This is an optimization exercise on Yosys and OpenROAD, whose aim is small area, not a production implementation. At most, simulation tests tie the RTL to the original design; equivalence was not proved. The series may have gaps, and a smaller design here may also do less where the tests do not look. No functional check of the RTL was part of runs 2 and 10. No activity file was given, so power comes from the tool's default toggle rates.

==> flow/design.v <==
module RegFile(
     output logic [15:0] rdata1,   
     output logic [15:0] rdata2,   
     input logic clock,		
     input logic [15:0] wdata,    
     input logic [2:0] waddr,    
     input logic [2:0] raddr1,   
     input logic [2:0] raddr2,   
     input logic write     
     );			
reg [15:0] regcell[0:7];		 
always_ff @(posedge clock) 
     if (write==1) regcell[waddr]<=wdata;
always_comb
     begin
     if (raddr1 == 7) 	rdata1 = 0;
     else rdata1 = regcell[raddr1];
     end
always_comb
     begin
     if (raddr2 == 7) 	rdata2 = 0;
     else rdata2 = regcell[raddr2];
     end
endmodule
module ALU(
     output logic [15:0] result,  
     output logic zero_result,  
     input logic [15:0] indata0,      
     input logic [15:0] indata1,      
     input logic [2:0] select        
     );		
always_comb
	case(select)
	0: result = indata0 + indata1;
	1: result = indata0 - indata1;
	2: result = indata0;
	3: result = indata0 | indata1;
	4: result = indata0 & indata1;
	default: result = 0;
	endcase
always_comb  
	if (result == 0) 	zero_result = 1;
	else 			  	zero_result = 0;
endmodule
module MUX2(
     output logic [15:0] result,    
     input logic [15:0] indata0,   
     input logic [15:0] indata1,   
     input logic select     
     );	
always_comb
	case(select)
	0: result = indata0;
	1: result = indata1;
	endcase
endmodule
module Control(
     output logic reg2loc,
     output logic uncondbranch,
     output logic branch,
     output logic memread,
     output logic memtoreg,
     output logic [2:0] alu_select,
     output logic memwrite,
     output logic alusrc,
     output logic regwrite,
     input logic [3:0] opcode
     );
always_comb
	case(opcode)
	0:	 
		begin
		reg2loc = 0;		 
		uncondbranch = 0;	 
		branch = 0;   		 
		memread = 0;  		 
		memtoreg = 0;		 
		alu_select = 0; 	 
		memwrite = 0; 		 
		alusrc = 0; 		 
		regwrite = 1;		 
		end
	1:	 
		begin
		reg2loc = 0;		 
		uncondbranch = 0;	 
		branch = 0;   		 
		memread = 0;  		 
		memtoreg = 0;		 
		alu_select = 1; 	 
		memwrite = 0; 		 
		alusrc = 0; 		 
		regwrite = 1;		 
		end
	4:	 
		begin
		reg2loc = 1;		 
		uncondbranch = 1;	 
		branch = 1;   		 
		memread = 0;  		 
		memtoreg = 0;		 
		alu_select = 0; 	 
		memwrite = 0; 		 
		alusrc = 0; 		 
		regwrite = 0;		 
		end
	5:	 
		begin
		reg2loc = 1;		 
		uncondbranch = 0;	 
		branch = 0;   		 
		memread = 1;  		 
		memtoreg = 1;		 
		alu_select = 0; 	 
		memwrite = 0; 		 
		alusrc = 1; 		 
		regwrite = 1;		 
		end
	6:	 
		begin
		reg2loc = 1;		 
		uncondbranch = 0;	 
		branch = 0;   		 
		memread = 0;  		 
		memtoreg = 0;		 
		alu_select = 0; 	 
		memwrite = 1; 		 
		alusrc = 1; 		 
		regwrite = 0;		 
		end
	7:	 
		begin
		reg2loc = 1;		 
		uncondbranch = 0;	 
		branch = 1;   		 
		memread = 0;  		 
		memtoreg = 0;		 
		alu_select = 2; 	 
		memwrite = 0; 		 
		alusrc = 1; 		 
		regwrite = 0;		 
		end
	8:	 
		begin
		reg2loc = 0;		 
		uncondbranch = 0;	 
		branch = 0;   		 
		memread = 0;  		 
		memtoreg = 0;		 
		alu_select = 0; 	 
		memwrite = 0; 		 
		alusrc = 1; 		 
		regwrite = 1;		 
		end
	9:	 
		begin
		reg2loc = 0;		 
		uncondbranch = 0;	 
		branch = 0;   		 
		memread = 0;  		 
		memtoreg = 0;		 
		alu_select = 4; 	 
		memwrite = 0; 		 
		alusrc = 1; 		 
		regwrite = 1;		 
		end
	10:	 
		begin
		reg2loc = 0;		 
		uncondbranch = 0;	 
		branch = 0;   		 
		memread = 0;  		 
		memtoreg = 0;		 
		alu_select = 1; 	 
		memwrite = 0; 		 
		alusrc = 1; 		 
		regwrite = 1;		 
		end
	default:
		begin
		reg2loc = 0;
		uncondbranch = 0;
		branch = 0;   
		memread = 0;   
		memtoreg = 0;  
		alu_select = 0; 
		memwrite = 0; 
		alusrc = 0;    
		regwrite = 0;
		end
	endcase
endmodule
module PCLogic(
     output logic [15:0] pc,   
     input logic clock,  
     input logic [15:0] signext,	 
     input logic uncondbranch,
     input logic branch,	
     input logic alu_zero,	
     input logic reset	
     );
always_ff @(posedge clock)
	begin
	if (reset==1) 
		pc <= 0;
    else if(branch == 1 && alu_zero ==1) 
		pc <= pc + (signext << 1) ;
   	else if( uncondbranch == 1) 
		pc <= pc + (signext << 1) ;
	else 
		pc <= pc+2;  
	end
endmodule
module LEGLiteSingle(
	iaddr,		 
	daddr,		 
	dwrite,		 
	dread,		 
	dwdata,		 
	alu_out,	 
	clock,
	idata,		 
	ddata,		 
	reset,
	probe
	);
output [15:0] iaddr; 	 
output [15:0] daddr;	 
output dwrite;			 
output dread;			 
output [15:0] dwdata;	 
output [15:0] alu_out;	 
input clock;			 
input [15:0] idata; 	 
input [15:0] ddata;		 
input reset;
output [15:0] probe;
wire reg2loc;
wire uncondbranch;
wire branch;
wire memtoreg;
wire [2:0] alu_selec;
wire alusrc;
wire regwrite;
wire [15:0] rdata1;
wire [15:0] rdata2;
wire [15:0] readReg1;
wire [15:0] readReg2;
wire [15:0] writeDataReg;
wire [15:0] ALU_input2;
wire  mainALU_z_out;
assign alu_out = daddr;
wire [15:0] signextension;
assign signextension = {{10{idata[11]}}, idata[11:6]};
assign probe = signextension;
assign dwdata = rdata2;
Control legv8_control(
	reg2loc, 
	uncondbranch, 
	branch, 
	dread, 
	memtoreg, 
	alu_selec, 
	dwrite, 
	alusrc , 
	regwrite, 
	{idata [15:12]}
	);
RegFile legv8_register(
	rdata1, 
	rdata2, 
	clock, 
	writeDataReg, 
	{idata [2:0]}, 
	{idata [5:3]},  
	readReg2[2:0], 		 
	regwrite
	);
MUX2 reg2loc_mux(
	readReg2, 
	{{13'b0},idata [11:9]}, 
	{{13'b0},idata [2:0]}, 
	reg2loc
	);
MUX2 alusrc_mux(
	ALU_input2, 
	rdata2, 
	signextension, 
	alusrc
	);
MUX2 memtoreg_mux(
	writeDataReg,
	daddr,
  	ddata,
	memtoreg
	);
ALU legv8_mainALU(
	daddr,
	mainALU_z_out,
	rdata1,
	ALU_input2,
	alu_selec
	);
PCLogic legv8_pclogic(
	iaddr,
	clock,
	signextension,
	uncondbranch,
	branch,
	mainALU_z_out,
	reset
	);
endmodule
==> flow/run.sh <==
#!/bin/bash
# synth_recipe.tcl (not shown) runs the flow's synth.tcl, then flattens the netlist and writes it again
# the make line also repeats each setting of config.mk as NAME=value (left out here)
make -C /OpenROAD-flow-scripts/flow DESIGN_CONFIG=/design/flow/config.mk WORK_HOME=/design/flow/orfs CLKGATE_MAP_FILE= SYNTH_SCRIPT=/design/flow/synth_recipe.tcl finish
==> flow/config.mk <==
export PLATFORM = sky130hd
export DESIGN_NAME = LEGLiteSingle
export DESIGN_NICKNAME = LEGLiteSingle
export VERILOG_FILES = /design/flow/design.v
export SDC_FILE = /design/flow/constraint.sdc
export NUM_CORES = 4
export LEC_CHECK = 0
export CAP_MARGIN = 20
export CORE_MARGIN = 2
export CORE_UTILIZATION = 40
export SLEW_MARGIN = 20
==> flow/constraint.sdc <==
create_clock -name core_clock -period 12.0 [get_ports {clock}]
set_input_delay 2.4000 -clock core_clock [delete_from_list [all_inputs] [get_ports {clock}]]
set_output_delay 2.4000 -clock core_clock [all_outputs]
set_load 0.01 [all_outputs]
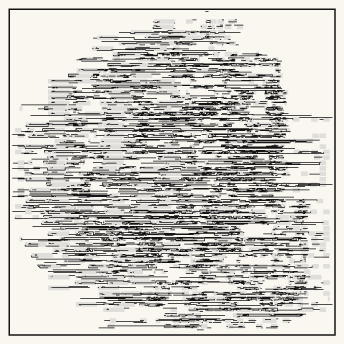
Fig. 1. M1 wires (run 1).
Scale: 2 px per micron.
The wires run mostly horizontal. The layer carries 13,800 microns of wire.
met1 GRT Util: 33.67%
wirelength, routed: 31.65 mm
Vias: 8,189

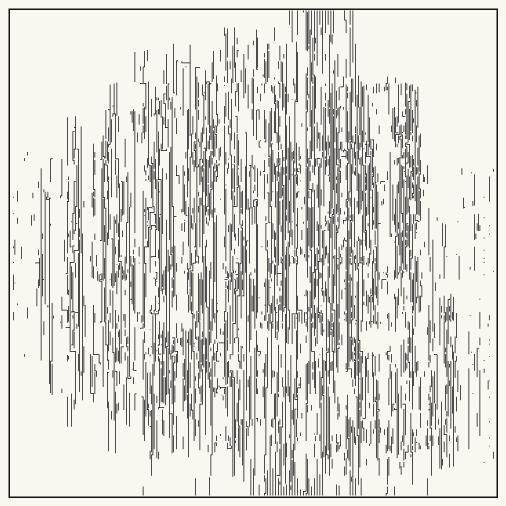
Fig. 2. M2 wires (run 1).
Scale: 3 px per micron.
The wires run mostly vertical. The layer carries 14,300 microns of wire.
met2 Resource Use GR: 37.27%

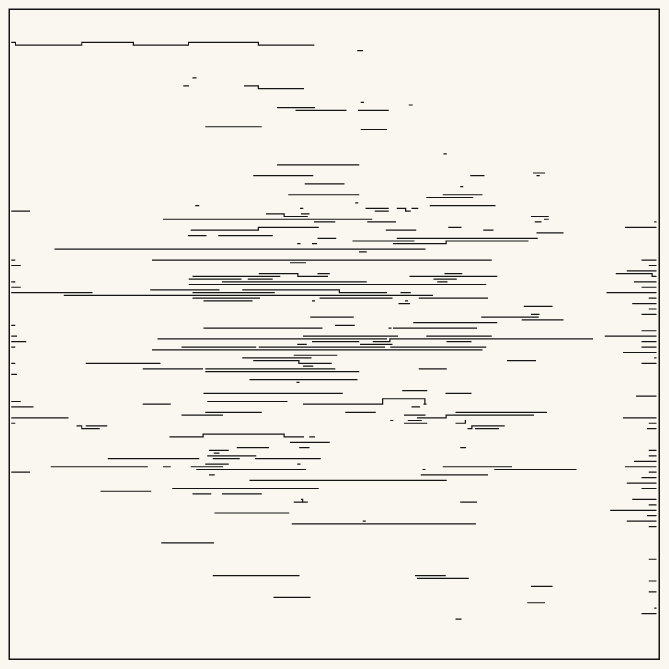
Fig. 3. The metal 3 layer (run 1).
Scale: 4 px per micron.
174 nets have wire on it. The longest straight run is 92.5 microns. The wires run mostly horizontal. The layer carries 2,760 microns of wire.
M3 GR Usage: 5.618%

## run 1: flip-flops by register name, indices dropped and copies added, names as in the netlist
register                count
legv8_register.regcell    121
legv8_pclogic.pc           15
## run 1: where the power goes
part	switching, mW	internal [mW]
combinational	0.487	0.363
sequential	0.0184	0.609
clock	0.201	0.282
total	0.706	1.25
## run 1: layer usage
layer  vias up  track usage [%]  part of all wire [%]
met5         -                0                     0
met2       386            37.27                    45
met4         0            8.085                   2.5
li1       3799                -                     -
met1      3946            33.67                    44
met3        58            5.618                   8.7
## run 1: stage by stage
step	hold WS (ns)	total power [mW]	cells	cell area [sq um]
after floorplan	0.6225	1.159	954	10000
final	0.6285	1.960	1370	11740
after CTS	0.6369	1.954	1370	11730
after global routing	0.6944	2.055	1370	11740
after global placement	0.6220	1.471	1339	11190
after detailed placement	0.6282	1.473	1340	11190
## run 1: area by class of cell
type	instances	area share (%)
Clock buffer	18	3.657
Inverter	28	0.8955
Timing Repair Buffer	144	11.56
Tap cell	324	3.454
Clock inverter	12	0.8955
Multi-Input combinational cell	708	46.02
Sequential cell	136	33.52
==> impl_metrics.toml, run 1 <==
[grt]
number_of_antenna_violations_at_the_first_check_in_global_routing = 0
grt_usage_pct = 24.19
grt_pass1_vias = 7841
grt_first_pass_wirelength_mm = 47.61
grt_overflow = 0
grt_max_degree = 30

[setup_path]
reg2reg_depth = 21
worst_path_max_delay_cell = "clkdlybuf4s50_1"
reg2reg_setup_slack_ns = 5.99
endpoint_kind = "output pin"
worst-endpoint-arrival_ns = 9.04
setup.worst_path.start = "idata[14]"
crit_end = "alu_out[15]"
timing.critical_path.cells = "clkdlybuf4s50_1 > and3b_1 > a21o_1 > buf_4 > mux2i_1 > o221ai_1 > nand4_1 > or2_2 > o21ai_0 > xnor2_1 > o21ai_0 > ha_1 > o21ai_0 > o21ai_0 > o311a_1 > a31oi_1 > a31oi_1 > or2_1 > o311ai_1 > nor3b_2 > inv_1 > clkdlybuf4s50_1"
cp_data_required_time_ns = 9.60
critical_path.max_fanout = 22
critPathMostFrequentCell = "o21ai_0"
crit_family = "compound AO/OA/AOI/OAI gates"
timing_worst_setup_path_type = "input port to output pin"
cp.depth = 22
critical_path.startpoint_type = "input port"
r2r_start = "legv8_register.regcell[0][1]"
buffers_and_inverters_on_the_worst_path = 4
max_stage_delay_ns = 0.71
reg_to_reg_critical_path_endpoint = "legv8_pclogic.pc[3]"

[yosys]
synth.most_common_cell = "edfxtp_1"
synth-compound-area-share_pct = 17.36
synth_simple_gate_area_share_pct = 14.00
synthTopCellsByCount = "edfxtp_1 (121), nand2_1 (74), nor2_1 (73)"
synth_cells = 954
avgSynthCellArea_sq_um = 10.48
synth_enable_flop_cells = 121
synthTopCellsByArea = "edfxtp_1 (36%), mux4_2 (5.6%), ha_1 (4.9%), mux2i_1 (4.8%), dfxtp_1 (3.0%)"
yosys_cell_types = 91
synth_top_area_cell = "edfxtp_1"
synth-seq-area-share_pct = 39.33
mappedNetlistArea_sq_um = 10000
dominantRegCellSynth = "edfxtp_1"
post-synth-top-area-fraction_pct = 36.33
synth_top_family_by_area = "compound AO/OA/AOI/OAI gates"
ys_warns = 5
post_synth_mux_area_share_pct = 13.06
synth-adder-area-share_pct = 5.279
yosys.area_share.xor_xnor_pct = 4.028
seq_cells_post_synth = 136
async_reset_ff_share_pct = 0

[timing]
finalSetupTns_ns = 0
setup_slack_ns = 0.5587
fmax_ghz = 0.08740
timing_worst_slew_pin_value_ns = 1.028
post-route-period-util_pct = 95.34
slew_margin_rel_pct = 30.88
rsz0062_at_grt = "no"
final.min_clock_period_ns = 11.44
setup_violations = 0
finClkSkew_ns = 0.01238
hold_viol = 0
maxSlewViolCount = 0

[min_path]
hold_depth = 2
hold_start = "legv8_pclogic.pc[12]"
worstHoldPathType = "flop to flop"
worst_hold_path.endpoint = "legv8_pclogic.pc[12]"

[layout]
final_layout_size_suffix_gt1_share_pct = 13.10
most_frequent_cells_in_the_layout = "edfxtp_1 (121), clkdlybuf4s50_1 (112), nand2_1 (74)"
number_of_inserted_diodes = 0
multiInputGateArea_sq_um = 5401
synthToLayoutAreaGrowth_pct = 17.34
layout.cells.most_common = "edfxtp_1"
final_net_count = 1110
post-route-util_pct = 47.98
ff_latch_area_sq_um = 3934
fill_cells = 2269

[die]
floorplan.core_area_sq_um = 24460
die_footprint_sq_um = 26290
width_of_the_die_microns = 162.1
dieHeight_microns = 162.1
start_util_pct = 40.89
core.rowCount = 57
ios = 116

[clock_tree]
post_cts_hold_buffer_count = 0
clkLatencyLatePin_ns = 0.42
max-clock-path-buffers = 2
tritoncts_clock_tree = "done"
post-cts-setup-buffer-count = 0
ctsResizeCount = 0
clk_pin_slew_ns = 0.06
ctsHtreeMaxLevel = 4
clock_sinks = 136
cts_root_buf = "clkbuf_16"
cts_made_buffers = 17

[drt]
drt_drc_violations_left = 0
routedWlPerCell_microns = 23.11
drt-vias-per-instance = 5.977
drtIter0Drc = 839
drt-pass1-iter-count = 5
drt.antenna.violating_nets = 0

[placed_design]
place_ws_ns = 0.5793
io_buffers = 114
gp_congestion = 0.9114
post-dp-hpwl_mm = 23.64

[power_and_ir_drop]
leakagePower_nw = 4.344
max-vdd-ir-drop_mv = 0.08579
pwr_density_cell_nw_per_um2 = 167.0

[run_status]
outcome = "complete, no violations"

[run]
drv_cap = 0
Fig. 4: run 1, met4 routing
Scale: 2 px per micron.
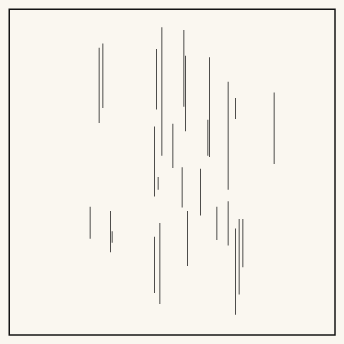

## Run 2: what changed since run 1
==> flow/design.v (replaced) <==
module RegFile(
	input  logic clock,
	input  logic [15:0] wdata,
	input  logic [2:0] waddr,
	input  logic write,
	input  logic [2:0] raddr_a,
	output logic [15:0] rdata_a,
	input  logic [2:0] raddr_b,
	input  logic en_b,
	output logic [15:0] rdata_b
	);
logic [6:0][15:0] x;
genvar k;
generate for (k = 0; k < 7; k = k + 1) begin : regs
	always_ff @(posedge clock)
		if (write && waddr == k) x[k] <= wdata;
end endgenerate
always_comb begin
	rdata_a = 16'd0;
	rdata_b = 16'd0;
	for (int j = 0; j < 7; j = j + 1) begin
		rdata_a = rdata_a | (x[j] & {16{raddr_a == j}});
		rdata_b = rdata_b | (x[j] & {16{en_b && raddr_b == j}});
	end
end
endmodule
module ALU(
	input  logic [15:0] a,
	input  logic [15:0] b,
	input  logic sub,
	output logic [15:0] sum
	);
logic [15:0] bx;
logic [16:0] c;
assign bx = b ^ {16{sub}};
assign c[0] = sub;
genvar i;
generate for (i = 0; i < 16; i = i + 1) begin : add
	assign sum[i] = a[i] ^ bx[i] ^ c[i];
	assign c[i+1] = (a[i] & bx[i]) | (a[i] & c[i]) | (bx[i] & c[i]);
end endgenerate
endmodule
module Control(
	input  logic [3:0] opcode,
	output logic is_ld,
	output logic is_st,
	output logic is_b,
	output logic is_cbz,
	output logic is_andi,
	output logic sub,        
	output logic regwrite,   
	output logic useimm,     
	output logic b_en        
	);
always_comb begin
	is_ld    = opcode == 4'd5;
	is_st    = opcode == 4'd6;
	is_b     = opcode == 4'd4;
	is_cbz   = opcode == 4'd7;
	is_andi  = opcode == 4'd9;
	sub      = opcode == 4'd1 || opcode == 4'd10;
	regwrite = opcode == 4'd0 || opcode == 4'd1 || opcode == 4'd5 ||
	           opcode == 4'd8 || opcode == 4'd9 || opcode == 4'd10;
	useimm   = opcode == 4'd5 || opcode == 4'd6 ||
	           opcode == 4'd8 || opcode == 4'd9 || opcode == 4'd10;
	b_en     = !(opcode == 4'd5 || opcode == 4'd8 || opcode == 4'd9 || opcode == 4'd10);
end
endmodule
module PCLogic(
	input  logic clock,
	input  logic reset,
	input  logic taken,
	input  logic [14:0] simm,
	output logic [14:0] pc
	);
logic [14:0] inc;
logic [14:0] nxt;
logic [15:0] c;
assign inc = taken ? simm : 15'd1;
assign c[0] = 1'b0;
genvar i;
generate for (i = 0; i < 15; i = i + 1) begin : add
	assign nxt[i] = pc[i] ^ inc[i] ^ c[i];
	assign c[i+1] = (pc[i] & inc[i]) | (pc[i] & c[i]) | (inc[i] & c[i]);
end endgenerate
always_ff @(posedge clock)
	if (reset) pc <= 15'd0;
	else       pc <= nxt;
endmodule
module LEGLiteSingle(
	iaddr,		 
	daddr,		 
	dwrite,		 
	dread,		 
	dwdata,		 
	alu_out,	 
	clock,
	idata,		 
	ddata,		 
	reset,
	probe
	);
output [15:0] iaddr;
output [15:0] daddr;
output dwrite;
output dread;
output [15:0] dwdata;
output [15:0] alu_out;
input clock;
input [15:0] idata;
input [15:0] ddata;
input reset;
output [15:0] probe;
wire [15:0] simm = {{10{idata[11]}}, idata[11:6]};
assign probe = simm;
wire is_ld, is_st, is_b, is_cbz, is_andi, sub, regwrite, useimm, b_en;
Control ctrl(
	.opcode(idata[15:12]),
	.is_ld(is_ld), .is_st(is_st), .is_b(is_b), .is_cbz(is_cbz),
	.is_andi(is_andi), .sub(sub), .regwrite(regwrite),
	.useimm(useimm), .b_en(b_en)
	);
assign dread = is_ld;
assign dwrite = is_st;
wire [15:0] rda, rdb, wd;
wire [2:0] rb_addr = is_st ? idata[2:0] : idata[11:9];
RegFile rf(
	.clock(clock),
	.wdata(wd), .waddr(idata[2:0]), .write(regwrite),
	.raddr_a(idata[5:3]), .rdata_a(rda),
	.raddr_b(rb_addr), .en_b(b_en), .rdata_b(rdb)
	);
assign dwdata = rdb;
wire [15:0] simmg = simm & {16{useimm}};
wire [15:0] opb = (rdb & {16{~is_st}}) | simmg;
wire [15:0] sum;
ALU alu(.a(rda), .b(opb), .sub(sub), .sum(sum));
assign daddr = sum;
assign alu_out = is_andi ? (rda & simm) : sum;
assign wd = is_ld ? ddata : alu_out;
wire zero = ~|rda;
wire taken = is_b | (is_cbz & zero);
wire [14:0] pc;
PCLogic pcl(.clock(clock), .reset(reset), .taken(taken), .simm(simm[14:0]), .pc(pc));
assign iaddr = {pc, 1'b0};
endmodule
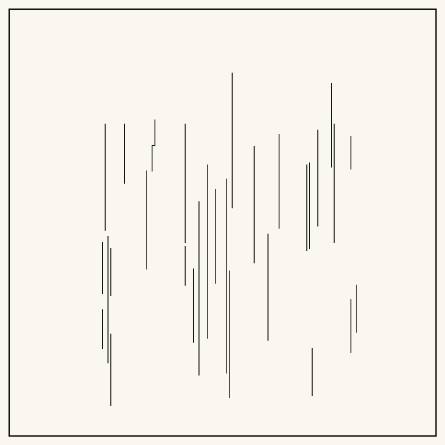
Fig. 5. Met4 routing (run 2).
Scale: 3 px per micron.
The layer holds 3.4% of the routed length. The wires run mostly vertical. The layer carries 914 microns of wire. The longest straight run is 64.6 microns. 23 nets have wire on it.
Vias: 6,683
wirelength, routed: 26.94 mm

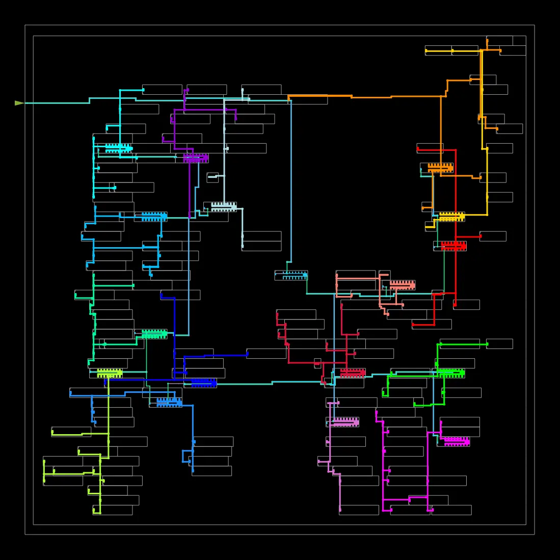
Fig. 6. Clock tree after CTS (run 2).
cell at the root of the clock tree: clkbuf_16
sequential cell count: 127

==> impl_metrics.toml, run 2 <==
[yosys]
synth-seq-area-share_pct = 48.27
dominantRegCellSynth = "edfxtp_1"
synth_cells = 660
synth.most_common_cell = "edfxtp_1"
async_reset_ff_share_pct = 0
post-synth-top-area-fraction_pct = 44.31
synthTopCellsByArea = "edfxtp_1 (44%), fa_1 (7.1%), mux2i_1 (4.6%), a22oi_1 (4.1%), dfxtp_1 (4.0%)"
mappedNetlistArea_sq_um = 7590
ys_warns = 3
yosys_cell_types = 73
avgSynthCellArea_sq_um = 11.50
synth_top_area_cell = "edfxtp_1"
synth_enable_flop_cells = 112
seq_cells_post_synth = 127

[timing]
slew_margin_rel_pct = 40.82
finClkSkew_ns = 0.01479
maxSlewViolCount = 0
setup_slack_ns = -0.5693
finalSetupTns_ns = -1.540
hold_viol = 0
setup_violations = 4
post-route-period-util_pct = 104.7
final.min_clock_period_ns = 12.57
rsz0062_at_grt = "yes"

[drt]
drt-vias-per-instance = 5.972
detailroute.wirelength.met2_mm = 12.64
top_signal_layer_used = "met4"
routedWlPerCell_microns = 24.07
drt.antenna.violating_nets = 0
drt-pass1-iter-count = 6
drtIter0Drc = 826
route.met3.wl_mm = 2.319

[layout]
multiInputGateArea_sq_um = 3662
final_net_count = 935
layout.clock.cell_area_share_pct = 5.439
num-multi-input-gates = 452
layout.cells.most_common = "buf_4"
number_of_inserted_diodes = 0
multi_input_area_share_pct = 34.99
reg_top3 = "rf.x x112, pcl.pc x15"
most_frequent_cells_in_the_layout = "buf_4 (125), edfxtp_1 (112), clkdlybuf4s50_1 (96)"
final.clkbuf_count = 19
largest-register = "rf.x"
area.share.sequential_pct = 35.00
final_layout_size_suffix_gt1_share_pct = 27.12
layout.cells.largest_class = "sequential cells"
ff_latch_area_sq_um = 3664
synthToLayoutAreaGrowth_pct = 37.90

[clock_tree]
clkLatencyLatePin_ns = 0.44
post_cts_hold_buffer_count = 0
post-cts-setup-buffer-count = 14
cts_made_buffers = 17
clock_sinks = 127
ctsResizeCount = 71
ctsHtreeMaxLevel = 4

[power_and_ir_drop]
internal_power_mw = 1.148
leakagePower_nw = 4.113
power_combinational_mw = 0.596
power.switching_mw = 0.5226
power-top-group = "combinational logic"
combPwrFrac_pct = 35.7
power_clock_mw = 0.506
pwr_density_cell_nw_per_um2 = 159.6
clock_power_share_pct = 30.3

[setup_path]
timing_worst_setup_path_type = "input port to output pin"
worst_path_max_delay_cell = "or3_4"
endpoint_kind = "output pin"
buffers_and_inverters_on_the_worst_path = 4
critPathMostFrequentCell = "fa_2"
setup.worst_path.start = "idata[15]"
critical_path.startpoint_type = "input port"
critical_path.max_fanout = 8
worst-endpoint-arrival_ns = 10.17
cp_data_required_time_ns = 9.60

[grt]
grt_usage_pct = 27.14
grt_overflow = 0
grt_max_degree = 23
globalRouteMet1Util_pct = 34.98
number_of_antenna_violations_at_the_first_check_in_global_routing = 0
gr-usage-met3_pct = 5.771
grt_first_pass_wirelength_mm = 39.94
grt.busiest_layer = "met2"

[die]
floorplan.core_area_sq_um = 18640
ios = 116
width_of_the_die_microns = 141.7
core.rowCount = 50
start_util_pct = 40.71
taps = 234
die_footprint_sq_um = 20090

[placed_design]
post-dp-hpwl_mm = 19.64
io_buffers = 114
gp_congestion = 1.047
place_ws_ns = -1.405

[min_path]
worstHoldPathType = "flop to flop"
hold_start = "pcl.pc[0]"

[run_status]
outcome = "failed layout checks"
layout.failed_checks = "negative setup slack"

[run]
drv_cap = 0
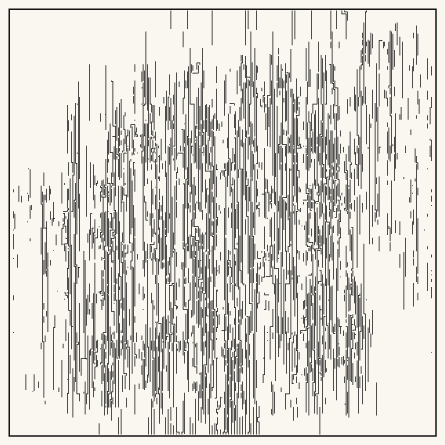
Fig. 7. M2 wires (run 2).
Scale: 3 px per micron.
met2 Resource Use GR: 44.17%

-- run 2: final timing paths --
path	endpoint	slack [ns]	depth (start not counted)
worst min register to register	pcl.pc[0]	0.60	2
worst min-delay path	pcl.pc[0]	0.60	2
worst max register to register	pcl.pc[14]	3.61	24
worst max-delay path	daddr[15]	-0.57	28
-- run 2: through the flow --
| stage | cell area [sq um] | hold slack, ns | util [%] | std cells | total power [mW] |
|---|---|---|---|---|---|
| after floorplan | 7649 | 0.6286 | - | 660 | 0.8376 |
| after global placement | 9653 | 0.5853 | 51.78 | 1071 | 1.132 |
| after detailed placement | 9683 | 0.5895 | 51.94 | 1073 | 1.143 |
| after CTS | 10430 | 0.6041 | 55.93 | 1118 | 1.656 |
| after global routing | 10470 | 0.6291 | 56.14 | 1119 | 1.730 |
| final | 10470 | 0.5980 | 56.14 | 1119 | 1.670 |
-- run 2: cell families (layout without fill, tap and decap cells) --
logic type,Yosys count,in the layout,share of synthesized area (%)
AO/OA/AOI/OAI,167,167,16.91
XOR/XNOR,15,15,1.731
adder cells (fa/ha/maj),28,28,7.287
buffers and inverters,81,306,5.622
flip-flops,127,127,48.27
multiplexers,55,55,7.633
other,1,1,0.04941
AND/OR/NAND/NOR,186,186,12.50
Fig. 8: run 2, the metal 3 layer
Scale: 4 px per micron.
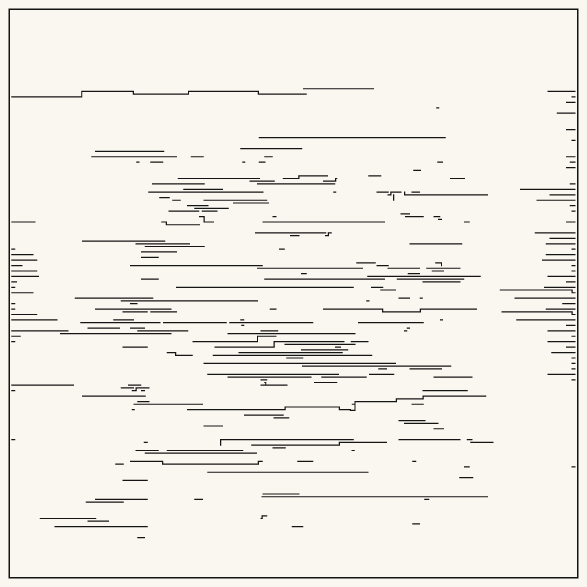

## Run 3: what changed since run 2
--- a/flow/design.v
+++ b/flow/design.v
@@ -31,14 +31,27 @@
 	output logic [15:0] sum
 	);
 logic [15:0] bx;
-logic [16:0] c;
+logic [8:0] c;      
+logic [15:8] s0;    
+logic [16:8] d;     
+logic [15:8] p;     
 assign bx = b ^ {16{sub}};
 assign c[0] = sub;
 genvar i;
-generate for (i = 0; i < 16; i = i + 1) begin : add
+generate for (i = 0; i < 8; i = i + 1) begin : lo
 	assign sum[i] = a[i] ^ bx[i] ^ c[i];
 	assign c[i+1] = (a[i] & bx[i]) | (a[i] & c[i]) | (bx[i] & c[i]);
 end endgenerate
+assign d[8] = 1'b0;
+generate for (i = 8; i < 16; i = i + 1) begin : hi
+	assign s0[i] = a[i] ^ bx[i] ^ d[i];
+	assign d[i+1] = (a[i] & bx[i]) | (a[i] & d[i]) | (bx[i] & d[i]);
+end endgenerate
+assign p[8] = 1'b1;
+generate for (i = 9; i < 16; i = i + 1) begin : pre
+	assign p[i] = p[i-1] & s0[i-1];
+end endgenerate
+assign sum[15:8] = s0 ^ (p & {8{c[8]}});
 endmodule
 module Control(
 	input  logic [3:0] opcode,
==> flow/flow/run.sh (new file) <==
#!/bin/bash
# Layout flow: the standard layout (standard.sh), except that synthesis maps
# the combinational logic with an area-oriented ABC script (flow/abc.script).
# Registers, their names and cell types are as in the standard synthesis.
set -euo pipefail
W=$(pwd)
F=$(cd "$(dirname "${BASH_SOURCE[0]}")" && pwd)

# ORFS's synth.tcl with the ABC script replaced
sed '/synth_preamble.tcl/a lset abc_args 1 '"$F"'/abc.script' \
    "$FLOW_HOME/scripts/synth.tcl" > "$W/area_synth.tcl"
grep -q "lset abc_args 1" "$W/area_synth.tcl"
# The standard flow's synthesis wrapper, sourcing the copy above
sed 's#source \$::env(SCRIPTS_DIR)/synth.tcl#source '"$W"'/area_synth.tcl#' \
    "$W/synth_recipe.tcl" > "$W/area_synth_recipe.tcl"
grep -q "area_synth.tcl" "$W/area_synth_recipe.tcl"
# standard.sh with that synthesis script
sed -E 's#SYNTH_SCRIPT=[^ ]+#SYNTH_SCRIPT='"$W"'/area_synth_recipe.tcl#' \
    "$W/standard.sh" > "$W/area_standard.sh"
grep -q "area_synth_recipe.tcl" "$W/area_standard.sh"

bash "$W/area_standard.sh" > "$W/make_finish.log" 2>&1 || { tail -50 "$W/make_finish.log"; exit 1; }
tail -5 "$W/make_finish.log"
==> flow/flow/abc.script (new file) <==
strash
&get -n
&fraig -x
&put
scorr
dc2
strash
&get -n
&dch -f
&nf -p -a
&put
==> flow/standard.sh (new file) <==
#!/bin/bash
# synth_recipe.tcl (not shown) runs the flow's synth.tcl, then flattens the netlist and writes it again
# the make line also repeats each setting of config.mk as NAME=value (left out here)
make -C /OpenROAD-flow-scripts/flow DESIGN_CONFIG=/design/flow/config.mk WORK_HOME=/design/flow/orfs CLKGATE_MAP_FILE= SYNTH_SCRIPT=/design/flow/synth_recipe.tcl "${@:-finish}"
removed: flow/run.sh
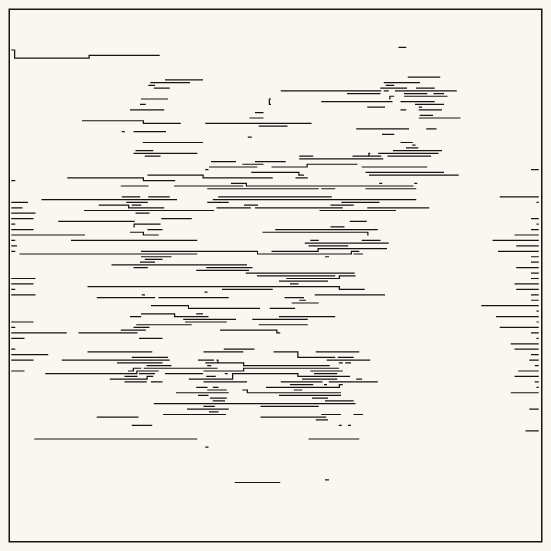
Fig. 9. The metal 3 layer (run 3).
Scale: 4 px per micron.
The layer carries 2,730 microns of wire. 175 nets have wire on it.
Vias: 5,728
M3 GR Usage: 5.900%

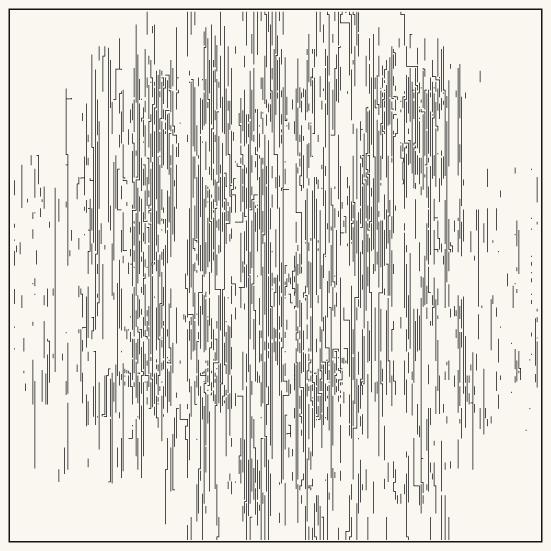
Fig. 10. M2 wires (run 3).
Scale: 4 px per micron.
wirelength, routed: 23.17 mm
met2 Resource Use GR: 41.45%

==> impl_metrics.toml, run 3 <==
[yosys]
synth-compound-area-share_pct = 14.76
seq_cells_post_synth = 127
synth-seq-area-share_pct = 55.26
synth-adder-area-share_pct = 8.417
yosys.area_share.xor_xnor_pct = 3.303
post-synth-top-area-fraction_pct = 50.73
yosys_cell_types = 41
synth_cells = 500
avgSynthCellArea_sq_um = 13.26
dominantRegCellSynth = "edfxtp_1"
synth_simple_gate_area_share_pct = 10.76
synth.most_common_cell = "edfxtp_1"
async_reset_ff_share_pct = 0
synth_enable_flop_cells = 112
post_synth_mux_area_share_pct = 3.831
synth_top_area_cell = "edfxtp_1"

[min_path]
worstHoldPathType = "flop to flop"
hold_depth = 3

[drt]
drtIter0Drc = 1079
top_signal_layer_used = "met4"
detailroute.wirelength.met2_mm = 10.64
drt-pass1-iter-count = 8
routedWlPerCell_microns = 25.13
drt-vias-per-instance = 6.213
route.met3.wl_mm = 2.727
drt.antenna.violating_nets = 0

[grt]
number_of_antenna_violations_at_the_first_check_in_global_routing = 0
grt_max_degree = 19
grt_usage_pct = 26.19
grt.busiest_layer = "met2"
grt_first_pass_wirelength_mm = 34.36
grt_overflow = 0

[setup_path]
reg2reg_depth = 26
buffers_and_inverters_on_the_worst_path = 6
reg2reg_setup_slack_ns = 3.85
endpoint_kind = "output pin"
cp_data_required_time_ns = 9.60
cp.depth = 26
critPathMostFrequentCell = "fa_2"
timing_worst_setup_path_type = "input port to output pin"
crit_end = "daddr[15]"
critical_path.startpoint_type = "input port"
setup.worst_path.start = "idata[13]"
worst-endpoint-arrival_ns = 9.36
reg_to_reg_critical_path_endpoint = "pcl.pc[14]"
critical_path.max_fanout = 9

[clock_tree]
ctsHtreeMaxLevel = 4
cts_made_buffers = 17
cts_root_buf = "clkbuf_16"
post-cts-setup-buffer-count = 1
clock_sinks = 127

[timing]
finClkSkew_ns = 0.008243
hold_ws_ns = 0.6072
final.min_clock_period_ns = 11.76
hold_viol = 0
post-route-period-util_pct = 98.03
maxSlewViolCount = 0
finalSetupTns_ns = 0
slew_margin_rel_pct = 27.56
fmax_ghz = 0.08501
setup_violations = 0
setup_slack_ns = 0.2366

[run_status]
outcome = "complete, no violations"

[layout]
most_frequent_cells_in_the_layout = "clkdlybuf4s50_1 (112), edfxtp_1 (112), buf_4 (67)"
stdcell_area_sq_um = 9445
synthToLayoutAreaGrowth_pct = 42.46
post-route-util_pct = 57.57
number_of_inserted_diodes = 0
final_cell_count_no_fill = 922
largest-register = "rf.x"
ff_latch_area_sq_um = 3664
final_net_count = 752

[placed_design]
place_area_sq_um = 8667
gp_congestion = 0.9692

[die]
ios = 116
core.rowCount = 47
width_of_the_die_microns = 132.7
floorplan.core_area_sq_um = 16410
start_util_pct = 40.41

[power_and_ir_drop]
pwr_density_cell_nw_per_um2 = 181.5
post-layout-total-power_mw = 1.714

[run]
drv_cap = 0
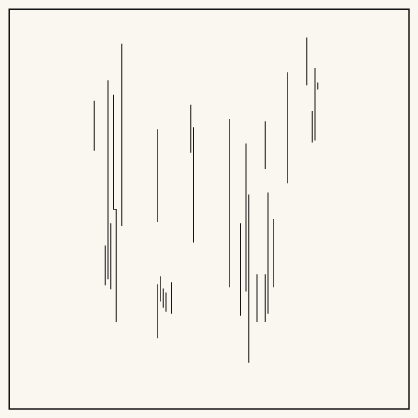
Fig. 11. Met4 routing (run 3).
Scale: 3 px per micron.
The longest straight run is 66.0 microns. The layer carries 775 microns of wire. The layer holds 3.4% of the routed length. The wires run mostly vertical. 25 nets have wire on it.

==> run 3: worst min-delay path, delay by kind of cell, from the launching register on <==
| family | cells | cell delay, ns |
|---|---|---|
| DFF | 1 | 0.31 |
| buffers and inverters | 1 | 0.06 |
| adders and majority gates | 1 | 0.16 |
| and+or+nand+nor | 1 | 0.04 |
==> run 3: area by class of cell <==
type                    instances  area share (%)
flip-flops and latches        127           38.79
clock inverters                15           2.530
inverters                      30           1.192
multi-input cells             326           31.71
well taps                     220           2.914
repair buffers                187           18.36
clock buffers                  17           4.504
==> run 3: how the worst min path moves through the flow <==
stage,start,end,slack (ns)
CTS,pcl.pc[2],pcl.pc[2],0.62
floorplan,pcl.pc[2],pcl.pc[2],0.62
finish,pcl.pc[2],pcl.pc[2],0.61
global route,pcl.pc[2],pcl.pc[2],0.65
detailed placement,pcl.pc[2],pcl.pc[2],0.61
global placement,pcl.pc[0],pcl.pc[0],0.59
==> run 3: power breakdown <==
group,internal (mW),total [mW],switching (mW)
logic,0.269,0.555,0.286
registers,0.560,0.571,0.0109
clock network,0.389,0.588,0.199
total,1.22,1.71,0.496
Fig. 12: run 3, clock tree after CTS
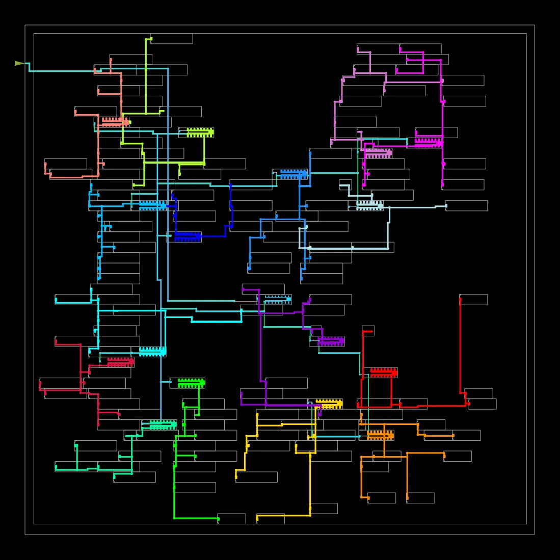

## Run 4: what changed since run 3
--- a/flow/flow/run.sh
+++ b/flow/flow/run.sh
@@ -19,5 +19,8 @@
     "$W/standard.sh" > "$W/area_standard.sh"
 grep -q "area_synth_recipe.tcl" "$W/area_standard.sh"
 
+# port buffers: the smallest buffer; no dummy clock-tree loads
+export BUFFER_PORTS_ARGS="-buffer_cell sky130_fd_sc_hd__buf_1"
+export CTS_ARGS="-sink_clustering_enable -repair_clock_nets -dont_use_dummy_load"
 bash "$W/area_standard.sh" > "$W/make_finish.log" 2>&1 || { tail -50 "$W/make_finish.log"; exit 1; }
 tail -5 "$W/make_finish.log"
--- a/flow/config.mk
+++ b/flow/config.mk
@@ -5,7 +5,8 @@
 export SDC_FILE = /design/flow/constraint.sdc
 export NUM_CORES = 4
 export LEC_CHECK = 0
-export CAP_MARGIN = 20
+export CAP_MARGIN = 0
 export CORE_MARGIN = 2
 export CORE_UTILIZATION = 40
-export SLEW_MARGIN = 20
+export GPL_TIMING_DRIVEN = 0
+export SLEW_MARGIN = 0
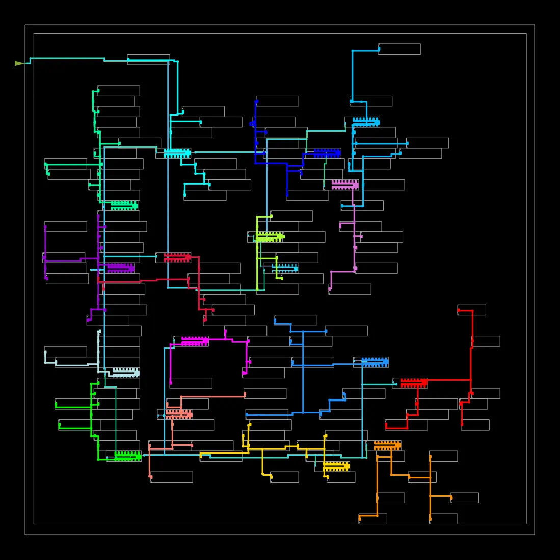
Fig. 13. Clock tree after CTS (run 4).
htree depth: 4
TritonCTS buffer count: 17

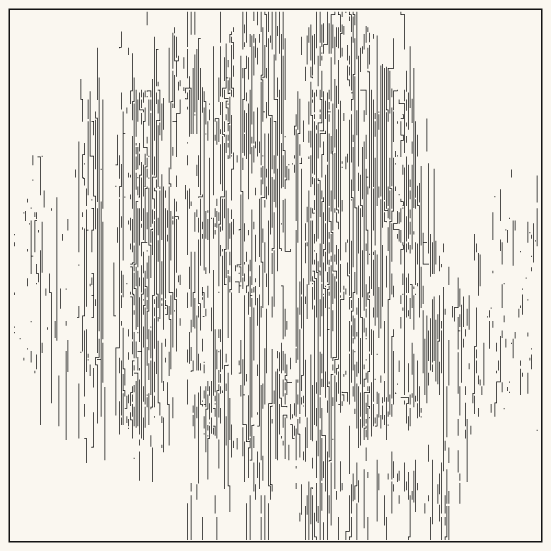
Fig. 14. M2 wires (run 4).
Scale: 4 px per micron.
wirelength, routed: 22.21 mm
met2 Resource Use GR: 39.23%

==> impl_metrics.toml, run 4 <==
[run_status]
outcome = "complete, no violations"

[timing]
fmax_ghz = 0.08577
slew_margin_rel_pct = 31.46
setup_slack_ns = 0.3409
final.min_clock_period_ns = 11.66
maxSlewViolCount = 0
hold_viol = 0

[power_and_ir_drop]
power.sequential.total_mw = 0.571
combPwrFrac_pct = 30.2
power-top-group = "sequential cells"
power_clock_mw = 0.400
internal_power_mw = 0.9548
pwr_density_cell_nw_per_um2 = 164.5
power.switching_fraction_pct = 31.36
power_combinational_mw = 0.420

[setup_path]
buffers_and_inverters_on_the_worst_path = 4
reg_to_reg_critical_path_endpoint = "pcl.pc[14]"
setup.worst_path.start = "idata[15]"
crit_end = "alu_out[15]"
reg2reg_depth = 26
reg2reg_setup_slack_ns = 4.07
critical_path.startpoint_type = "input port"
critPathMostFrequentCell = "fa_1"
endpoint_kind = "output pin"
worst-endpoint-arrival_ns = 9.26

[yosys]
avgSynthCellArea_sq_um = 13.26
seq_cells_post_synth = 127
synth-seq-area-share_pct = 55.26
async_reset_ff_share_pct = 0
synth_cells = 500
synth.most_common_cell = "edfxtp_1"
dominantRegCellSynth = "edfxtp_1"
synth_enable_flop_cells = 112
synth_top_area_cell = "edfxtp_1"
yosys_cell_types = 41

[grt]
grt_first_pass_wirelength_mm = 32.81
grt_overflow = 0
grt_max_degree = 18
number_of_antenna_violations_at_the_first_check_in_global_routing = 0
grt_usage_pct = 25.51

[drt]
drtIter0Drc = 906
routedWlPerCell_microns = 24.90
drt.antenna.violating_nets = 0
drt-pass1-iter-count = 6

[layout]
synthToLayoutAreaGrowth_pct = 27.53
most_frequent_cells_in_the_layout = "edfxtp_1 (112), buf_1 (109), a222oi_1 (46)"
final_net_count = 737
largest-register = "rf.x"

[die]
width_of_the_die_microns = 132.7
ios = 116
floorplan.core_area_sq_um = 16410
start_util_pct = 40.41
core.rowCount = 47

[min_path]
worst_hold_path.endpoint = "pcl.pc[0]"

[clock_tree]
cts_root_buf = "clkbuf_16"
post-cts-setup-buffer-count = 14
clock_sinks = 127

[run]
drv_cap = 0
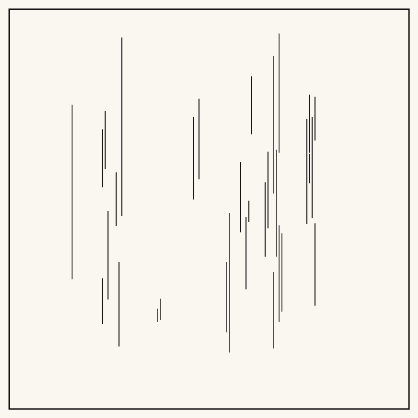
Fig. 15. Met4 routing (run 4).
Scale: 3 px per micron.
18 nets have wire on it. The layer carries 843 microns of wire. The wires run mostly vertical. The layer holds 3.8% of the routed length. The longest straight run is 59.2 microns.
Vias: 5,514

[run 4: cell counts after synthesis]
No cell type changed its count.
[run 4: layer usage]
metal  GRT usage [%]  share of wire (%)  up-vias
li1                -                  -     2356
met1           32.74                 38     2663
met2           39.23                 46      421
met3           7.548                 12       74
met4           13.32                3.8        0
met5               0                  0        -
[run 4: cell families (layout without fill, tap and decap cells)]
group,count (synthesis),after routing,synth area share (%)
other,1,1,0.05656
xor gates and xnor gates,25,25,3.303
DFF,127,127,55.26
adders and majority gates,29,29,8.417
muxes,23,23,3.831
AOI/OAI and AO/OA,122,122,14.76
and+or+nand+nor,126,127,10.76
buffers and inverters,47,218,3.623
[run 4: final cells by class]
cell class / instances / area [sq um]
inverters: 30 / 112.6
repair buffers: 154 / 853.3
multi-input cells: 327 / 2998
well taps: 220 / 275.3
fillers: 1395 / 7951
flip-flops and latches: 127 / 3664
plain buffers: 17 / 127.6
clock buffers: 17 / 425.4
[run 4: metrics by stage]
stage | instance area [sq um] | std cells | TNS, ns
after floorplan | 6755 | 500 | 0
after global placement | 7458 | 834 | -18.52
after detailed placement | 7742 | 851 | -20.82
after CTS | 8354 | 883 | 0
after global routing | 8456 | 892 | 0
final | 8456 | 892 | 0
Fig. 16: run 4, M1 wires
Scale: 3 px per micron.
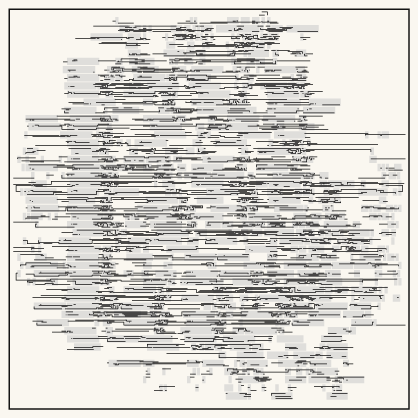

## Run 5: what changed since run 4
--- a/flow/design.v
+++ b/flow/design.v
@@ -5,7 +5,9 @@
 	input  logic write,
 	input  logic [2:0] raddr_a,
 	output logic [15:0] rdata_a,
-	input  logic [2:0] raddr_b,
+	input  logic [2:0] raddr_b0,    
+	input  logic [2:0] raddr_b1,    
+	input  logic sel_b1,
 	input  logic en_b,
 	output logic [15:0] rdata_b
 	);
@@ -20,7 +22,7 @@
 	rdata_b = 16'd0;
 	for (int j = 0; j < 7; j = j + 1) begin
 		rdata_a = rdata_a | (x[j] & {16{raddr_a == j}});
-		rdata_b = rdata_b | (x[j] & {16{en_b && raddr_b == j}});
+		rdata_b = rdata_b | (x[j] & {16{en_b && (sel_b1 ? raddr_b1 == j : raddr_b0 == j)}});
 	end
 end
 endmodule
@@ -31,27 +33,28 @@
 	output logic [15:0] sum
 	);
 logic [15:0] bx;
-logic [8:0] c;      
-logic [15:8] s0;    
-logic [16:8] d;     
-logic [15:8] p;     
+logic [16:0] c;      
+logic [15:0] s0;     
+logic [15:0] p;      
+logic c6, c11;       
 assign bx = b ^ {16{sub}};
-assign c[0] = sub;
 genvar i;
-generate for (i = 0; i < 8; i = i + 1) begin : lo
-	assign sum[i] = a[i] ^ bx[i] ^ c[i];
-	assign c[i+1] = (a[i] & bx[i]) | (a[i] & c[i]) | (bx[i] & c[i]);
+generate for (i = 0; i < 16; i = i + 1) begin : add
+	logic ci;
+	if (i == 0)                 assign ci = sub;
+	else if (i == 6 || i == 11) assign ci = 1'b0;
+	else                        assign ci = c[i];
+	assign s0[i] = a[i] ^ bx[i] ^ ci;
+	assign c[i+1] = (a[i] & bx[i]) | (a[i] & ci) | (bx[i] & ci);
+	if (i == 6 || i == 11) assign p[i] = 1'b1;
+	else if (i > 6)        assign p[i] = p[i-1] & s0[i-1];
+	else                   assign p[i] = 1'b0;
 end endgenerate
-assign d[8] = 1'b0;
-generate for (i = 8; i < 16; i = i + 1) begin : hi
-	assign s0[i] = a[i] ^ bx[i] ^ d[i];
-	assign d[i+1] = (a[i] & bx[i]) | (a[i] & d[i]) | (bx[i] & d[i]);
-end endgenerate
-assign p[8] = 1'b1;
-generate for (i = 9; i < 16; i = i + 1) begin : pre
-	assign p[i] = p[i-1] & s0[i-1];
-end endgenerate
-assign sum[15:8] = s0 ^ (p & {8{c[8]}});
+assign c6  = c[6];
+assign c11 = c[11] | (c6 & p[10] & s0[10]);
+assign sum[5:0]   = s0[5:0];
+assign sum[10:6]  = s0[10:6]  ^ (p[10:6]  & {5{c6}});
+assign sum[15:11] = s0[15:11] ^ (p[15:11] & {5{c11}});
 endmodule
 module Control(
 	input  logic [3:0] opcode,
@@ -75,7 +78,7 @@
 	regwrite = opcode == 4'd0 || opcode == 4'd1 || opcode == 4'd5 ||
 	           opcode == 4'd8 || opcode == 4'd9 || opcode == 4'd10;
 	useimm   = opcode == 4'd5 || opcode == 4'd6 ||
-	           opcode == 4'd8 || opcode == 4'd9 || opcode == 4'd10;
+	           opcode == 4'd8 || opcode == 4'd10;
 	b_en     = !(opcode == 4'd5 || opcode == 4'd8 || opcode == 4'd9 || opcode == 4'd10);
 end
 endmodule
@@ -136,22 +139,23 @@
 assign dread = is_ld;
 assign dwrite = is_st;
 wire [15:0] rda, rdb, wd;
-wire [2:0] rb_addr = is_st ? idata[2:0] : idata[11:9];
 RegFile rf(
 	.clock(clock),
 	.wdata(wd), .waddr(idata[2:0]), .write(regwrite),
 	.raddr_a(idata[5:3]), .rdata_a(rda),
-	.raddr_b(rb_addr), .en_b(b_en), .rdata_b(rdb)
+	.raddr_b0(idata[11:9]), .raddr_b1(idata[2:0]), .sel_b1(is_st), .en_b(b_en), .rdata_b(rdb)
 	);
 assign dwdata = rdb;
+wire [15:0] amask = simm | {16{~is_andi}};
+wire [15:0] opa = rda & amask;
 wire [15:0] simmg = simm & {16{useimm}};
 wire [15:0] opb = (rdb & {16{~is_st}}) | simmg;
 wire [15:0] sum;
-ALU alu(.a(rda), .b(opb), .sub(sub), .sum(sum));
+ALU alu(.a(opa), .b(opb), .sub(sub), .sum(sum));
 assign daddr = sum;
-assign alu_out = is_andi ? (rda & simm) : sum;
-assign wd = is_ld ? ddata : alu_out;
-wire zero = ~|rda;
+assign alu_out = sum;
+assign wd = is_ld ? ddata : sum;
+wire zero = ~|opa;    
 wire taken = is_b | (is_cbz & zero);
 wire [14:0] pc;
 PCLogic pcl(.clock(clock), .reset(reset), .taken(taken), .simm(simm[14:0]), .pc(pc));
==> flow/flow/abc.script (replaced) <==
strash
&get -n
&fraig -x
&put
scorr
dc2
strash
&get -n
&dch -f
&nf -p -a -R 1000
&put
--- a/flow/config.mk
+++ b/flow/config.mk
@@ -8,5 +8,6 @@
 export CAP_MARGIN = 0
 export CORE_MARGIN = 2
 export CORE_UTILIZATION = 40
+export CTS_BUF_LIST = sky130_fd_sc_hd__clkbuf_4
 export GPL_TIMING_DRIVEN = 0
 export SLEW_MARGIN = 0
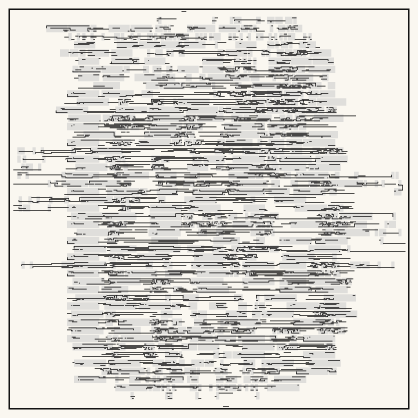
Fig. 17. M1 wires (run 5).
Scale: 3 px per micron.
met1 GRT Util: 30.69%
wirelength, routed: 21.35 mm
Vias: 5,376

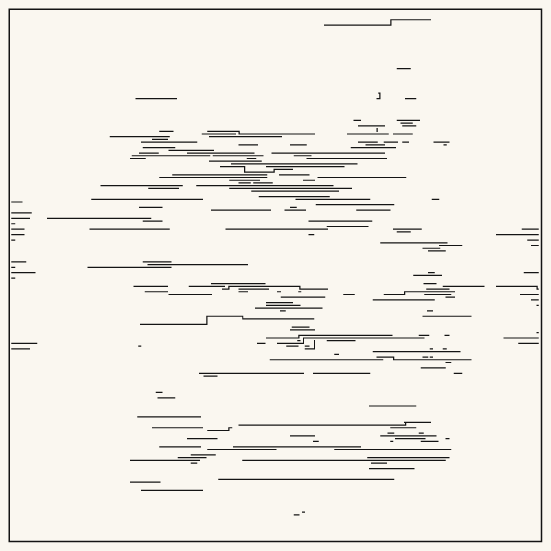
Fig. 18. The metal 3 layer (run 5).
Scale: 4 px per micron.
124 nets have wire on it. The longest straight run is 50.6 microns. The layer carries 1,950 microns of wire. The wires run mostly horizontal.
M3 GR Usage: 4.406%

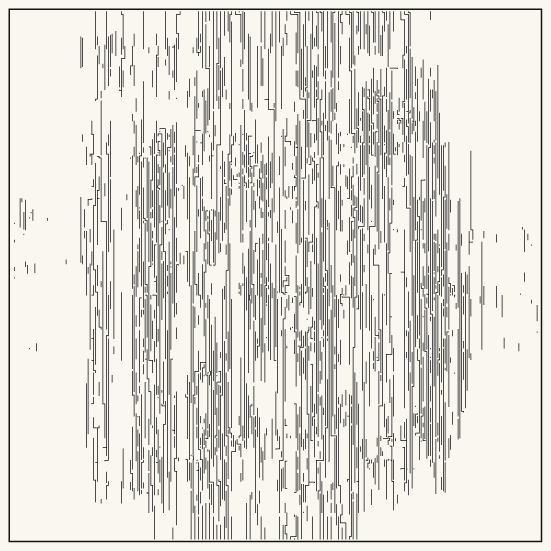
Fig. 19. M2 wires (run 5).
Scale: 4 px per micron.
met2 Resource Use GR: 41.19%

==> impl_metrics.toml, run 5 <==
[setup_path]
critPathMostFrequentCell = "fa_1"
cp.depth = 29
reg2reg_depth = 24
critical_path.startpoint_type = "input port"
buffers_and_inverters_on_the_worst_path = 6
endpoint_kind = "output pin"

[drt]
drt-pass1-iter-count = 8
detailroute.wirelength.met2_mm = 10.77
top_signal_layer_used = "met4"
route.met3.wl_mm = 1.948
drt.antenna.violating_nets = 0
routedWlPerCell_microns = 24.20

[timing]
fmax_ghz = 0.08554
final.min_clock_period_ns = 11.69
maxSlewViolCount = 0
hold_viol = 0
slew_margin_rel_pct = 11.26

[clock_tree]
cts_made_buffers = 17
cts_root_buf = "clkbuf_16"
ctsHtreeMaxLevel = 4
clock_sinks = 127

[layout]
layout.cells.most_common = "edfxtp_1"
n_sequential_cell = 127
largest-register = "rf.x"
layout.buffer.nonclock.area_share_pct = 13.56
final_net_count = 729
signal_buffers = 182
final.clkbuf_count = 17
multi_input_area_share_pct = 33.97
ff_latch_area_sq_um = 3664
stdcell_area_sq_um = 8416
final_layout_size_suffix_gt1_share_pct = 17.82
layout.clock.cell_area_share_pct = 5.055
multiInputGateArea_sq_um = 2859
num-multi-input-gates = 323
fill_cells = 1400
most_frequent_cells_in_the_layout = "edfxtp_1 (112), buf_1 (110), a22oi_1 (48)"
layout.cells.largest_class = "sequential cells"

[grt]
grt_overflow = 0
grt_usage_pct = 24.47
grt.busiest_layer = "met2"
grt_first_pass_wirelength_mm = 32.04
grt_max_degree = 32
number_of_antenna_violations_at_the_first_check_in_global_routing = 0

[die]
ios = 116
taps = 220
core.rowCount = 47
start_util_pct = 40.36
width_of_the_die_microns = 132.7
floorplan.core_area_sq_um = 16410

[power_and_ir_drop]
pwr_density_cell_nw_per_um2 = 173.0
combPwrFrac_pct = 32.2
power_clock_mw = 0.401
power-top-group = "sequential cells"
internal_power_mw = 1.002
power.switching_fraction_pct = 31.16

[min_path]
hold_depth = 2

[yosys]
synth_enable_flop_cells = 112
synth_cells = 495
async_reset_ff_share_pct = 0
seq_cells_post_synth = 127
dominantRegCellSynth = "edfxtp_1"
avgSynthCellArea_sq_um = 13.38
synth_top_area_cell = "edfxtp_1"
yosys_cell_types = 43

[run_status]
outcome = "complete, no violations"

[run]
drv_cap = 0

[placed_design]
place_area_sq_um = 7815
-- run 5: final timing paths --
check | start | slack [ns] | end
max | idata[14] | 0.31 | daddr[15]
max reg2reg | rf.x[60] | 3.56 | pcl.pc[14]
min | pcl.pc[0] | 0.61 | pcl.pc[0]
min reg2reg | pcl.pc[0] | 0.61 | pcl.pc[0]
-- run 5: kinds of logic after synthesis --
kind of cell | after synthesis | share of synthesized area (%)
AO/OA/AOI/OAI | 141 | 17.10
buffers and inverters | 46 | 4.479
AND/OR/NAND/NOR | 113 | 9.146
flip-flops | 127 | 55.33
multiplexers | 12 | 2.022
other | 1 | 0.05663
adder cells (fa/ha/maj) | 31 | 8.692
XOR/XNOR | 24 | 3.175
-- run 5: through the flow --
| stage | instances | setup TNS, ns | utilization [%] |
|---|---|---|---|
| after CTS | 873 | 0 | 50.63 |
| final | 882 | 0 | 51.29 |
| after floorplan | 495 | 0 | - |
| after global placement | 829 | -36.87 | 44.64 |
| after global routing | 882 | -0.01116 | 51.29 |
| after detailed placement | 853 | -5.542 | 47.63 |
-- run 5: timing repair --
action	4_1_cts	5_1_grt
gates resized for setup	10	14
pin swaps	3	5
gates cloned	1	0
endpoints found under the setup margin	11	2
buffers inserted	2	9
Fig. 20: run 5, met4 routing
Scale: 3 px per micron.
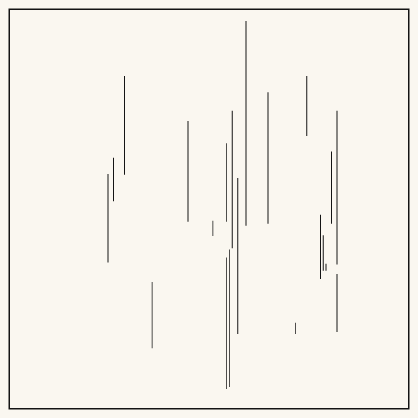

## Run 6: what changed since run 5
--- a/flow/flow/run.sh
+++ b/flow/flow/run.sh
@@ -21,6 +21,8 @@
 
 # port buffers: the smallest buffer; no dummy clock-tree loads
 export BUFFER_PORTS_ARGS="-buffer_cell sky130_fd_sc_hd__buf_1"
-export CTS_ARGS="-sink_clustering_enable -repair_clock_nets -dont_use_dummy_load"
+export CTS_ARGS="-sink_clustering_enable -repair_clock_nets -dont_use_dummy_load -buf_list {sky130_fd_sc_hd__clkbuf_4 sky130_fd_sc_hd__clkbuf_8} -root_buf sky130_fd_sc_hd__clkbuf_8"
+# repair with small buffers (and upsizing) rather than 6x-16x buffers
+export DONT_USE_CELLS="sky130_fd_sc_hd__buf_6 sky130_fd_sc_hd__buf_8 sky130_fd_sc_hd__buf_12 sky130_fd_sc_hd__buf_16"
 bash "$W/area_standard.sh" > "$W/make_finish.log" 2>&1 || { tail -50 "$W/make_finish.log"; exit 1; }
 tail -5 "$W/make_finish.log"
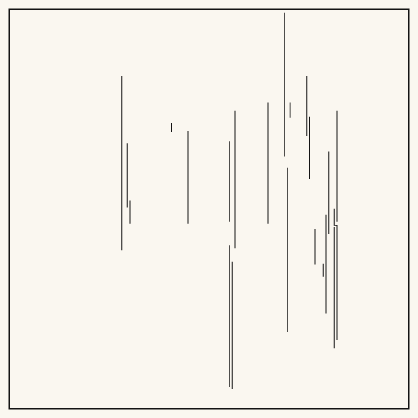
Fig. 21. Met4 routing (run 6).
Scale: 3 px per micron.
wirelength, routed: 21.26 mm
Vias: 5,381

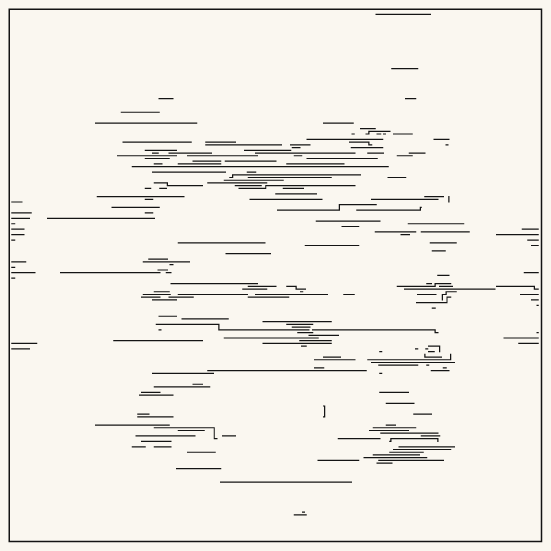
Fig. 22. The metal 3 layer (run 6).
Scale: 4 px per micron.
The layer carries 1,850 microns of wire. 120 nets have wire on it. The longest straight run is 63.9 microns. The wires run mostly horizontal. The layer holds 8.7% of the routed length.
M3 GR Usage: 4.061%

==> impl_metrics.toml, run 6 <==
[timing]
final.min_clock_period_ns = 11.70
slew_margin_rel_pct = 19.29
finalSetupTns_ns = 0
fmax_ghz = 0.08547
hold_viol = 0
maxSlewViolCount = 0

[yosys]
synth_top_family_by_area = "compound AO/OA/AOI/OAI gates"
mappedNetlistArea_sq_um = 6621
synth_top_area_cell = "edfxtp_1"
seq_cells_post_synth = 127
synth-adder-area-share_pct = 8.692
dominantRegCellSynth = "edfxtp_1"
yosys.area_share.xor_xnor_pct = 3.175
synth_simple_gate_area_share_pct = 9.146
synth_cells = 495
synth-compound-area-share_pct = 17.10
avgSynthCellArea_sq_um = 13.38
post_synth_mux_area_share_pct = 2.022
synth_enable_flop_cells = 112
async_reset_ff_share_pct = 0
yosys_cell_types = 43

[clock_tree]
post-cts-setup-buffer-count = 2
cts_made_buffers = 17
cts_root_buf = "clkbuf_8"
clock_sinks = 127
max-clock-path-buffers = 2

[drt]
detailroute.wirelength.met2_mm = 10.71
route.met3.wl_mm = 1.847
drt.antenna.violating_nets = 0
drt-vias-per-instance = 6.115
drt-pass1-iter-count = 6
top_signal_layer_used = "met4"
routedWlPerCell_microns = 24.16

[setup_path]
critical_path.startpoint_type = "input port"
reg2reg_setup_slack_ns = 3.59
setup.worst_path.start = "idata[14]"
crit_end = "daddr[15]"
crit_family = "adder cells"
cp.depth = 29
reg_to_reg_critical_path_endpoint = "pcl.pc[14]"
critPathMostFrequentCell = "fa_1"
endpoint_kind = "output pin"
r2r_start = "rf.x[60]"
buffers_and_inverters_on_the_worst_path = 6
reg2reg_depth = 24

[layout]
final_cell_count_no_fill = 880
final_layout_size_suffix_gt1_share_pct = 17.12
most_frequent_cells_in_the_layout = "buf_1 (112), edfxtp_1 (112), a22oi_1 (48)"
final_net_count = 727
largest-register = "rf.x"
layout.buffer.nonclock.area_share_pct = 13.63
multi_input_area_share_pct = 34.87
multiInputGateArea_sq_um = 2859
stdcell_area_sq_um = 8199
ff_latch_area_sq_um = 3664
signal_buffers = 180
n_sequential_cell = 127
num-multi-input-gates = 323
layout.cells.largest_class = "sequential cells"
final.clkbuf_count = 17
post-route-util_pct = 49.97
layout.clock.cell_area_share_pct = 2.854

[grt]
groute.layer.met2.usage_pct = 40.41
grt_first_pass_wirelength_mm = 31.82
grt_usage_pct = 24.16
grt_max_degree = 32
grt.busiest_layer = "met2"
number_of_antenna_violations_at_the_first_check_in_global_routing = 0
grt_overflow = 0

[power_and_ir_drop]
pwr_density_cell_nw_per_um2 = 160.7
combPwrFrac_pct = 35.6
power-top-group = "sequential cells"
internal_power_mw = 0.8810
power.switching_fraction_pct = 33.14
power_clock_mw = 0.264

[die]
taps = 220
floorplan.core_area_sq_um = 16410
start_util_pct = 40.36
ios = 116
core.rowCount = 47
width_of_the_die_microns = 132.7

[placed_design]
dp.cells = 853
place_area_sq_um = 7815

[run_status]
outcome = "complete, no violations"

[run]
drv_cap = 0

[min_path]
hold_start = "pcl.pc[0]"
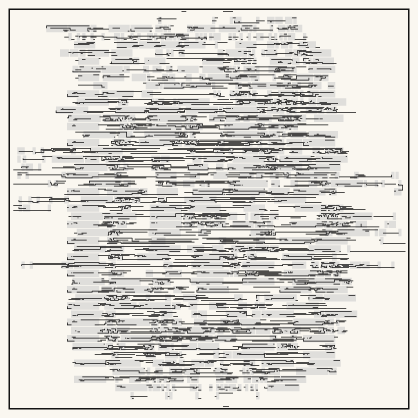
Fig. 23. M1 wires (run 6).
Scale: 3 px per micron.
met1 GRT Util: 30.32%

run 6: cell counts after synthesis:
No cell type changed its count.
run 6: worst min-delay path by stage:
stage                 to  slack (ns)  cells after the start
2_1_floorplan  pcl.pc[0]        0.63                      2
4_1_cts        pcl.pc[0]        0.62                      2
5_1_grt        pcl.pc[0]        0.64                      2
3_5_place_dp   pcl.pc[0]        0.60                      2
6_report       pcl.pc[0]        0.61                      2
3_3_place_gp   pcl.pc[0]        0.58                      2
run 6: worst reg2reg max path, stage by stage (launching register included):
cell	delay [ns]
edfxtp_1	0.39
a222oi_1	0.34
a31oi_1	0.21
nor4_1	0.57
nand3_1	0.16
nor4_1	0.36
o21ai_0	0.29
or2_0	0.29
ha_1	0.20
fa_1	0.40
fa_1	0.42
fa_1	0.40
fa_1	0.39
fa_1	0.39
fa_1	0.38
fa_1	0.38
fa_1	0.39
fa_1	0.39
fa_1	0.39
fa_1	0.39
fa_1	0.40
fa_1	0.39
xor2_1	0.18
xnor2_1	0.13
nor2_1	0.06
Fig. 24: run 6, M2 wires
Scale: 4 px per micron.
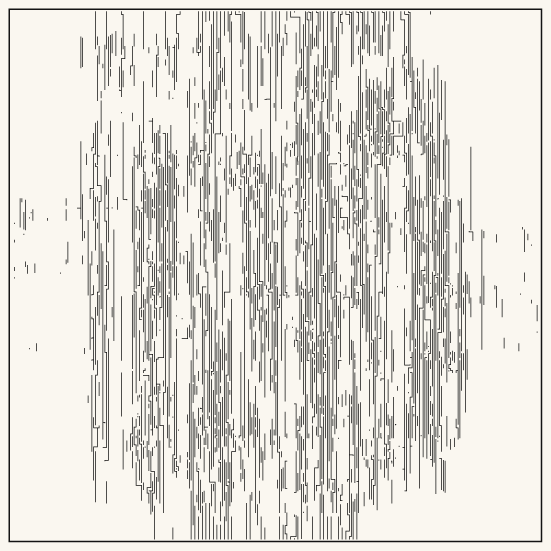

## Run 7: what changed since run 6
--- a/flow/flow/run.sh
+++ b/flow/flow/run.sh
@@ -21,8 +21,11 @@
 
 # port buffers: the smallest buffer; no dummy clock-tree loads
 export BUFFER_PORTS_ARGS="-buffer_cell sky130_fd_sc_hd__buf_1"
-export CTS_ARGS="-sink_clustering_enable -repair_clock_nets -dont_use_dummy_load -buf_list {sky130_fd_sc_hd__clkbuf_4 sky130_fd_sc_hd__clkbuf_8} -root_buf sky130_fd_sc_hd__clkbuf_8"
-# repair with small buffers (and upsizing) rather than 6x-16x buffers
-export DONT_USE_CELLS="sky130_fd_sc_hd__buf_6 sky130_fd_sc_hd__buf_8 sky130_fd_sc_hd__buf_12 sky130_fd_sc_hd__buf_16"
-bash "$W/area_standard.sh" > "$W/make_finish.log" 2>&1 || { tail -50 "$W/make_finish.log"; exit 1; }
+export CTS_ARGS="-sink_clustering_enable -repair_clock_nets -dont_use_dummy_load -sink_clustering_size 8 -buf_list {sky130_fd_sc_hd__clkbuf_4} -root_buf sky130_fd_sc_hd__clkbuf_8"
+# repair with small buffers (and upsizing) rather than 6x-16x buffers:
+# the platform's don't-use cells plus the large buffers
+DU=$(make -s -C "$FLOW_HOME" DESIGN_CONFIG="$W/config.mk" WORK_HOME="$W/orfs" print-DONT_USE_CELLS | sed -n 's/^DONT_USE_CELLS: //p')
+[ -n "$DU" ]
+DU="$DU sky130_fd_sc_hd__buf_6 sky130_fd_sc_hd__buf_8 sky130_fd_sc_hd__buf_12 sky130_fd_sc_hd__buf_16"
+bash "$W/area_standard.sh" "DONT_USE_CELLS=$DU" finish > "$W/make_finish.log" 2>&1 || { tail -50 "$W/make_finish.log"; exit 1; }
 tail -5 "$W/make_finish.log"
--- a/flow/config.mk
+++ b/flow/config.mk
@@ -7,7 +7,6 @@
 export LEC_CHECK = 0
 export CAP_MARGIN = 0
 export CORE_MARGIN = 2
-export CORE_UTILIZATION = 40
-export CTS_BUF_LIST = sky130_fd_sc_hd__clkbuf_4
+export CORE_UTILIZATION = 60
 export GPL_TIMING_DRIVEN = 0
 export SLEW_MARGIN = 0
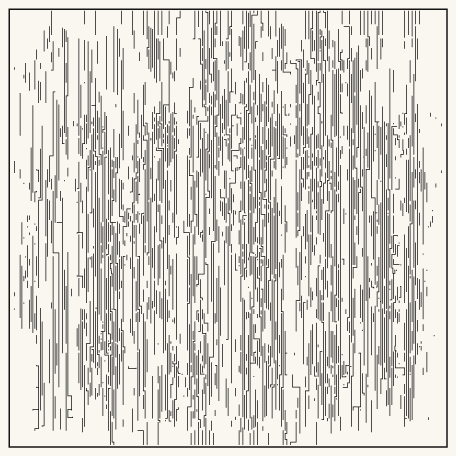
Fig. 25. M2 wires (run 7).
Scale: 4 px per micron.
666 nets have wire on it. The layer holds 48% of the routed length.
met2 Resource Use GR: 55.19%
Vias: 5,520

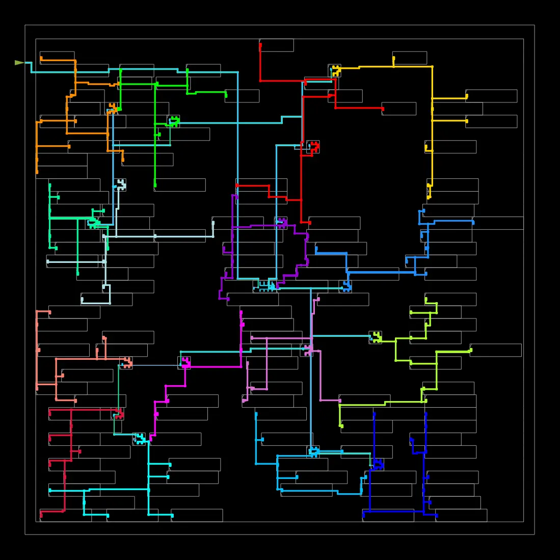
Fig. 26. Clock tree after CTS (run 7).
clk sink count: 127
cell at the root of the clock tree: clkbuf_8

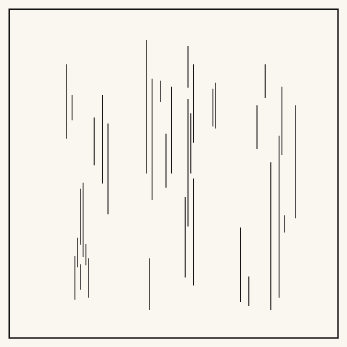
Fig. 27. Met4 routing (run 7).
Scale: 3 px per micron.
The longest straight run is 53.7 microns. The layer carries 774 microns of wire. 28 nets have wire on it. The layer holds 3.8% of the routed length.
wirelength, routed: 20.61 mm

==> impl_metrics.toml, run 7 <==
[layout]
largest-register = "rf.x"
multi_input_area_share_pct = 36.01
layout.buffer.nonclock.area_share_pct = 12.99
most_frequent_cells_in_the_layout = "edfxtp_1 (112), buf_1 (111), buf_4 (52)"
final_cell_count_no_fill = 803
layout.cells.largest_class = "sequential cells"
num-multi-input-gates = 323
ff_latch_area_sq_um = 3664
layout.clock.cell_area_share_pct = 1.697
multiInputGateArea_sq_um = 2841
final.clkbuf_count = 17
signal_buffers = 183
final_net_count = 730

[yosys]
yosys.area_share.xor_xnor_pct = 3.175
post_synth_mux_area_share_pct = 2.022
synth-adder-area-share_pct = 8.692
synth-compound-area-share_pct = 17.10
synth_top_area_cell = "edfxtp_1"
synth_enable_flop_cells = 112
synth_cells = 495
yosys_cell_types = 43
synth_simple_gate_area_share_pct = 9.146
dominantRegCellSynth = "edfxtp_1"
async_reset_ff_share_pct = 0
avgSynthCellArea_sq_um = 13.38
ys_warns = 3
synth_top_family_by_area = "compound AO/OA/AOI/OAI gates"
mappedNetlistArea_sq_um = 6621

[die]
width_of_the_die_microns = 109.1
floorplan.core_area_sq_um = 10790
core.rowCount = 38
taps = 140
start_util_pct = 61.35
ios = 116

[grt]
gr-usage-met3_pct = 8.846
globalRouteMet1Util_pct = 47.70
grt_first_pass_wirelength_mm = 30.17
grt.busiest_layer = "met2"
number_of_antenna_violations_at_the_first_check_in_global_routing = 0
grt_usage_pct = 35.84
grt_max_degree = 32
grt_overflow = 0

[setup_path]
critPathMostFrequentCell = "fa_1"
critical_path.max_fanout = 15
critical_path.startpoint_type = "input port"
crit_family = "adder cells"
worst-endpoint-arrival_ns = 9.26
endpoint_kind = "output pin"
buffers_and_inverters_on_the_worst_path = 5

[run]
drv_cap = 0

[timing]
fmax_ghz = 0.08576
maxSlewViolCount = 0
setup_violations = 0
hold_viol = 0
final.min_clock_period_ns = 11.66
slew_margin_rel_pct = 14.15
finalSetupTns_ns = 0

[drt]
detailroute.wirelength.met2_mm = 9.921
drt-vias-per-instance = 6.874
drt.antenna.violating_nets = 0
routedWlPerCell_microns = 25.67
route.met3.wl_mm = 2.501
drt-pass1-iter-count = 8
top_signal_layer_used = "met4"

[run_status]
outcome = "complete, no violations"

[placed_design]
dp.cells = 771

[power_and_ir_drop]
pwr_density_cell_nw_per_um2 = 156.5

[clock_tree]
max-clock-path-buffers = 2
cts_made_buffers = 17
run 7: power by group:
group	internal (mW)	total [mW]	switching (mW)
Combinational	0.175	0.449	0.273
Clock	0.0695	0.202	0.133
Sequential	0.572	0.584	0.0121
run 7: worst paths after layout:
check,endpoint,startpoint,slack [ns],depth (start not counted)
setup / recovery,daddr[15],idata[13],0.34,28
setup reg to reg,pcl.pc[14],rf.x[60],3.37,24
hold / removal,pcl.pc[0],pcl.pc[0],0.61,2
hold reg to reg,pcl.pc[0],pcl.pc[0],0.61,2
run 7: per-stage QoR:
step                area (sq um)  total power, mW  util [%]  hold WS (ns)
floorplan                   6621           0.8779         -        0.6286
global placement            7224            1.004     66.94        0.5718
detailed placement          7523            1.027     69.71        0.5873
CTS                         7791            1.228     72.19        0.6081
global route                7890            1.298     73.10        0.6334
finish                      7890            1.235     73.10        0.6093
run 7: what timing repair did:
item | 4_1_cts | 5_1_grt
endpoints found under the hold margin | 0 | 0
hold buffers | 0 | 0
resized for setup | 11 | 12
cloned | 1 | 0
buffers inserted | 9 | 6
endpoints found under the setup margin | 10 | 3
pin swaps | 5 | 4
Fig. 28: run 7, M1 wires
Scale: 3 px per micron.
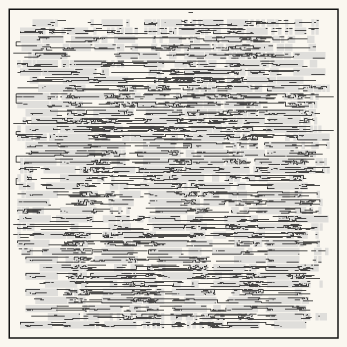

## Run 8: what changed since run 7
--- a/flow/config.mk
+++ b/flow/config.mk
@@ -7,6 +7,6 @@
 export LEC_CHECK = 0
 export CAP_MARGIN = 0
 export CORE_MARGIN = 2
-export CORE_UTILIZATION = 60
+export CORE_UTILIZATION = 55
 export GPL_TIMING_DRIVEN = 0
 export SLEW_MARGIN = 0
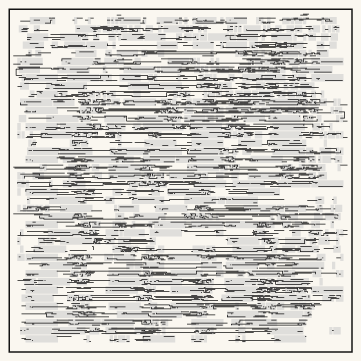
Fig. 29. M1 wires (run 8).
Scale: 3 px per micron.
met1 GRT Util: 41.90%
Vias: 5,415
wirelength, routed: 20.42 mm

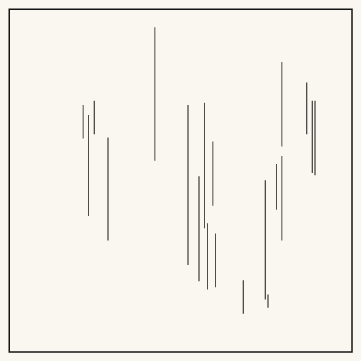
Fig. 30. Met4 routing (run 8).
Scale: 3 px per micron.
The layer holds 2.5% of the routed length. The longest straight run is 53.0 microns. The layer carries 513 microns of wire.

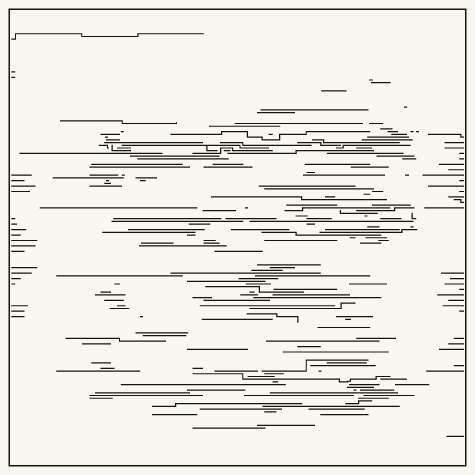
Fig. 31. The metal 3 layer (run 8).
Scale: 4 px per micron.
The layer holds 13% of the routed length. The layer carries 2,650 microns of wire. 143 nets have wire on it. The longest straight run is 40.9 microns. The wires run mostly horizontal.
M3 GR Usage: 10.26%

==> impl_metrics.toml, run 8 <==
[run_status]
outcome = "complete, no violations"

[clock_tree]
post_cts_hold_buffer_count = 0
ctsResizeCount = 8
clock_sinks = 127
post-cts-setup-buffer-count = 6
max-clock-path-buffers = 2
cts_root_buf = "clkbuf_8"

[layout]
most_frequent_cells_in_the_layout = "buf_1 (113), edfxtp_1 (112), buf_4 (53)"
ff_latch_area_sq_um = 3664
largest-register = "rf.x"
stdcell_area_sq_um = 7790

[die]
floorplan.core_area_sq_um = 11860
start_util_pct = 55.82
ios = 116

[yosys]
synth_enable_flop_cells = 112
synth-compound-area-share_pct = 17.10
synth_cells = 495
synth_top_family_by_area = "compound AO/OA/AOI/OAI gates"
post_synth_mux_area_share_pct = 2.022
dominantRegCellSynth = "edfxtp_1"
yosys.area_share.xor_xnor_pct = 3.175
synth_top_area_cell = "edfxtp_1"
ys_warns = 3

[grt]
groute.layer.met2.usage_pct = 50.90
grt.busiest_layer = "met2"
grt_first_pass_wirelength_mm = 30.04
number_of_antenna_violations_at_the_first_check_in_global_routing = 0
grt_usage_pct = 32.09

[power_and_ir_drop]
post-layout-total-power_mw = 1.226
pwr_density_cell_nw_per_um2 = 157.4

[drt]
routedWlPerCell_microns = 25.43
route.met3.wl_mm = 2.646
top_signal_layer_used = "met4"

[setup_path]
endpoint_kind = "output pin"
reg2reg_setup_slack_ns = 3.42
critical_path.startpoint_type = "input port"
reg_to_reg_critical_path_endpoint = "pcl.pc[14]"
crit_end = "daddr[15]"

[min_path]
worst_hold_path.endpoint = "pcl.pc[0]"
hold_depth = 2
hold_start = "pcl.pc[0]"

[timing]
maxSlewViolCount = 0
final.min_clock_period_ns = 11.62
fmax_ghz = 0.08604
hold_viol = 0
hold_ws_ns = 0.6249

[placed_design]
dp.cells = 778
place_area_sq_um = 7521

[run]
drv_cap = 0
==> run 8: power breakdown <==
part           internal, mW  switching (mW)
Clock                0.0693           0.128
Sequential            0.572          0.0118
Combinational         0.173           0.272
Total                 0.814           0.412
==> run 8: area by class of cell <==
| cell class | count | share of cell area (%) |
|---|---|---|
| flip-flops and latches | 127 | 47.03 |
| multi-input cells | 323 | 36.41 |
| repair buffers | 143 | 8.641 |
| plain buffers | 33 | 3.180 |
| well taps | 147 | 2.361 |
| clock buffers | 17 | 1.719 |
| inverters | 13 | 0.6585 |
==> run 8: worst max-delay path: stages <==
cell and delay (ns):
buf_1 0.26, nor3b_4 0.32, and2_4 0.29, a21o_4 0.24, nor2_2 0.08, clkbuf_8 0.21
a222oi_1 0.38, nand3_1 0.14, a22o_1 0.29, mux2i_1 0.15, fa_1 0.50, fa_1 0.50
fa_1 0.48, fa_2 0.45, fa_1 0.46, nor2_1 0.14, and3_1 0.21, and2_0 0.18
ha_1 0.15, or2_1 0.18, nand4_1 0.17, nand2b_1 0.19, xnor2_1 0.20, xnor2_1 0.16
xor2_1 0.22, buf_4 0.14, buf_1 0.14
Fig. 32: run 8, M2 wires
Scale: 4 px per micron.
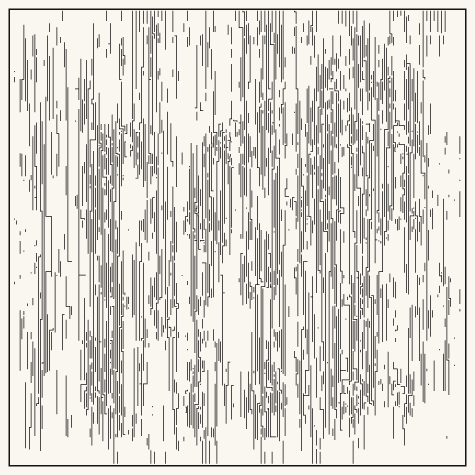

## Run 9: what changed since run 8
--- a/flow/config.mk
+++ b/flow/config.mk
@@ -7,6 +7,6 @@
 export LEC_CHECK = 0
 export CAP_MARGIN = 0
 export CORE_MARGIN = 2
-export CORE_UTILIZATION = 55
+export CORE_UTILIZATION = 50
 export GPL_TIMING_DRIVEN = 0
 export SLEW_MARGIN = 0
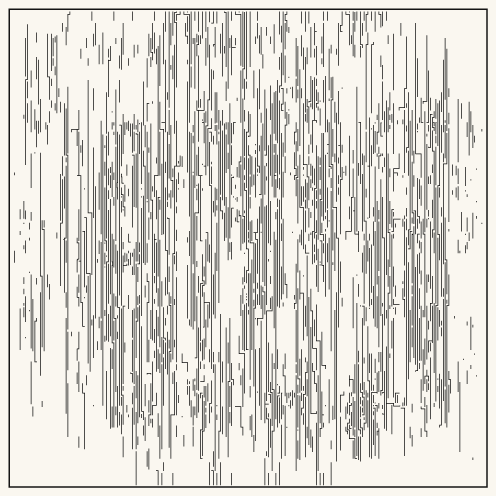
Fig. 33. M2 wires (run 9).
Scale: 4 px per micron.
wirelength, routed: 21.30 mm
Vias: 5,392

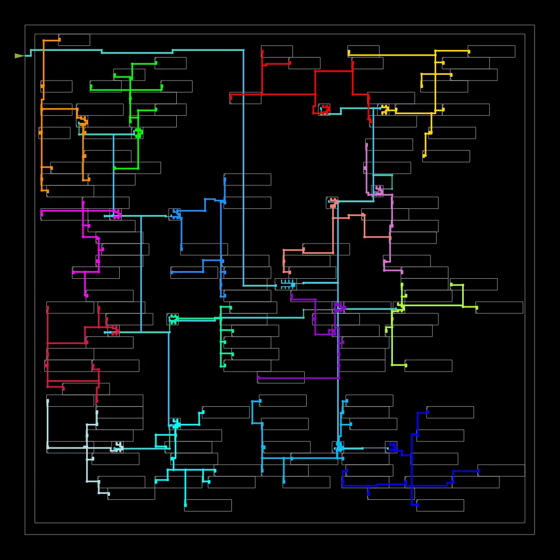
Fig. 34. Clock tree after CTS (run 9).

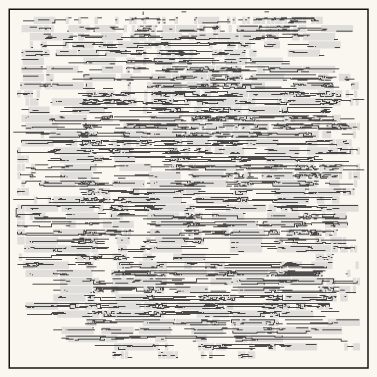
Fig. 35. M1 wires (run 9).
Scale: 3 px per micron.
met1 GRT Util: 39.99%

==> impl_metrics.toml, run 9 <==
[yosys]
synth_enable_flop_cells = 112
synth_top_area_cell = "edfxtp_1"
synth_simple_gate_area_share_pct = 9.146
synth_cells = 495
yosys.area_share.xor_xnor_pct = 3.175
synth_top_family_by_area = "compound AO/OA/AOI/OAI gates"
dominantRegCellSynth = "edfxtp_1"
post_synth_mux_area_share_pct = 2.022
synth-compound-area-share_pct = 17.10

[power_and_ir_drop]
power.switching_mw = 0.4124
seq_pwr_share_pct = 47.6
post-layout-total-power_mw = 1.226
pwr_density_cell_nw_per_um2 = 156.8
clock_power_share_pct = 16.4
combPwrFrac_pct = 36.0
power.switching_fraction_pct = 33.64
internal_power_mw = 0.8136

[run_status]
outcome = "complete, no violations"

[setup_path]
reg2reg_setup_slack_ns = 3.51
critPathMostFrequentCell = "fa_1"
cp.depth = 30
buffers_and_inverters_on_the_worst_path = 7
crit_end = "daddr[15]"
worst_path_max_delay_cell = "fa_1"
max_stage_delay_ns = 0.51
critical_path.startpoint_type = "input port"
crit_family = "adder cells"
reg_to_reg_critical_path_endpoint = "pcl.pc[14]"

[min_path]
hold_depth = 2
hold_start = "pcl.pc[0]"
worst_hold_path.endpoint = "pcl.pc[0]"

[grt]
number_of_antenna_violations_at_the_first_check_in_global_routing = 0
grt_first_pass_wirelength_mm = 30.86
grt_usage_pct = 29.86
groute.layer.met2.usage_pct = 47.84
gr-usage-met3_pct = 6.657

[timing]
final.min_clock_period_ns = 11.82
fmax_ghz = 0.08458
maxSlewViolCount = 0
hold_ws_ns = 0.6242
hold_viol = 0

[layout]
largest-register = "rf.x"
most_frequent_cells_in_the_layout = "edfxtp_1 (112), buf_1 (111), buf_4 (55)"
stdcell_area_sq_um = 7818
fill_cells = 1093

[drt]
route.met3.wl_mm = 2.461
routedWlPerCell_microns = 25.64
top_signal_layer_used = "met4"

[clock_tree]
post_cts_hold_buffer_count = 0
max-clock-path-buffers = 2
clock_sinks = 127
cts_root_buf = "clkbuf_8"

[placed_design]
place_area_sq_um = 7580
dp.cells = 810

[die]
ios = 116
start_util_pct = 50.60

[run]
drv_cap = 0
## run 9: cell families (layout without fill, tap and decap cells)
logic type / count (synthesis) / count (layout)
compound gates: 141 / 141
flops: 127 / 127
simple gates: 113 / 115
buf+inv: 46 / 204
fa+ha+maj: 31 / 31
xor+xnor: 24 / 24
mux: 12 / 12
other cells: 1 / 1
## run 9: cell type report
cell class / count / area (sq um) / share of cell area, %
Timing Repair Buffer: 141 / 653.1 / 8.355
Clock buffer: 17 / 133.9 / 1.713
Multi-Input combinational cell: 324 / 2849 / 36.44
Tap cell: 176 / 220.2 / 2.817
Buffer: 33 / 247.7 / 3.169
Inverter: 13 / 50.05 / 0.6402
Sequential cell: 127 / 3664 / 46.86
## run 9: power by group through the flow
stage	logic (mW)	registers, mW	clock network, mW
floorplan	0.287	0.591	0
global placement	0.416	0.593	0
detailed placement	0.434	0.593	0
CTS	0.438	0.583	0.201
global route	0.476	0.586	0.221
finish	0.442	0.584	0.200
## run 9: what timing repair did
action | CTS | global route
endpoints found under the setup margin | 10 | 3
resized for setup | 10 | 9
pin swaps | 0 | 2
setup buffers | 1 | 2
cloned | 1 | 1
Fig. 36: run 9, met4 routing
Scale: 3 px per micron.
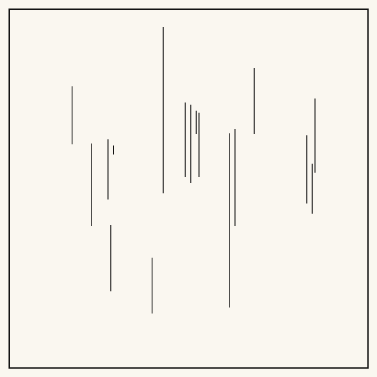

## Run 10: what changed since run 9
--- a/flow/design.v
+++ b/flow/design.v
@@ -49,12 +49,28 @@
 	if (i == 6 || i == 11) assign p[i] = 1'b1;
 	else if (i > 6)        assign p[i] = p[i-1] & s0[i-1];
 	else                   assign p[i] = 1'b0;
+	if (i < 6)       assign sum[i] = s0[i];
+	else if (i < 11) IncBit inc(.s(s0[i]), .p(p[i]), .c(c6), .y(sum[i]));
+	else             IncBit inc(.s(s0[i]), .p(p[i]), .c(c11), .y(sum[i]));
 end endgenerate
-assign c6  = c[6];
-assign c11 = c[11] | (c6 & p[10] & s0[10]);
-assign sum[5:0]   = s0[5:0];
-assign sum[10:6]  = s0[10:6]  ^ (p[10:6]  & {5{c6}});
-assign sum[15:11] = s0[15:11] ^ (p[15:11] & {5{c11}});
+assign c6 = c[6];
+CarryOr c11or(.g(c[11]), .p(p[10] & s0[10]), .c(c6), .y(c11));
+endmodule
+module IncBit(
+	input  logic s,
+	input  logic p,
+	input  logic c,
+	output logic y
+	);
+assign y = s ^ (p & c);
+endmodule
+module CarryOr(
+	input  logic g,
+	input  logic p,
+	input  logic c,
+	output logic y
+	);
+assign y = g | (p & c);
 endmodule
 module Control(
 	input  logic [3:0] opcode,
--- a/flow/flow/run.sh
+++ b/flow/flow/run.sh
@@ -1,6 +1,7 @@
 #!/bin/bash
 # Layout flow: the standard layout (standard.sh), except that synthesis maps
-# the combinational logic with an area-oriented ABC script (flow/abc.script).
+# the combinational logic with an area-oriented ABC script (flow/abc.script)
+# and keeps the modules IncBit and CarryOr apart until after mapping.
 # Registers, their names and cell types are as in the standard synthesis.
 set -euo pipefail
 W=$(pwd)
@@ -27,5 +28,5 @@
 DU=$(make -s -C "$FLOW_HOME" DESIGN_CONFIG="$W/config.mk" WORK_HOME="$W/orfs" print-DONT_USE_CELLS | sed -n 's/^DONT_USE_CELLS: //p')
 [ -n "$DU" ]
 DU="$DU sky130_fd_sc_hd__buf_6 sky130_fd_sc_hd__buf_8 sky130_fd_sc_hd__buf_12 sky130_fd_sc_hd__buf_16"
-bash "$W/area_standard.sh" "DONT_USE_CELLS=$DU" finish > "$W/make_finish.log" 2>&1 || { tail -50 "$W/make_finish.log"; exit 1; }
+bash "$W/area_standard.sh" "DONT_USE_CELLS=$DU" "SYNTH_KEEP_MODULES=IncBit CarryOr" finish > "$W/make_finish.log" 2>&1 || { tail -50 "$W/make_finish.log"; exit 1; }
 tail -5 "$W/make_finish.log"
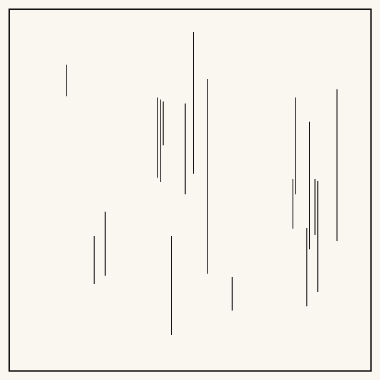
Fig. 37. Met4 routing (run 10).
Scale: 3 px per micron.
The longest straight run is 64.6 microns. The layer holds 2.5% of the routed length. The layer carries 522 microns of wire.
wirelength, routed: 20.71 mm
Vias: 5,346

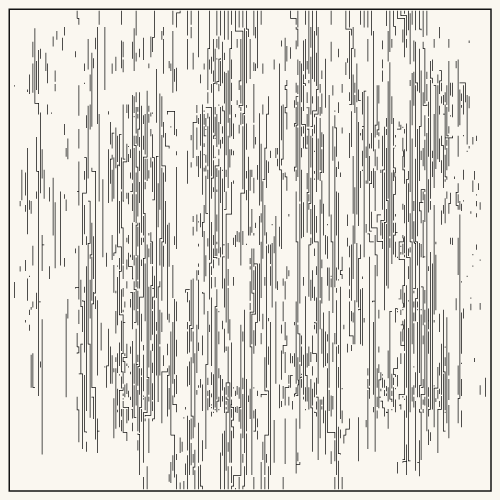
Fig. 38. M2 wires (run 10).
Scale: 4 px per micron.
The layer holds 45% of the routed length. The longest straight run is 74.5 microns. The wires run mostly vertical. The layer carries 9,310 microns of wire. 636 nets have wire on it.
met2 Resource Use GR: 43.25%

==> impl_metrics.toml, run 10 <==
[setup_path]
cp.depth = 21
crit_family = "adder cells"
critPathMostFrequentCell = "fa_1"
critical_path.startpoint_type = "input port"

[timing]
maxSlewViolCount = 0
hold_ws_ns = 0.6277
fmax_ghz = 0.08547
hold_viol = 0
final.min_clock_period_ns = 11.70

[die]
ios = 116
start_util_pct = 51.06

[power_and_ir_drop]
internal_power_mw = 0.8296
power-top-group = "sequential cells"
power_combinational_mw = 0.474
clock_power_share_pct = 15.9
pwr_density_cell_nw_per_um2 = 160.7
seq_pwr_share_pct = 46.4
combPwrFrac_pct = 37.7

[run_status]
outcome = "complete, no violations"

[yosys]
synth_simple_gate_area_share_pct = 9.270
synth-compound-area-share_pct = 16.78
synth_enable_flop_cells = 112
post_synth_mux_area_share_pct = 2.155
yosys.area_share.xor_xnor_pct = 3.901

[clock_tree]
cts_root_buf = "clkbuf_8"
post-cts-setup-buffer-count = 0
ctsResizeCount = 0
post_cts_hold_buffer_count = 0
max-clock-path-buffers = 2

[layout]
most_frequent_cells_in_the_layout = "buf_1 (113), edfxtp_1 (112), buf_4 (57)"
stdcell_area_sq_um = 7829

[grt]
grt_usage_pct = 29.27
grt_first_pass_wirelength_mm = 30.50
gr-usage-met3_pct = 7.367
globalRouteMet1Util_pct = 41.69
number_of_antenna_violations_at_the_first_check_in_global_routing = 0

[drt]
route.met3.wl_mm = 2.183
routedWlPerCell_microns = 24.34

[placed_design]
dp.cells = 828
place_area_sq_um = 7642

[run]
drv_cap = 0
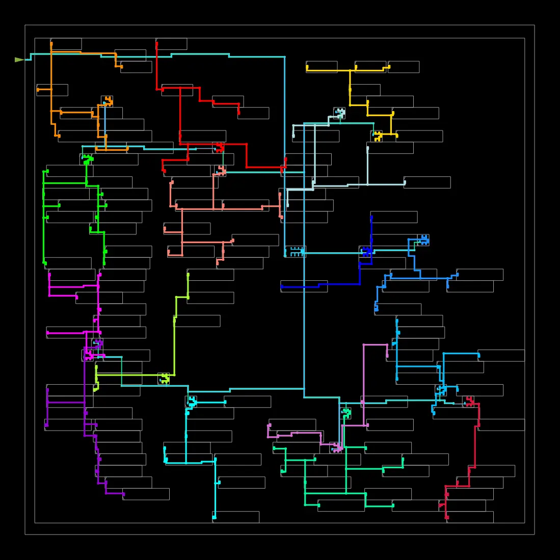
Fig. 39. Clock tree after CTS (run 10).

run 10: cell count changes after synthesis, moves of 5 or more:
| cell | change |
|---|---|
| buf_4 | +6 |
| xnor2_1 | +9 |
| clkinv_1 | +6 |
| a22oi_1 | -5 |
| nand2_1 | +13 |
run 10: area by class of cell:
class | instances | area [sq um]
repair buffers | 138 | 613.1
fillers | 1094 | 5361
multi-input cells | 335 | 2834
plain buffers | 39 | 292.8
inverters | 19 | 71.32
flip-flops and latches | 127 | 3664
well taps | 176 | 220.2
clock buffers | 17 | 133.9
run 10: path summary, 6_finish.rpt:
| kind | start | to | slack (ns) |
|---|---|---|---|
| hold / removal | pcl.pc[0] | pcl.pc[0] | 0.63 |
| setup reg to reg | rf.x[43] | pcl.pc[14] | 3.60 |
| setup / recovery | idata[12] | daddr[15] | 0.30 |
| hold reg to reg | pcl.pc[0] | pcl.pc[0] | 0.63 |
run 10: modules after synthesis, one instance, submodules excluded:
module / flops+latches / cells / times used
IncBit: 0 / 2 / 10
CarryOr: 0 / 1 / 1
LEGLiteSingle: 127 / 497 / 1
run 10: tightest hold or removal path, cell delays in order (launching register included):
cell and delay [ns]:
dfxtp_1 0.36, ha_1 0.13, nor2b_1 0.11
Fig. 40: run 10, the metal 3 layer
Scale: 4 px per micron.
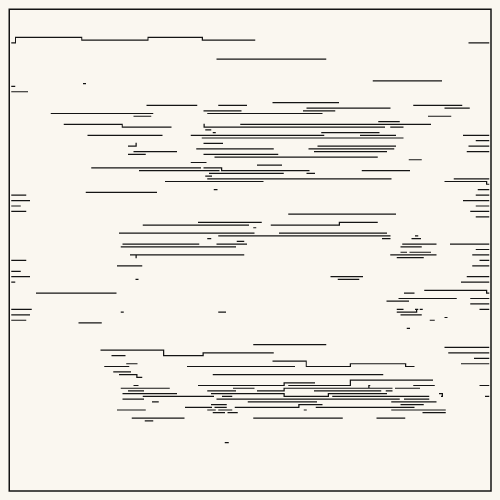

## Run 11: files that changed since run 10, shown whole
==> flow/design.v <==
module RegFile(
	input  logic clock,
	input  logic [15:0] wdata,
	input  logic [2:0] waddr,
	input  logic write,
	input  logic [2:0] raddr_a,
	output logic [15:0] rdata_a,
	input  logic [2:0] raddr_b0,    
	input  logic [2:0] raddr_b1,    
	input  logic sel_b1,
	input  logic en_b,
	output logic [15:0] rdata_b
	);
logic [6:0][15:0] x;
genvar k;
generate for (k = 0; k < 7; k = k + 1) begin : regs
	always_ff @(posedge clock)
		if (write && waddr == k) x[k] <= wdata;
end endgenerate
always_comb begin
	rdata_a = 16'd0;
	rdata_b = 16'd0;
	for (int j = 0; j < 7; j = j + 1) begin
		rdata_a = rdata_a | (x[j] & {16{raddr_a == j}});
		rdata_b = rdata_b | (x[j] & {16{en_b && (sel_b1 ? raddr_b1 == j : raddr_b0 == j)}});
	end
end
endmodule
module ALU(
	input  logic [15:0] a,
	input  logic [15:0] b,
	input  logic sub,
	output logic [15:0] sum
	);
logic [15:0] bx;
logic [16:0] c;      
logic [15:0] s0;     
logic [15:0] p;      
logic c6, c11;       
assign bx = b ^ {16{sub}};
genvar i;
generate for (i = 0; i < 16; i = i + 1) begin : add
	logic ci;
	if (i == 0)                 assign ci = sub;
	else if (i == 6 || i == 11) assign ci = 1'b0;
	else                        assign ci = c[i];
	assign s0[i] = a[i] ^ bx[i] ^ ci;
	assign c[i+1] = (a[i] & bx[i]) | (a[i] & ci) | (bx[i] & ci);
	if (i == 6 || i == 11) assign p[i] = 1'b1;
	else if (i > 6)        assign p[i] = p[i-1] & s0[i-1];
	else                   assign p[i] = 1'b0;
end endgenerate
assign c6  = c[6];
assign c11 = c[11] | (c6 & p[10] & s0[10]);
assign sum[5:0]   = s0[5:0];
assign sum[10:6]  = s0[10:6]  ^ (p[10:6]  & {5{c6}});
assign sum[15:11] = s0[15:11] ^ (p[15:11] & {5{c11}});
endmodule
module Control(
	input  logic [3:0] opcode,
	output logic is_ld,      
	output logic is_st,      
	output logic is_b,       
	output logic is_cbz,     
	output logic regwrite,   
	output logic ld_data,    
	output logic is_andi,    
	output logic sub,        
	output logic useimm,     
	output logic b_en,       
	output logic b_rt,       
	output logic b_keep      
	);
always_comb begin
	is_ld    = opcode == 4'd5;
	is_st    = opcode == 4'd6;
	is_b     = opcode == 4'd4;
	is_cbz   = opcode == 4'd7;
	regwrite = opcode == 4'd0 || opcode == 4'd1 || opcode == 4'd5 ||
	           opcode == 4'd8 || opcode == 4'd9 || opcode == 4'd10;
	ld_data  = opcode[2];
	is_andi  = opcode[3] & opcode[0];
	sub      = opcode[3] ? opcode[1] : (opcode[0] & ~opcode[2]);
	useimm   = opcode[3] ? ~opcode[0] : opcode[2];
	b_en     = ~opcode[3] & ~(opcode[2] & opcode[0]);
	b_rt     = opcode[1];
	b_keep   = ~opcode[2];
end
endmodule
module PCLogic(
	input  logic clock,
	input  logic reset,
	input  logic taken,
	input  logic [14:0] simm,
	output logic [14:0] pc
	);
logic [14:0] inc;
logic [14:0] nxt;
logic [15:0] c;
assign inc = taken ? simm : 15'd1;
assign c[0] = 1'b0;
genvar i;
generate for (i = 0; i < 15; i = i + 1) begin : add
	assign nxt[i] = pc[i] ^ inc[i] ^ c[i];
	assign c[i+1] = (pc[i] & inc[i]) | (pc[i] & c[i]) | (inc[i] & c[i]);
end endgenerate
always_ff @(posedge clock)
	if (reset) pc <= 15'd0;
	else       pc <= nxt;
endmodule
module LEGLiteSingle(
	iaddr,		 
	daddr,		 
	dwrite,		 
	dread,		 
	dwdata,		 
	alu_out,	 
	clock,
	idata,		 
	ddata,		 
	reset,
	probe
	);
output [15:0] iaddr;
output [15:0] daddr;
output dwrite;
output dread;
output [15:0] dwdata;
output [15:0] alu_out;
input clock;
input [15:0] idata;
input [15:0] ddata;
input reset;
output [15:0] probe;
wire [15:0] simm = {{10{idata[11]}}, idata[11:6]};
assign probe = simm;
wire is_ld, is_st, is_b, is_cbz, regwrite, ld_data, is_andi, sub, useimm, b_en, b_rt, b_keep;
Control ctrl(
	.opcode(idata[15:12]),
	.is_ld(is_ld), .is_st(is_st), .is_b(is_b), .is_cbz(is_cbz),
	.regwrite(regwrite), .ld_data(ld_data), .is_andi(is_andi), .sub(sub),
	.useimm(useimm), .b_en(b_en), .b_rt(b_rt), .b_keep(b_keep)
	);
assign dread = is_ld;
assign dwrite = is_st;
wire [15:0] rda, rdb, wd;
RegFile rf(
	.clock(clock),
	.wdata(wd), .waddr(idata[2:0]), .write(regwrite),
	.raddr_a(idata[5:3]), .rdata_a(rda),
	.raddr_b0(idata[11:9]), .raddr_b1(idata[2:0]), .sel_b1(b_rt), .en_b(b_en), .rdata_b(rdb)
	);
assign dwdata = rdb;
wire [15:0] amask = simm | {16{~is_andi}};
wire [15:0] opa = rda & amask;
wire [15:0] simmg = simm & {16{useimm}};
wire [15:0] opb = (rdb & {16{b_keep}}) | simmg;
wire [15:0] sum;
ALU alu(.a(opa), .b(opb), .sub(sub), .sum(sum));
assign daddr = sum;
assign alu_out = sum;
assign wd = ld_data ? ddata : sum;
wire zero = ~|opa;    
wire taken = is_b | (is_cbz & zero);
wire [14:0] pc;
PCLogic pcl(.clock(clock), .reset(reset), .taken(taken), .simm(simm[14:0]), .pc(pc));
assign iaddr = {pc, 1'b0};
endmodule
==> flow/flow/run.sh <==
#!/bin/bash
# Layout flow: the standard layout (standard.sh), except that synthesis maps
# the combinational logic with an area-oriented ABC script (flow/abc.script).
# Registers, their names and cell types are as in the standard synthesis.
set -euo pipefail
W=$(pwd)
F=$(cd "$(dirname "${BASH_SOURCE[0]}")" && pwd)

# ORFS's synth.tcl with the ABC script replaced
sed '/synth_preamble.tcl/a lset abc_args 1 '"$F"'/abc.script' \
    "$FLOW_HOME/scripts/synth.tcl" > "$W/area_synth.tcl"
grep -q "lset abc_args 1" "$W/area_synth.tcl"
# The standard flow's synthesis wrapper, sourcing the copy above
sed 's#source \$::env(SCRIPTS_DIR)/synth.tcl#source '"$W"'/area_synth.tcl#' \
    "$W/synth_recipe.tcl" > "$W/area_synth_recipe.tcl"
grep -q "area_synth.tcl" "$W/area_synth_recipe.tcl"
# standard.sh with that synthesis script
sed -E 's#SYNTH_SCRIPT=[^ ]+#SYNTH_SCRIPT='"$W"'/area_synth_recipe.tcl#' \
    "$W/standard.sh" > "$W/area_standard.sh"
grep -q "area_synth_recipe.tcl" "$W/area_standard.sh"

# port buffers: the smallest buffer; no dummy clock-tree loads
export BUFFER_PORTS_ARGS="-buffer_cell sky130_fd_sc_hd__buf_1"
export CTS_ARGS="-sink_clustering_enable -repair_clock_nets -dont_use_dummy_load -sink_clustering_size 8 -buf_list {sky130_fd_sc_hd__clkbuf_4} -root_buf sky130_fd_sc_hd__clkbuf_8"
# repair with small buffers (and upsizing) rather than 6x-16x buffers:
# the platform's don't-use cells plus the large buffers
DU=$(make -s -C "$FLOW_HOME" DESIGN_CONFIG="$W/config.mk" WORK_HOME="$W/orfs" print-DONT_USE_CELLS | sed -n 's/^DONT_USE_CELLS: //p')
[ -n "$DU" ]
DU="$DU sky130_fd_sc_hd__buf_6 sky130_fd_sc_hd__buf_8 sky130_fd_sc_hd__buf_12 sky130_fd_sc_hd__buf_16"
bash "$W/area_standard.sh" "DONT_USE_CELLS=$DU" finish > "$W/make_finish.log" 2>&1 || { tail -50 "$W/make_finish.log"; exit 1; }
tail -5 "$W/make_finish.log"
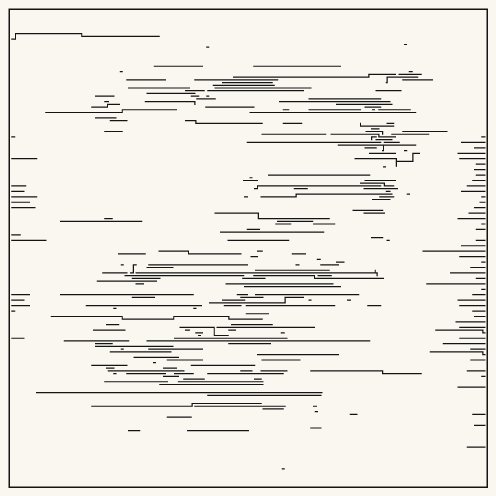
Fig. 41. The metal 3 layer (run 11).
Scale: 4 px per micron.
The layer carries 2,430 microns of wire. The layer holds 12% of the routed length. The wires run mostly horizontal. 154 nets have wire on it.
Vias: 5,357
M3 GR Usage: 7.232%

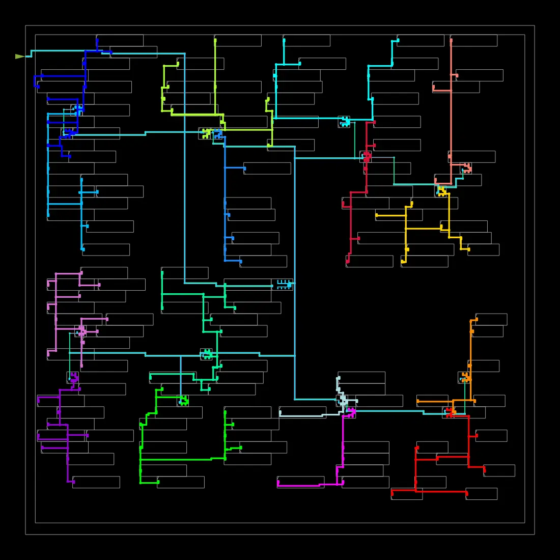
Fig. 42. Clock tree after CTS (run 11).

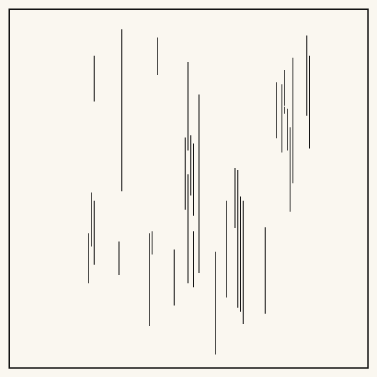
Fig. 43. Met4 routing (run 11).
Scale: 3 px per micron.
The longest straight run is 59.2 microns. The layer carries 847 microns of wire. 24 nets have wire on it. The layer holds 4.1% of the routed length.
wirelength, routed: 20.74 mm

==> impl_metrics.toml, run 11 <==
[clock_tree]
cts_made_buffers = 17
clk_pin_slew_ns = 0.08
post_cts_hold_buffer_count = 0
ctsHtreeMaxLevel = 4
clock_sinks = 127
clkLatencyLatePin_ns = 0.43
cts_root_buf = "clkbuf_8"
post-cts-setup-buffer-count = 0
max-clock-path-buffers = 2

[power_and_ir_drop]
post-layout-total-power_mw = 1.060
pwr_density_cell_nw_per_um2 = 138.1

[timing]
rsz0062_at_grt = "no"
fmax_ghz = 0.08498
hold_viol = 0
hold_ws_ns = 0.5971
final.min_clock_period_ns = 11.77
maxSlewViolCount = 0
finalSetupTns_ns = 0

[die]
dieHeight_microns = 119.1
ios = 116
width_of_the_die_microns = 119.1
taps = 176
die_footprint_sq_um = 14190
start_util_pct = 50.64

[layout]
fill_cells = 1131
final.clkbuf_count = 17
most_frequent_cells_in_the_layout = "edfxtp_1 (112), buf_1 (111), buf_4 (53)"
final_layout_size_suffix_gt1_share_pct = 15.10
multiInputGateArea_sq_um = 2773
multi_input_area_share_pct = 36.12
ff_latch_area_sq_um = 3664
n_sequential_cell = 127
stdcell_area_sq_um = 7676
layout.buffer.nonclock.area_share_pct = 11.13
num-multi-input-gates = 329
post-route-util_pct = 58.66
signal_buffers = 168
layout.clock.cell_area_share_pct = 1.744
area.share.sequential_pct = 47.73
layout.non_clock_inverters = 8
layout.cells.largest_class = "sequential cells"

[drt]
routedWlPerCell_microns = 25.14
met1_length_mm = 8.231
drt-vias-per-instance = 6.493
drt-pass1-iter-count = 7
route.met3.wl_mm = 2.429
drt_drc_violations_left = 0
top_signal_layer_used = "met4"

[setup_path]
critical_path.max_fanout = 9
reg_to_reg_critical_path_endpoint = "pcl.pc[14]"
r2r_start = "rf.x[12]"
reg2reg_setup_slack_ns = 3.08
critical_path.startpoint_type = "input port"
worst_path_max_delay_cell = "nor3b_2"
crit_family = "adder cells"
worst-endpoint-arrival_ns = 9.37
critPathMostFrequentCell = "fa_1"
buffers_and_inverters_on_the_worst_path = 5

[placed_design]
place_area_sq_um = 7512
io_buffers = 114
post-dp-hpwl_mm = 14.34

[yosys]
ys_warns = 3
synth_enable_flop_cells = 112
synth-seq-area-share_pct = 55.29
avgSynthCellArea_sq_um = 13.33
synth_simple_gate_area_share_pct = 9.441
yosys.area_share.xor_xnor_pct = 3.437
dominantRegCellSynth = "edfxtp_1"
post_synth_mux_area_share_pct = 2.020
yosys_cell_types = 36
synth-compound-area-share_pct = 16.88
async_reset_ff_share_pct = 0

[grt]
grt_pass1_vias = 5366
groute.layer.met2.usage_pct = 46.16
grt_usage_pct = 30.26
number_of_antenna_violations_at_the_first_check_in_global_routing = 0
globalRouteMet1Util_pct = 41.36
grt_max_degree = 29
grt_overflow = 0
grt_first_pass_wirelength_mm = 31.40

[min_path]
hold_start = "pcl.pc[0]"
worst_hold_path.endpoint = "pcl.pc[0]"

[run_status]
outcome = "complete, no violations"

[run]
drv_cap = 0
==> run 11: cell count changes after synthesis, moves of 5 or more <==
cell      change
nand2_1       -7
xor2_1       +12
a222oi_1      -6
nand2b_1      +7
clkinv_1     -11
a22o_1        +6
xnor2_1      -16
buf_4         -6
a211oi_1      -5
==> run 11: how the worst max path moves through the flow <==
stage,from,endpoint,slack (ns),depth (start not counted)
after floorplan,idata[15],daddr[15],1.24,19
after global placement,idata[14],daddr[15],-1.98,22
after detailed placement,idata[14],daddr[15],-0.86,22
after CTS,idata[14],daddr[15],0.21,26
after global routing,idata[14],daddr[15],0.03,26
final,idata[5],daddr[15],0.23,23
==> run 11: report_power, final <==
| part | internal [mW] | total, mW | switching (mW) |
|---|---|---|---|
| Sequential | 0.524 | 0.532 | 0.00773 |
| Combinational | 0.130 | 0.332 | 0.202 |
| Clock | 0.0692 | 0.196 | 0.127 |
==> run 11: through the flow <==
step                instances  setup WS, ns
floorplan                 497         1.242
global placement          787        -1.982
detailed placement        808       -0.8559
CTS                       825        0.2060
global route              825       0.02641
finish                    825        0.2332
==> run 11: what timing repair did <==
item,4_1_cts,5_1_grt
endpoints found under the hold margin,0,0
setup endpoints to repair,9,3
gates resized for setup,6,6
Fig. 44: run 11, M1 wires
Scale: 3 px per micron.
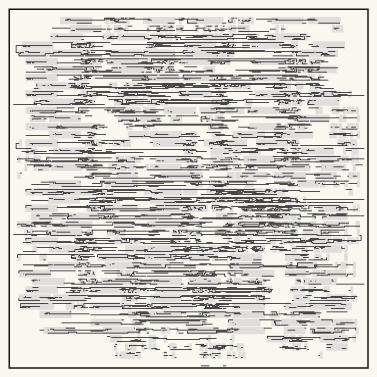

## Run 12: what changed since run 11
--- a/flow/flow/run.sh
+++ b/flow/flow/run.sh
@@ -2,6 +2,8 @@
 # Layout flow: the standard layout (standard.sh), except that synthesis maps
 # the combinational logic with an area-oriented ABC script (flow/abc.script).
 # Registers, their names and cell types are as in the standard synthesis.
+# The floorplan removes the buffers synthesis put on pass-through wires
+# (REMOVE_ABC_BUFFERS); placement then buffers every port as usual.
 set -euo pipefail
 W=$(pwd)
 F=$(cd "$(dirname "${BASH_SOURCE[0]}")" && pwd)
@@ -27,5 +29,5 @@
 DU=$(make -s -C "$FLOW_HOME" DESIGN_CONFIG="$W/config.mk" WORK_HOME="$W/orfs" print-DONT_USE_CELLS | sed -n 's/^DONT_USE_CELLS: //p')
 [ -n "$DU" ]
 DU="$DU sky130_fd_sc_hd__buf_6 sky130_fd_sc_hd__buf_8 sky130_fd_sc_hd__buf_12 sky130_fd_sc_hd__buf_16"
-bash "$W/area_standard.sh" "DONT_USE_CELLS=$DU" finish > "$W/make_finish.log" 2>&1 || { tail -50 "$W/make_finish.log"; exit 1; }
+bash "$W/area_standard.sh" "DONT_USE_CELLS=$DU" REMOVE_ABC_BUFFERS=1 finish > "$W/make_finish.log" 2>&1 || { tail -50 "$W/make_finish.log"; exit 1; }
 tail -5 "$W/make_finish.log"
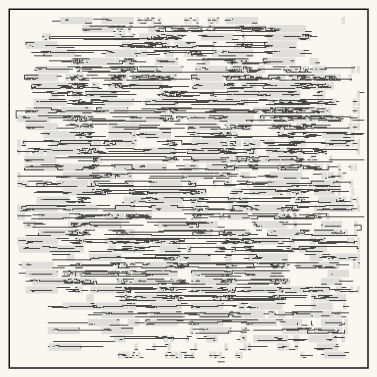
Fig. 45. M1 wires (run 12).
Scale: 3 px per micron.
589 nets have wire on it. The layer holds 39% of the routed length. The wires run mostly horizontal. The longest straight run is 37.7 microns. The layer carries 7,880 microns of wire.
Vias: 5,213
met1 GRT Util: 38.35%

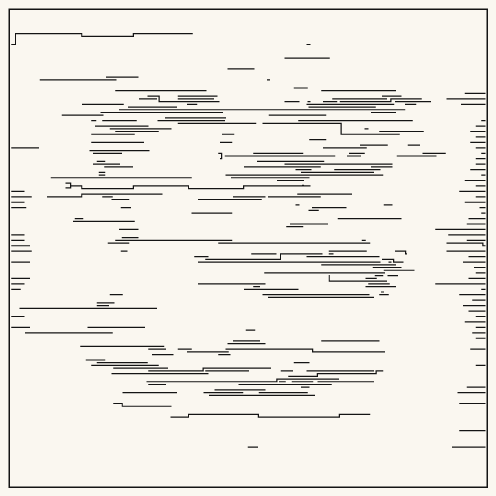
Fig. 46. The metal 3 layer (run 12).
Scale: 4 px per micron.
The longest straight run is 71.3 microns. The wires run mostly horizontal.
wirelength, routed: 20.28 mm
M3 GR Usage: 8.477%

==> impl_metrics.toml, run 12 <==
[grt]
groute.layer.met2.usage_pct = 44.86
grt.busiest_layer = "met2"
grt_overflow = 0
grt_first_pass_wirelength_mm = 30.22
grt_max_degree = 29
grt_usage_pct = 29.11
grt_pass1_vias = 5232
number_of_antenna_violations_at_the_first_check_in_global_routing = 0

[yosys]
synth_top_family_by_area = "compound AO/OA/AOI/OAI gates"
dominantRegCellSynth = "edfxtp_1"
synth-compound-area-share_pct = 16.88
synth_top_area_cell = "edfxtp_1"
synth-seq-area-share_pct = 55.29
synthTopCellsByCount = "edfxtp_1 (112), a22oi_1 (48), a222oi_1 (35)"
yosys_cell_types = 36
mappedNetlistArea_sq_um = 6626
post_synth_mux_area_share_pct = 2.020
post-synth-top-area-fraction_pct = 50.76
synth_simple_gate_area_share_pct = 9.441
synth_enable_flop_cells = 112
ys_warns = 3
avgSynthCellArea_sq_um = 13.33
async_reset_ff_share_pct = 0
synth-adder-area-share_pct = 8.686
synth.most_common_cell = "edfxtp_1"
yosys.area_share.xor_xnor_pct = 3.437

[layout]
stdcell_area_sq_um = 7397
final_layout_size_suffix_gt1_share_pct = 10.23
final_net_count = 683
largest-register = "rf.x"
number_of_inserted_diodes = 0
fill_cells = 1102
reg_top3 = "rf.x x112, pcl.pc x15"
most_frequent_cells_in_the_layout = "buf_1 (112), edfxtp_1 (112), a22oi_1 (48)"

[timing]
maxSlewViolCount = 0
hold_viol = 0
setup_violations = 0
final.min_clock_period_ns = 11.39
finalSetupTns_ns = 0
post-route-period-util_pct = 94.93
fmax_ghz = 0.08778
rsz0062_at_grt = "no"

[power_and_ir_drop]
pwr_density_cell_nw_per_um2 = 137.4
power.switching_fraction_pct = 32.24
clock_power_share_pct = 19.7
internal_power_mw = 0.6888
seq_pwr_share_pct = 52.3
power.switching_mw = 0.3277
combPwrFrac_pct = 28.0

[min_path]
worst_hold_path.endpoint = "pcl.pc[0]"
worstHoldPathType = "flop to flop"
hold_depth = 2
hold_start = "pcl.pc[0]"

[setup_path]
critical_path.max_fanout = 17
setup.worst_path.start = "idata[14]"
reg_to_reg_critical_path_endpoint = "pcl.pc[14]"
worst_path_max_delay_cell = "a21oi_2"
crit_end = "daddr[15]"
crit_family = "adder cells"
reg2reg_depth = 25
critPathMostFrequentCell = "fa_1"
endpoint_kind = "output pin"
critical_path.startpoint_type = "input port"
r2r_start = "rf.x[12]"
cp_data_required_time_ns = 9.60
buffers_and_inverters_on_the_worst_path = 4
worst-endpoint-arrival_ns = 8.99
cp.depth = 25
reg2reg_setup_slack_ns = 3.26

[run]
drv_cap = 0

[placed_design]
io_buffers = 114
post-dp-hpwl_mm = 13.59
place_area_sq_um = 7253

[clock_tree]
clkLatencyLatePin_ns = 0.43
ctsHtreeMaxLevel = 4
clock_sinks = 127
cts_root_buf = "clkbuf_8"
max-clock-path-buffers = 2
cts_made_buffers = 17
post-cts-setup-buffer-count = 0
clk_pin_slew_ns = 0.07

[die]
core.rowCount = 42
start_util_pct = 50.64
ios = 116
die_footprint_sq_um = 14190
floorplan.core_area_sq_um = 13090
dieHeight_microns = 119.1
width_of_the_die_microns = 119.1

[drt]
route.met3.wl_mm = 2.449
top_signal_layer_used = "met4"
routedWlPerCell_microns = 25.61
drt.antenna.violating_nets = 0
drt-vias-per-instance = 6.582
detailroute.wirelength.met2_mm = 9.467
drt_drc_violations_left = 0
met1_length_mm = 7.875
drt-pass1-iter-count = 6

[run_status]
outcome = "complete, no violations"
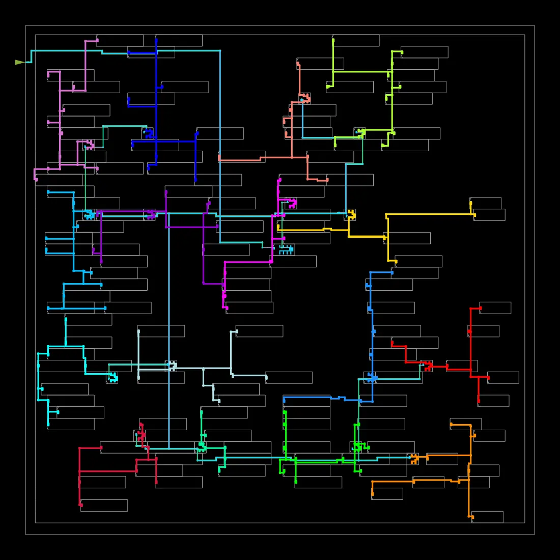
Fig. 47. Clock tree after CTS (run 12).

## run 12: cell counts after synthesis
Identical to the previous run, type by type.
## run 12: layout make-up
type / count / area (sq um) / share of cell area, %
inverter: 8 / 35.03 / 0.4736
clock buffer: 17 / 133.9 / 1.810
timing repair buffer: 135 / 588.1 / 7.950
tap: 176 / 220.2 / 2.977
multi-input combinational: 329 / 2756 / 37.26
sequential: 127 / 3664 / 49.53
## run 12: stage by stage
step,std cells,power (mW),setup slack (ns),util [%],hold slack [ns]
floorplan,464,0.7114,1.320,-,0.6286
global placement,754,0.8150,-2.029,53.70,0.5820
detailed placement,775,0.8243,-0.7041,55.43,0.6007
CTS,792,1.021,0.1642,56.49,0.6182
global route,792,1.065,0.2194,56.53,0.6768
finish,792,1.017,0.6081,56.53,0.6147
## run 12: power groups by stage
stage	Sequential [mW]	Combinational, mW	Clock (mW)
CTS	0.532	0.284	0.205
detailed placement	0.542	0.283	0
global route	0.533	0.309	0.223
finish	0.532	0.284	0.200
global placement	0.541	0.274	0
floorplan	0.541	0.171	0
## run 12: timing repair
action / CTS / global route
gates resized for setup: 2 / 5
endpoints found under the setup margin: 10 / 3
hold buffers: 0 / 0

==> screenshots <==
The metal 3 layer.
Scale: 4 px per micron.
(a)
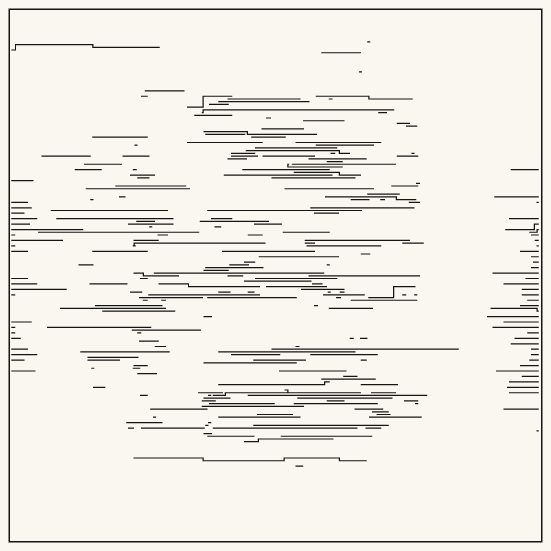
(b)
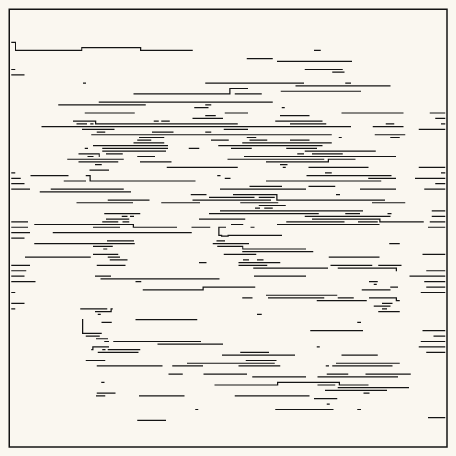
(c)
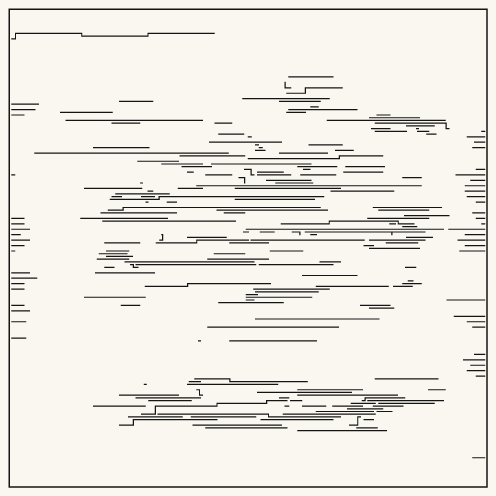
The one with the smallest die is (b).
The one with the largest die is (a).
- (a) = run 4
- (c) = run 9
- (b) = run 7


==> notes/layouts.md <==
Pictures saved along the way, in no particular order.

Clock tree after CTS.
picture 1
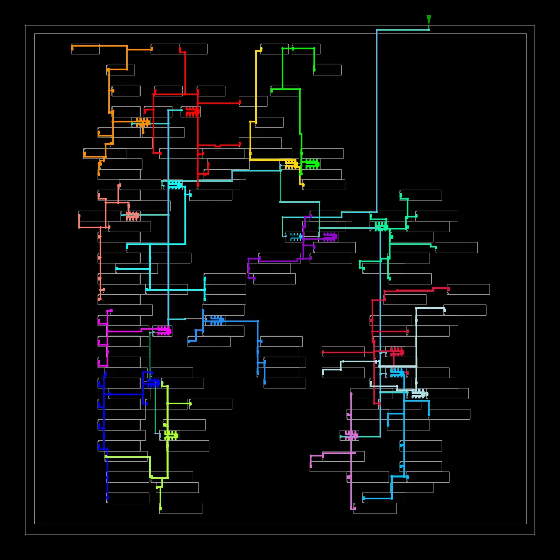
picture 2
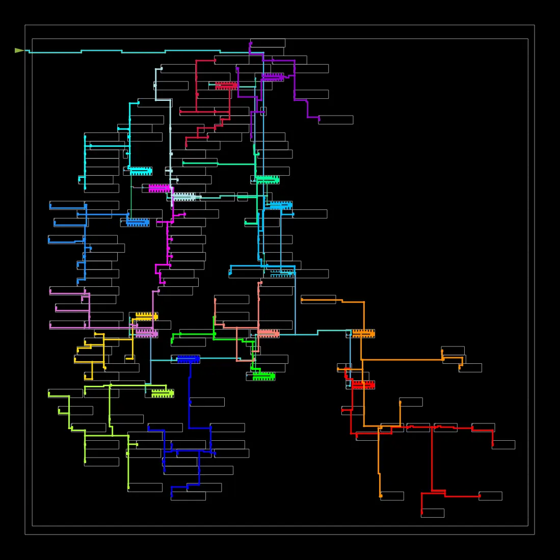
picture 3
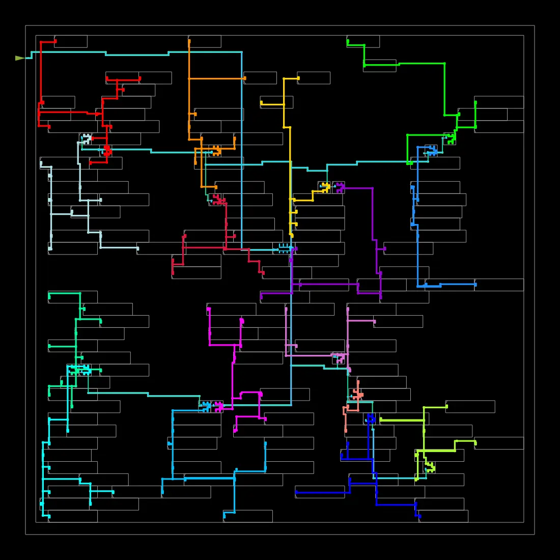
- run 8 = picture 3
- run 1 = picture 2
- run 6 = picture 1

[what the ideal ports hide]
How much do the figures lean on ideal ports? The routed layouts below were timed once more, with nothing changed but the port constraints.
Step 1, drivers: a clkbuf_16 drives clock and a buf_2 each remaining input, both assumed.
Step 2 times the ports against the registers' clock, not the clock port: input delays grow and output delays shrink by t, the midpoint of the rising clock arrivals with the driver on.
Slacks: no drivers / after step 1 / after step 2; pairs: no drivers / after step 1.
| run | t, ns | setup WS [ns] | worst setup path after step 2 | worst data-port slew with drivers (ns) |
|---|---|---|---|---|
| run 1 | 0.462 | 0.559 / 0.525 / 0.525 | input to output | 0.04 |
| run 2 | 0.477 | -0.569 / -0.609 / -0.609 | input to output | 0.05 |
| run 3 | 0.466 | 0.237 / 0.198 / 0.198 | input to output | 0.05 |
| run 4 | 0.464 | 0.341 / 0.314 / 0.314 | input to output | 0.04 |
| run 5 | 0.453 | 0.309 / 0.277 / 0.050 | input to register | 0.04 |
| run 6 | 0.462 | 0.300 / 0.267 / 0.069 | input to register | 0.04 |
| run 7 | 0.441 | 0.340 / 0.312 / -0.057 | input to register | 0.04 |
| run 8 | 0.427 | 0.378 / 0.346 / 0.206 | input to register | 0.04 |
| run 9 | 0.454 | 0.177 / 0.141 / 0.141 | input to output | 0.04 |
| run 10 | 0.436 | 0.300 / 0.278 / 0.269 | input to register | 0.03 |
| run 11 | 0.445 | 0.233 / 0.198 / 0.133 | input to register | 0.04 |
| run 12 | 0.442 | 0.608 / 0.586 / 0.341 | input to register | 0.03 |
Met with ideal ports but missed after step 2: setup timing in run 7. The setup slack of run 7, which loses most, moves by -0.028 ns with the drivers and by -0.397 ns with both steps.
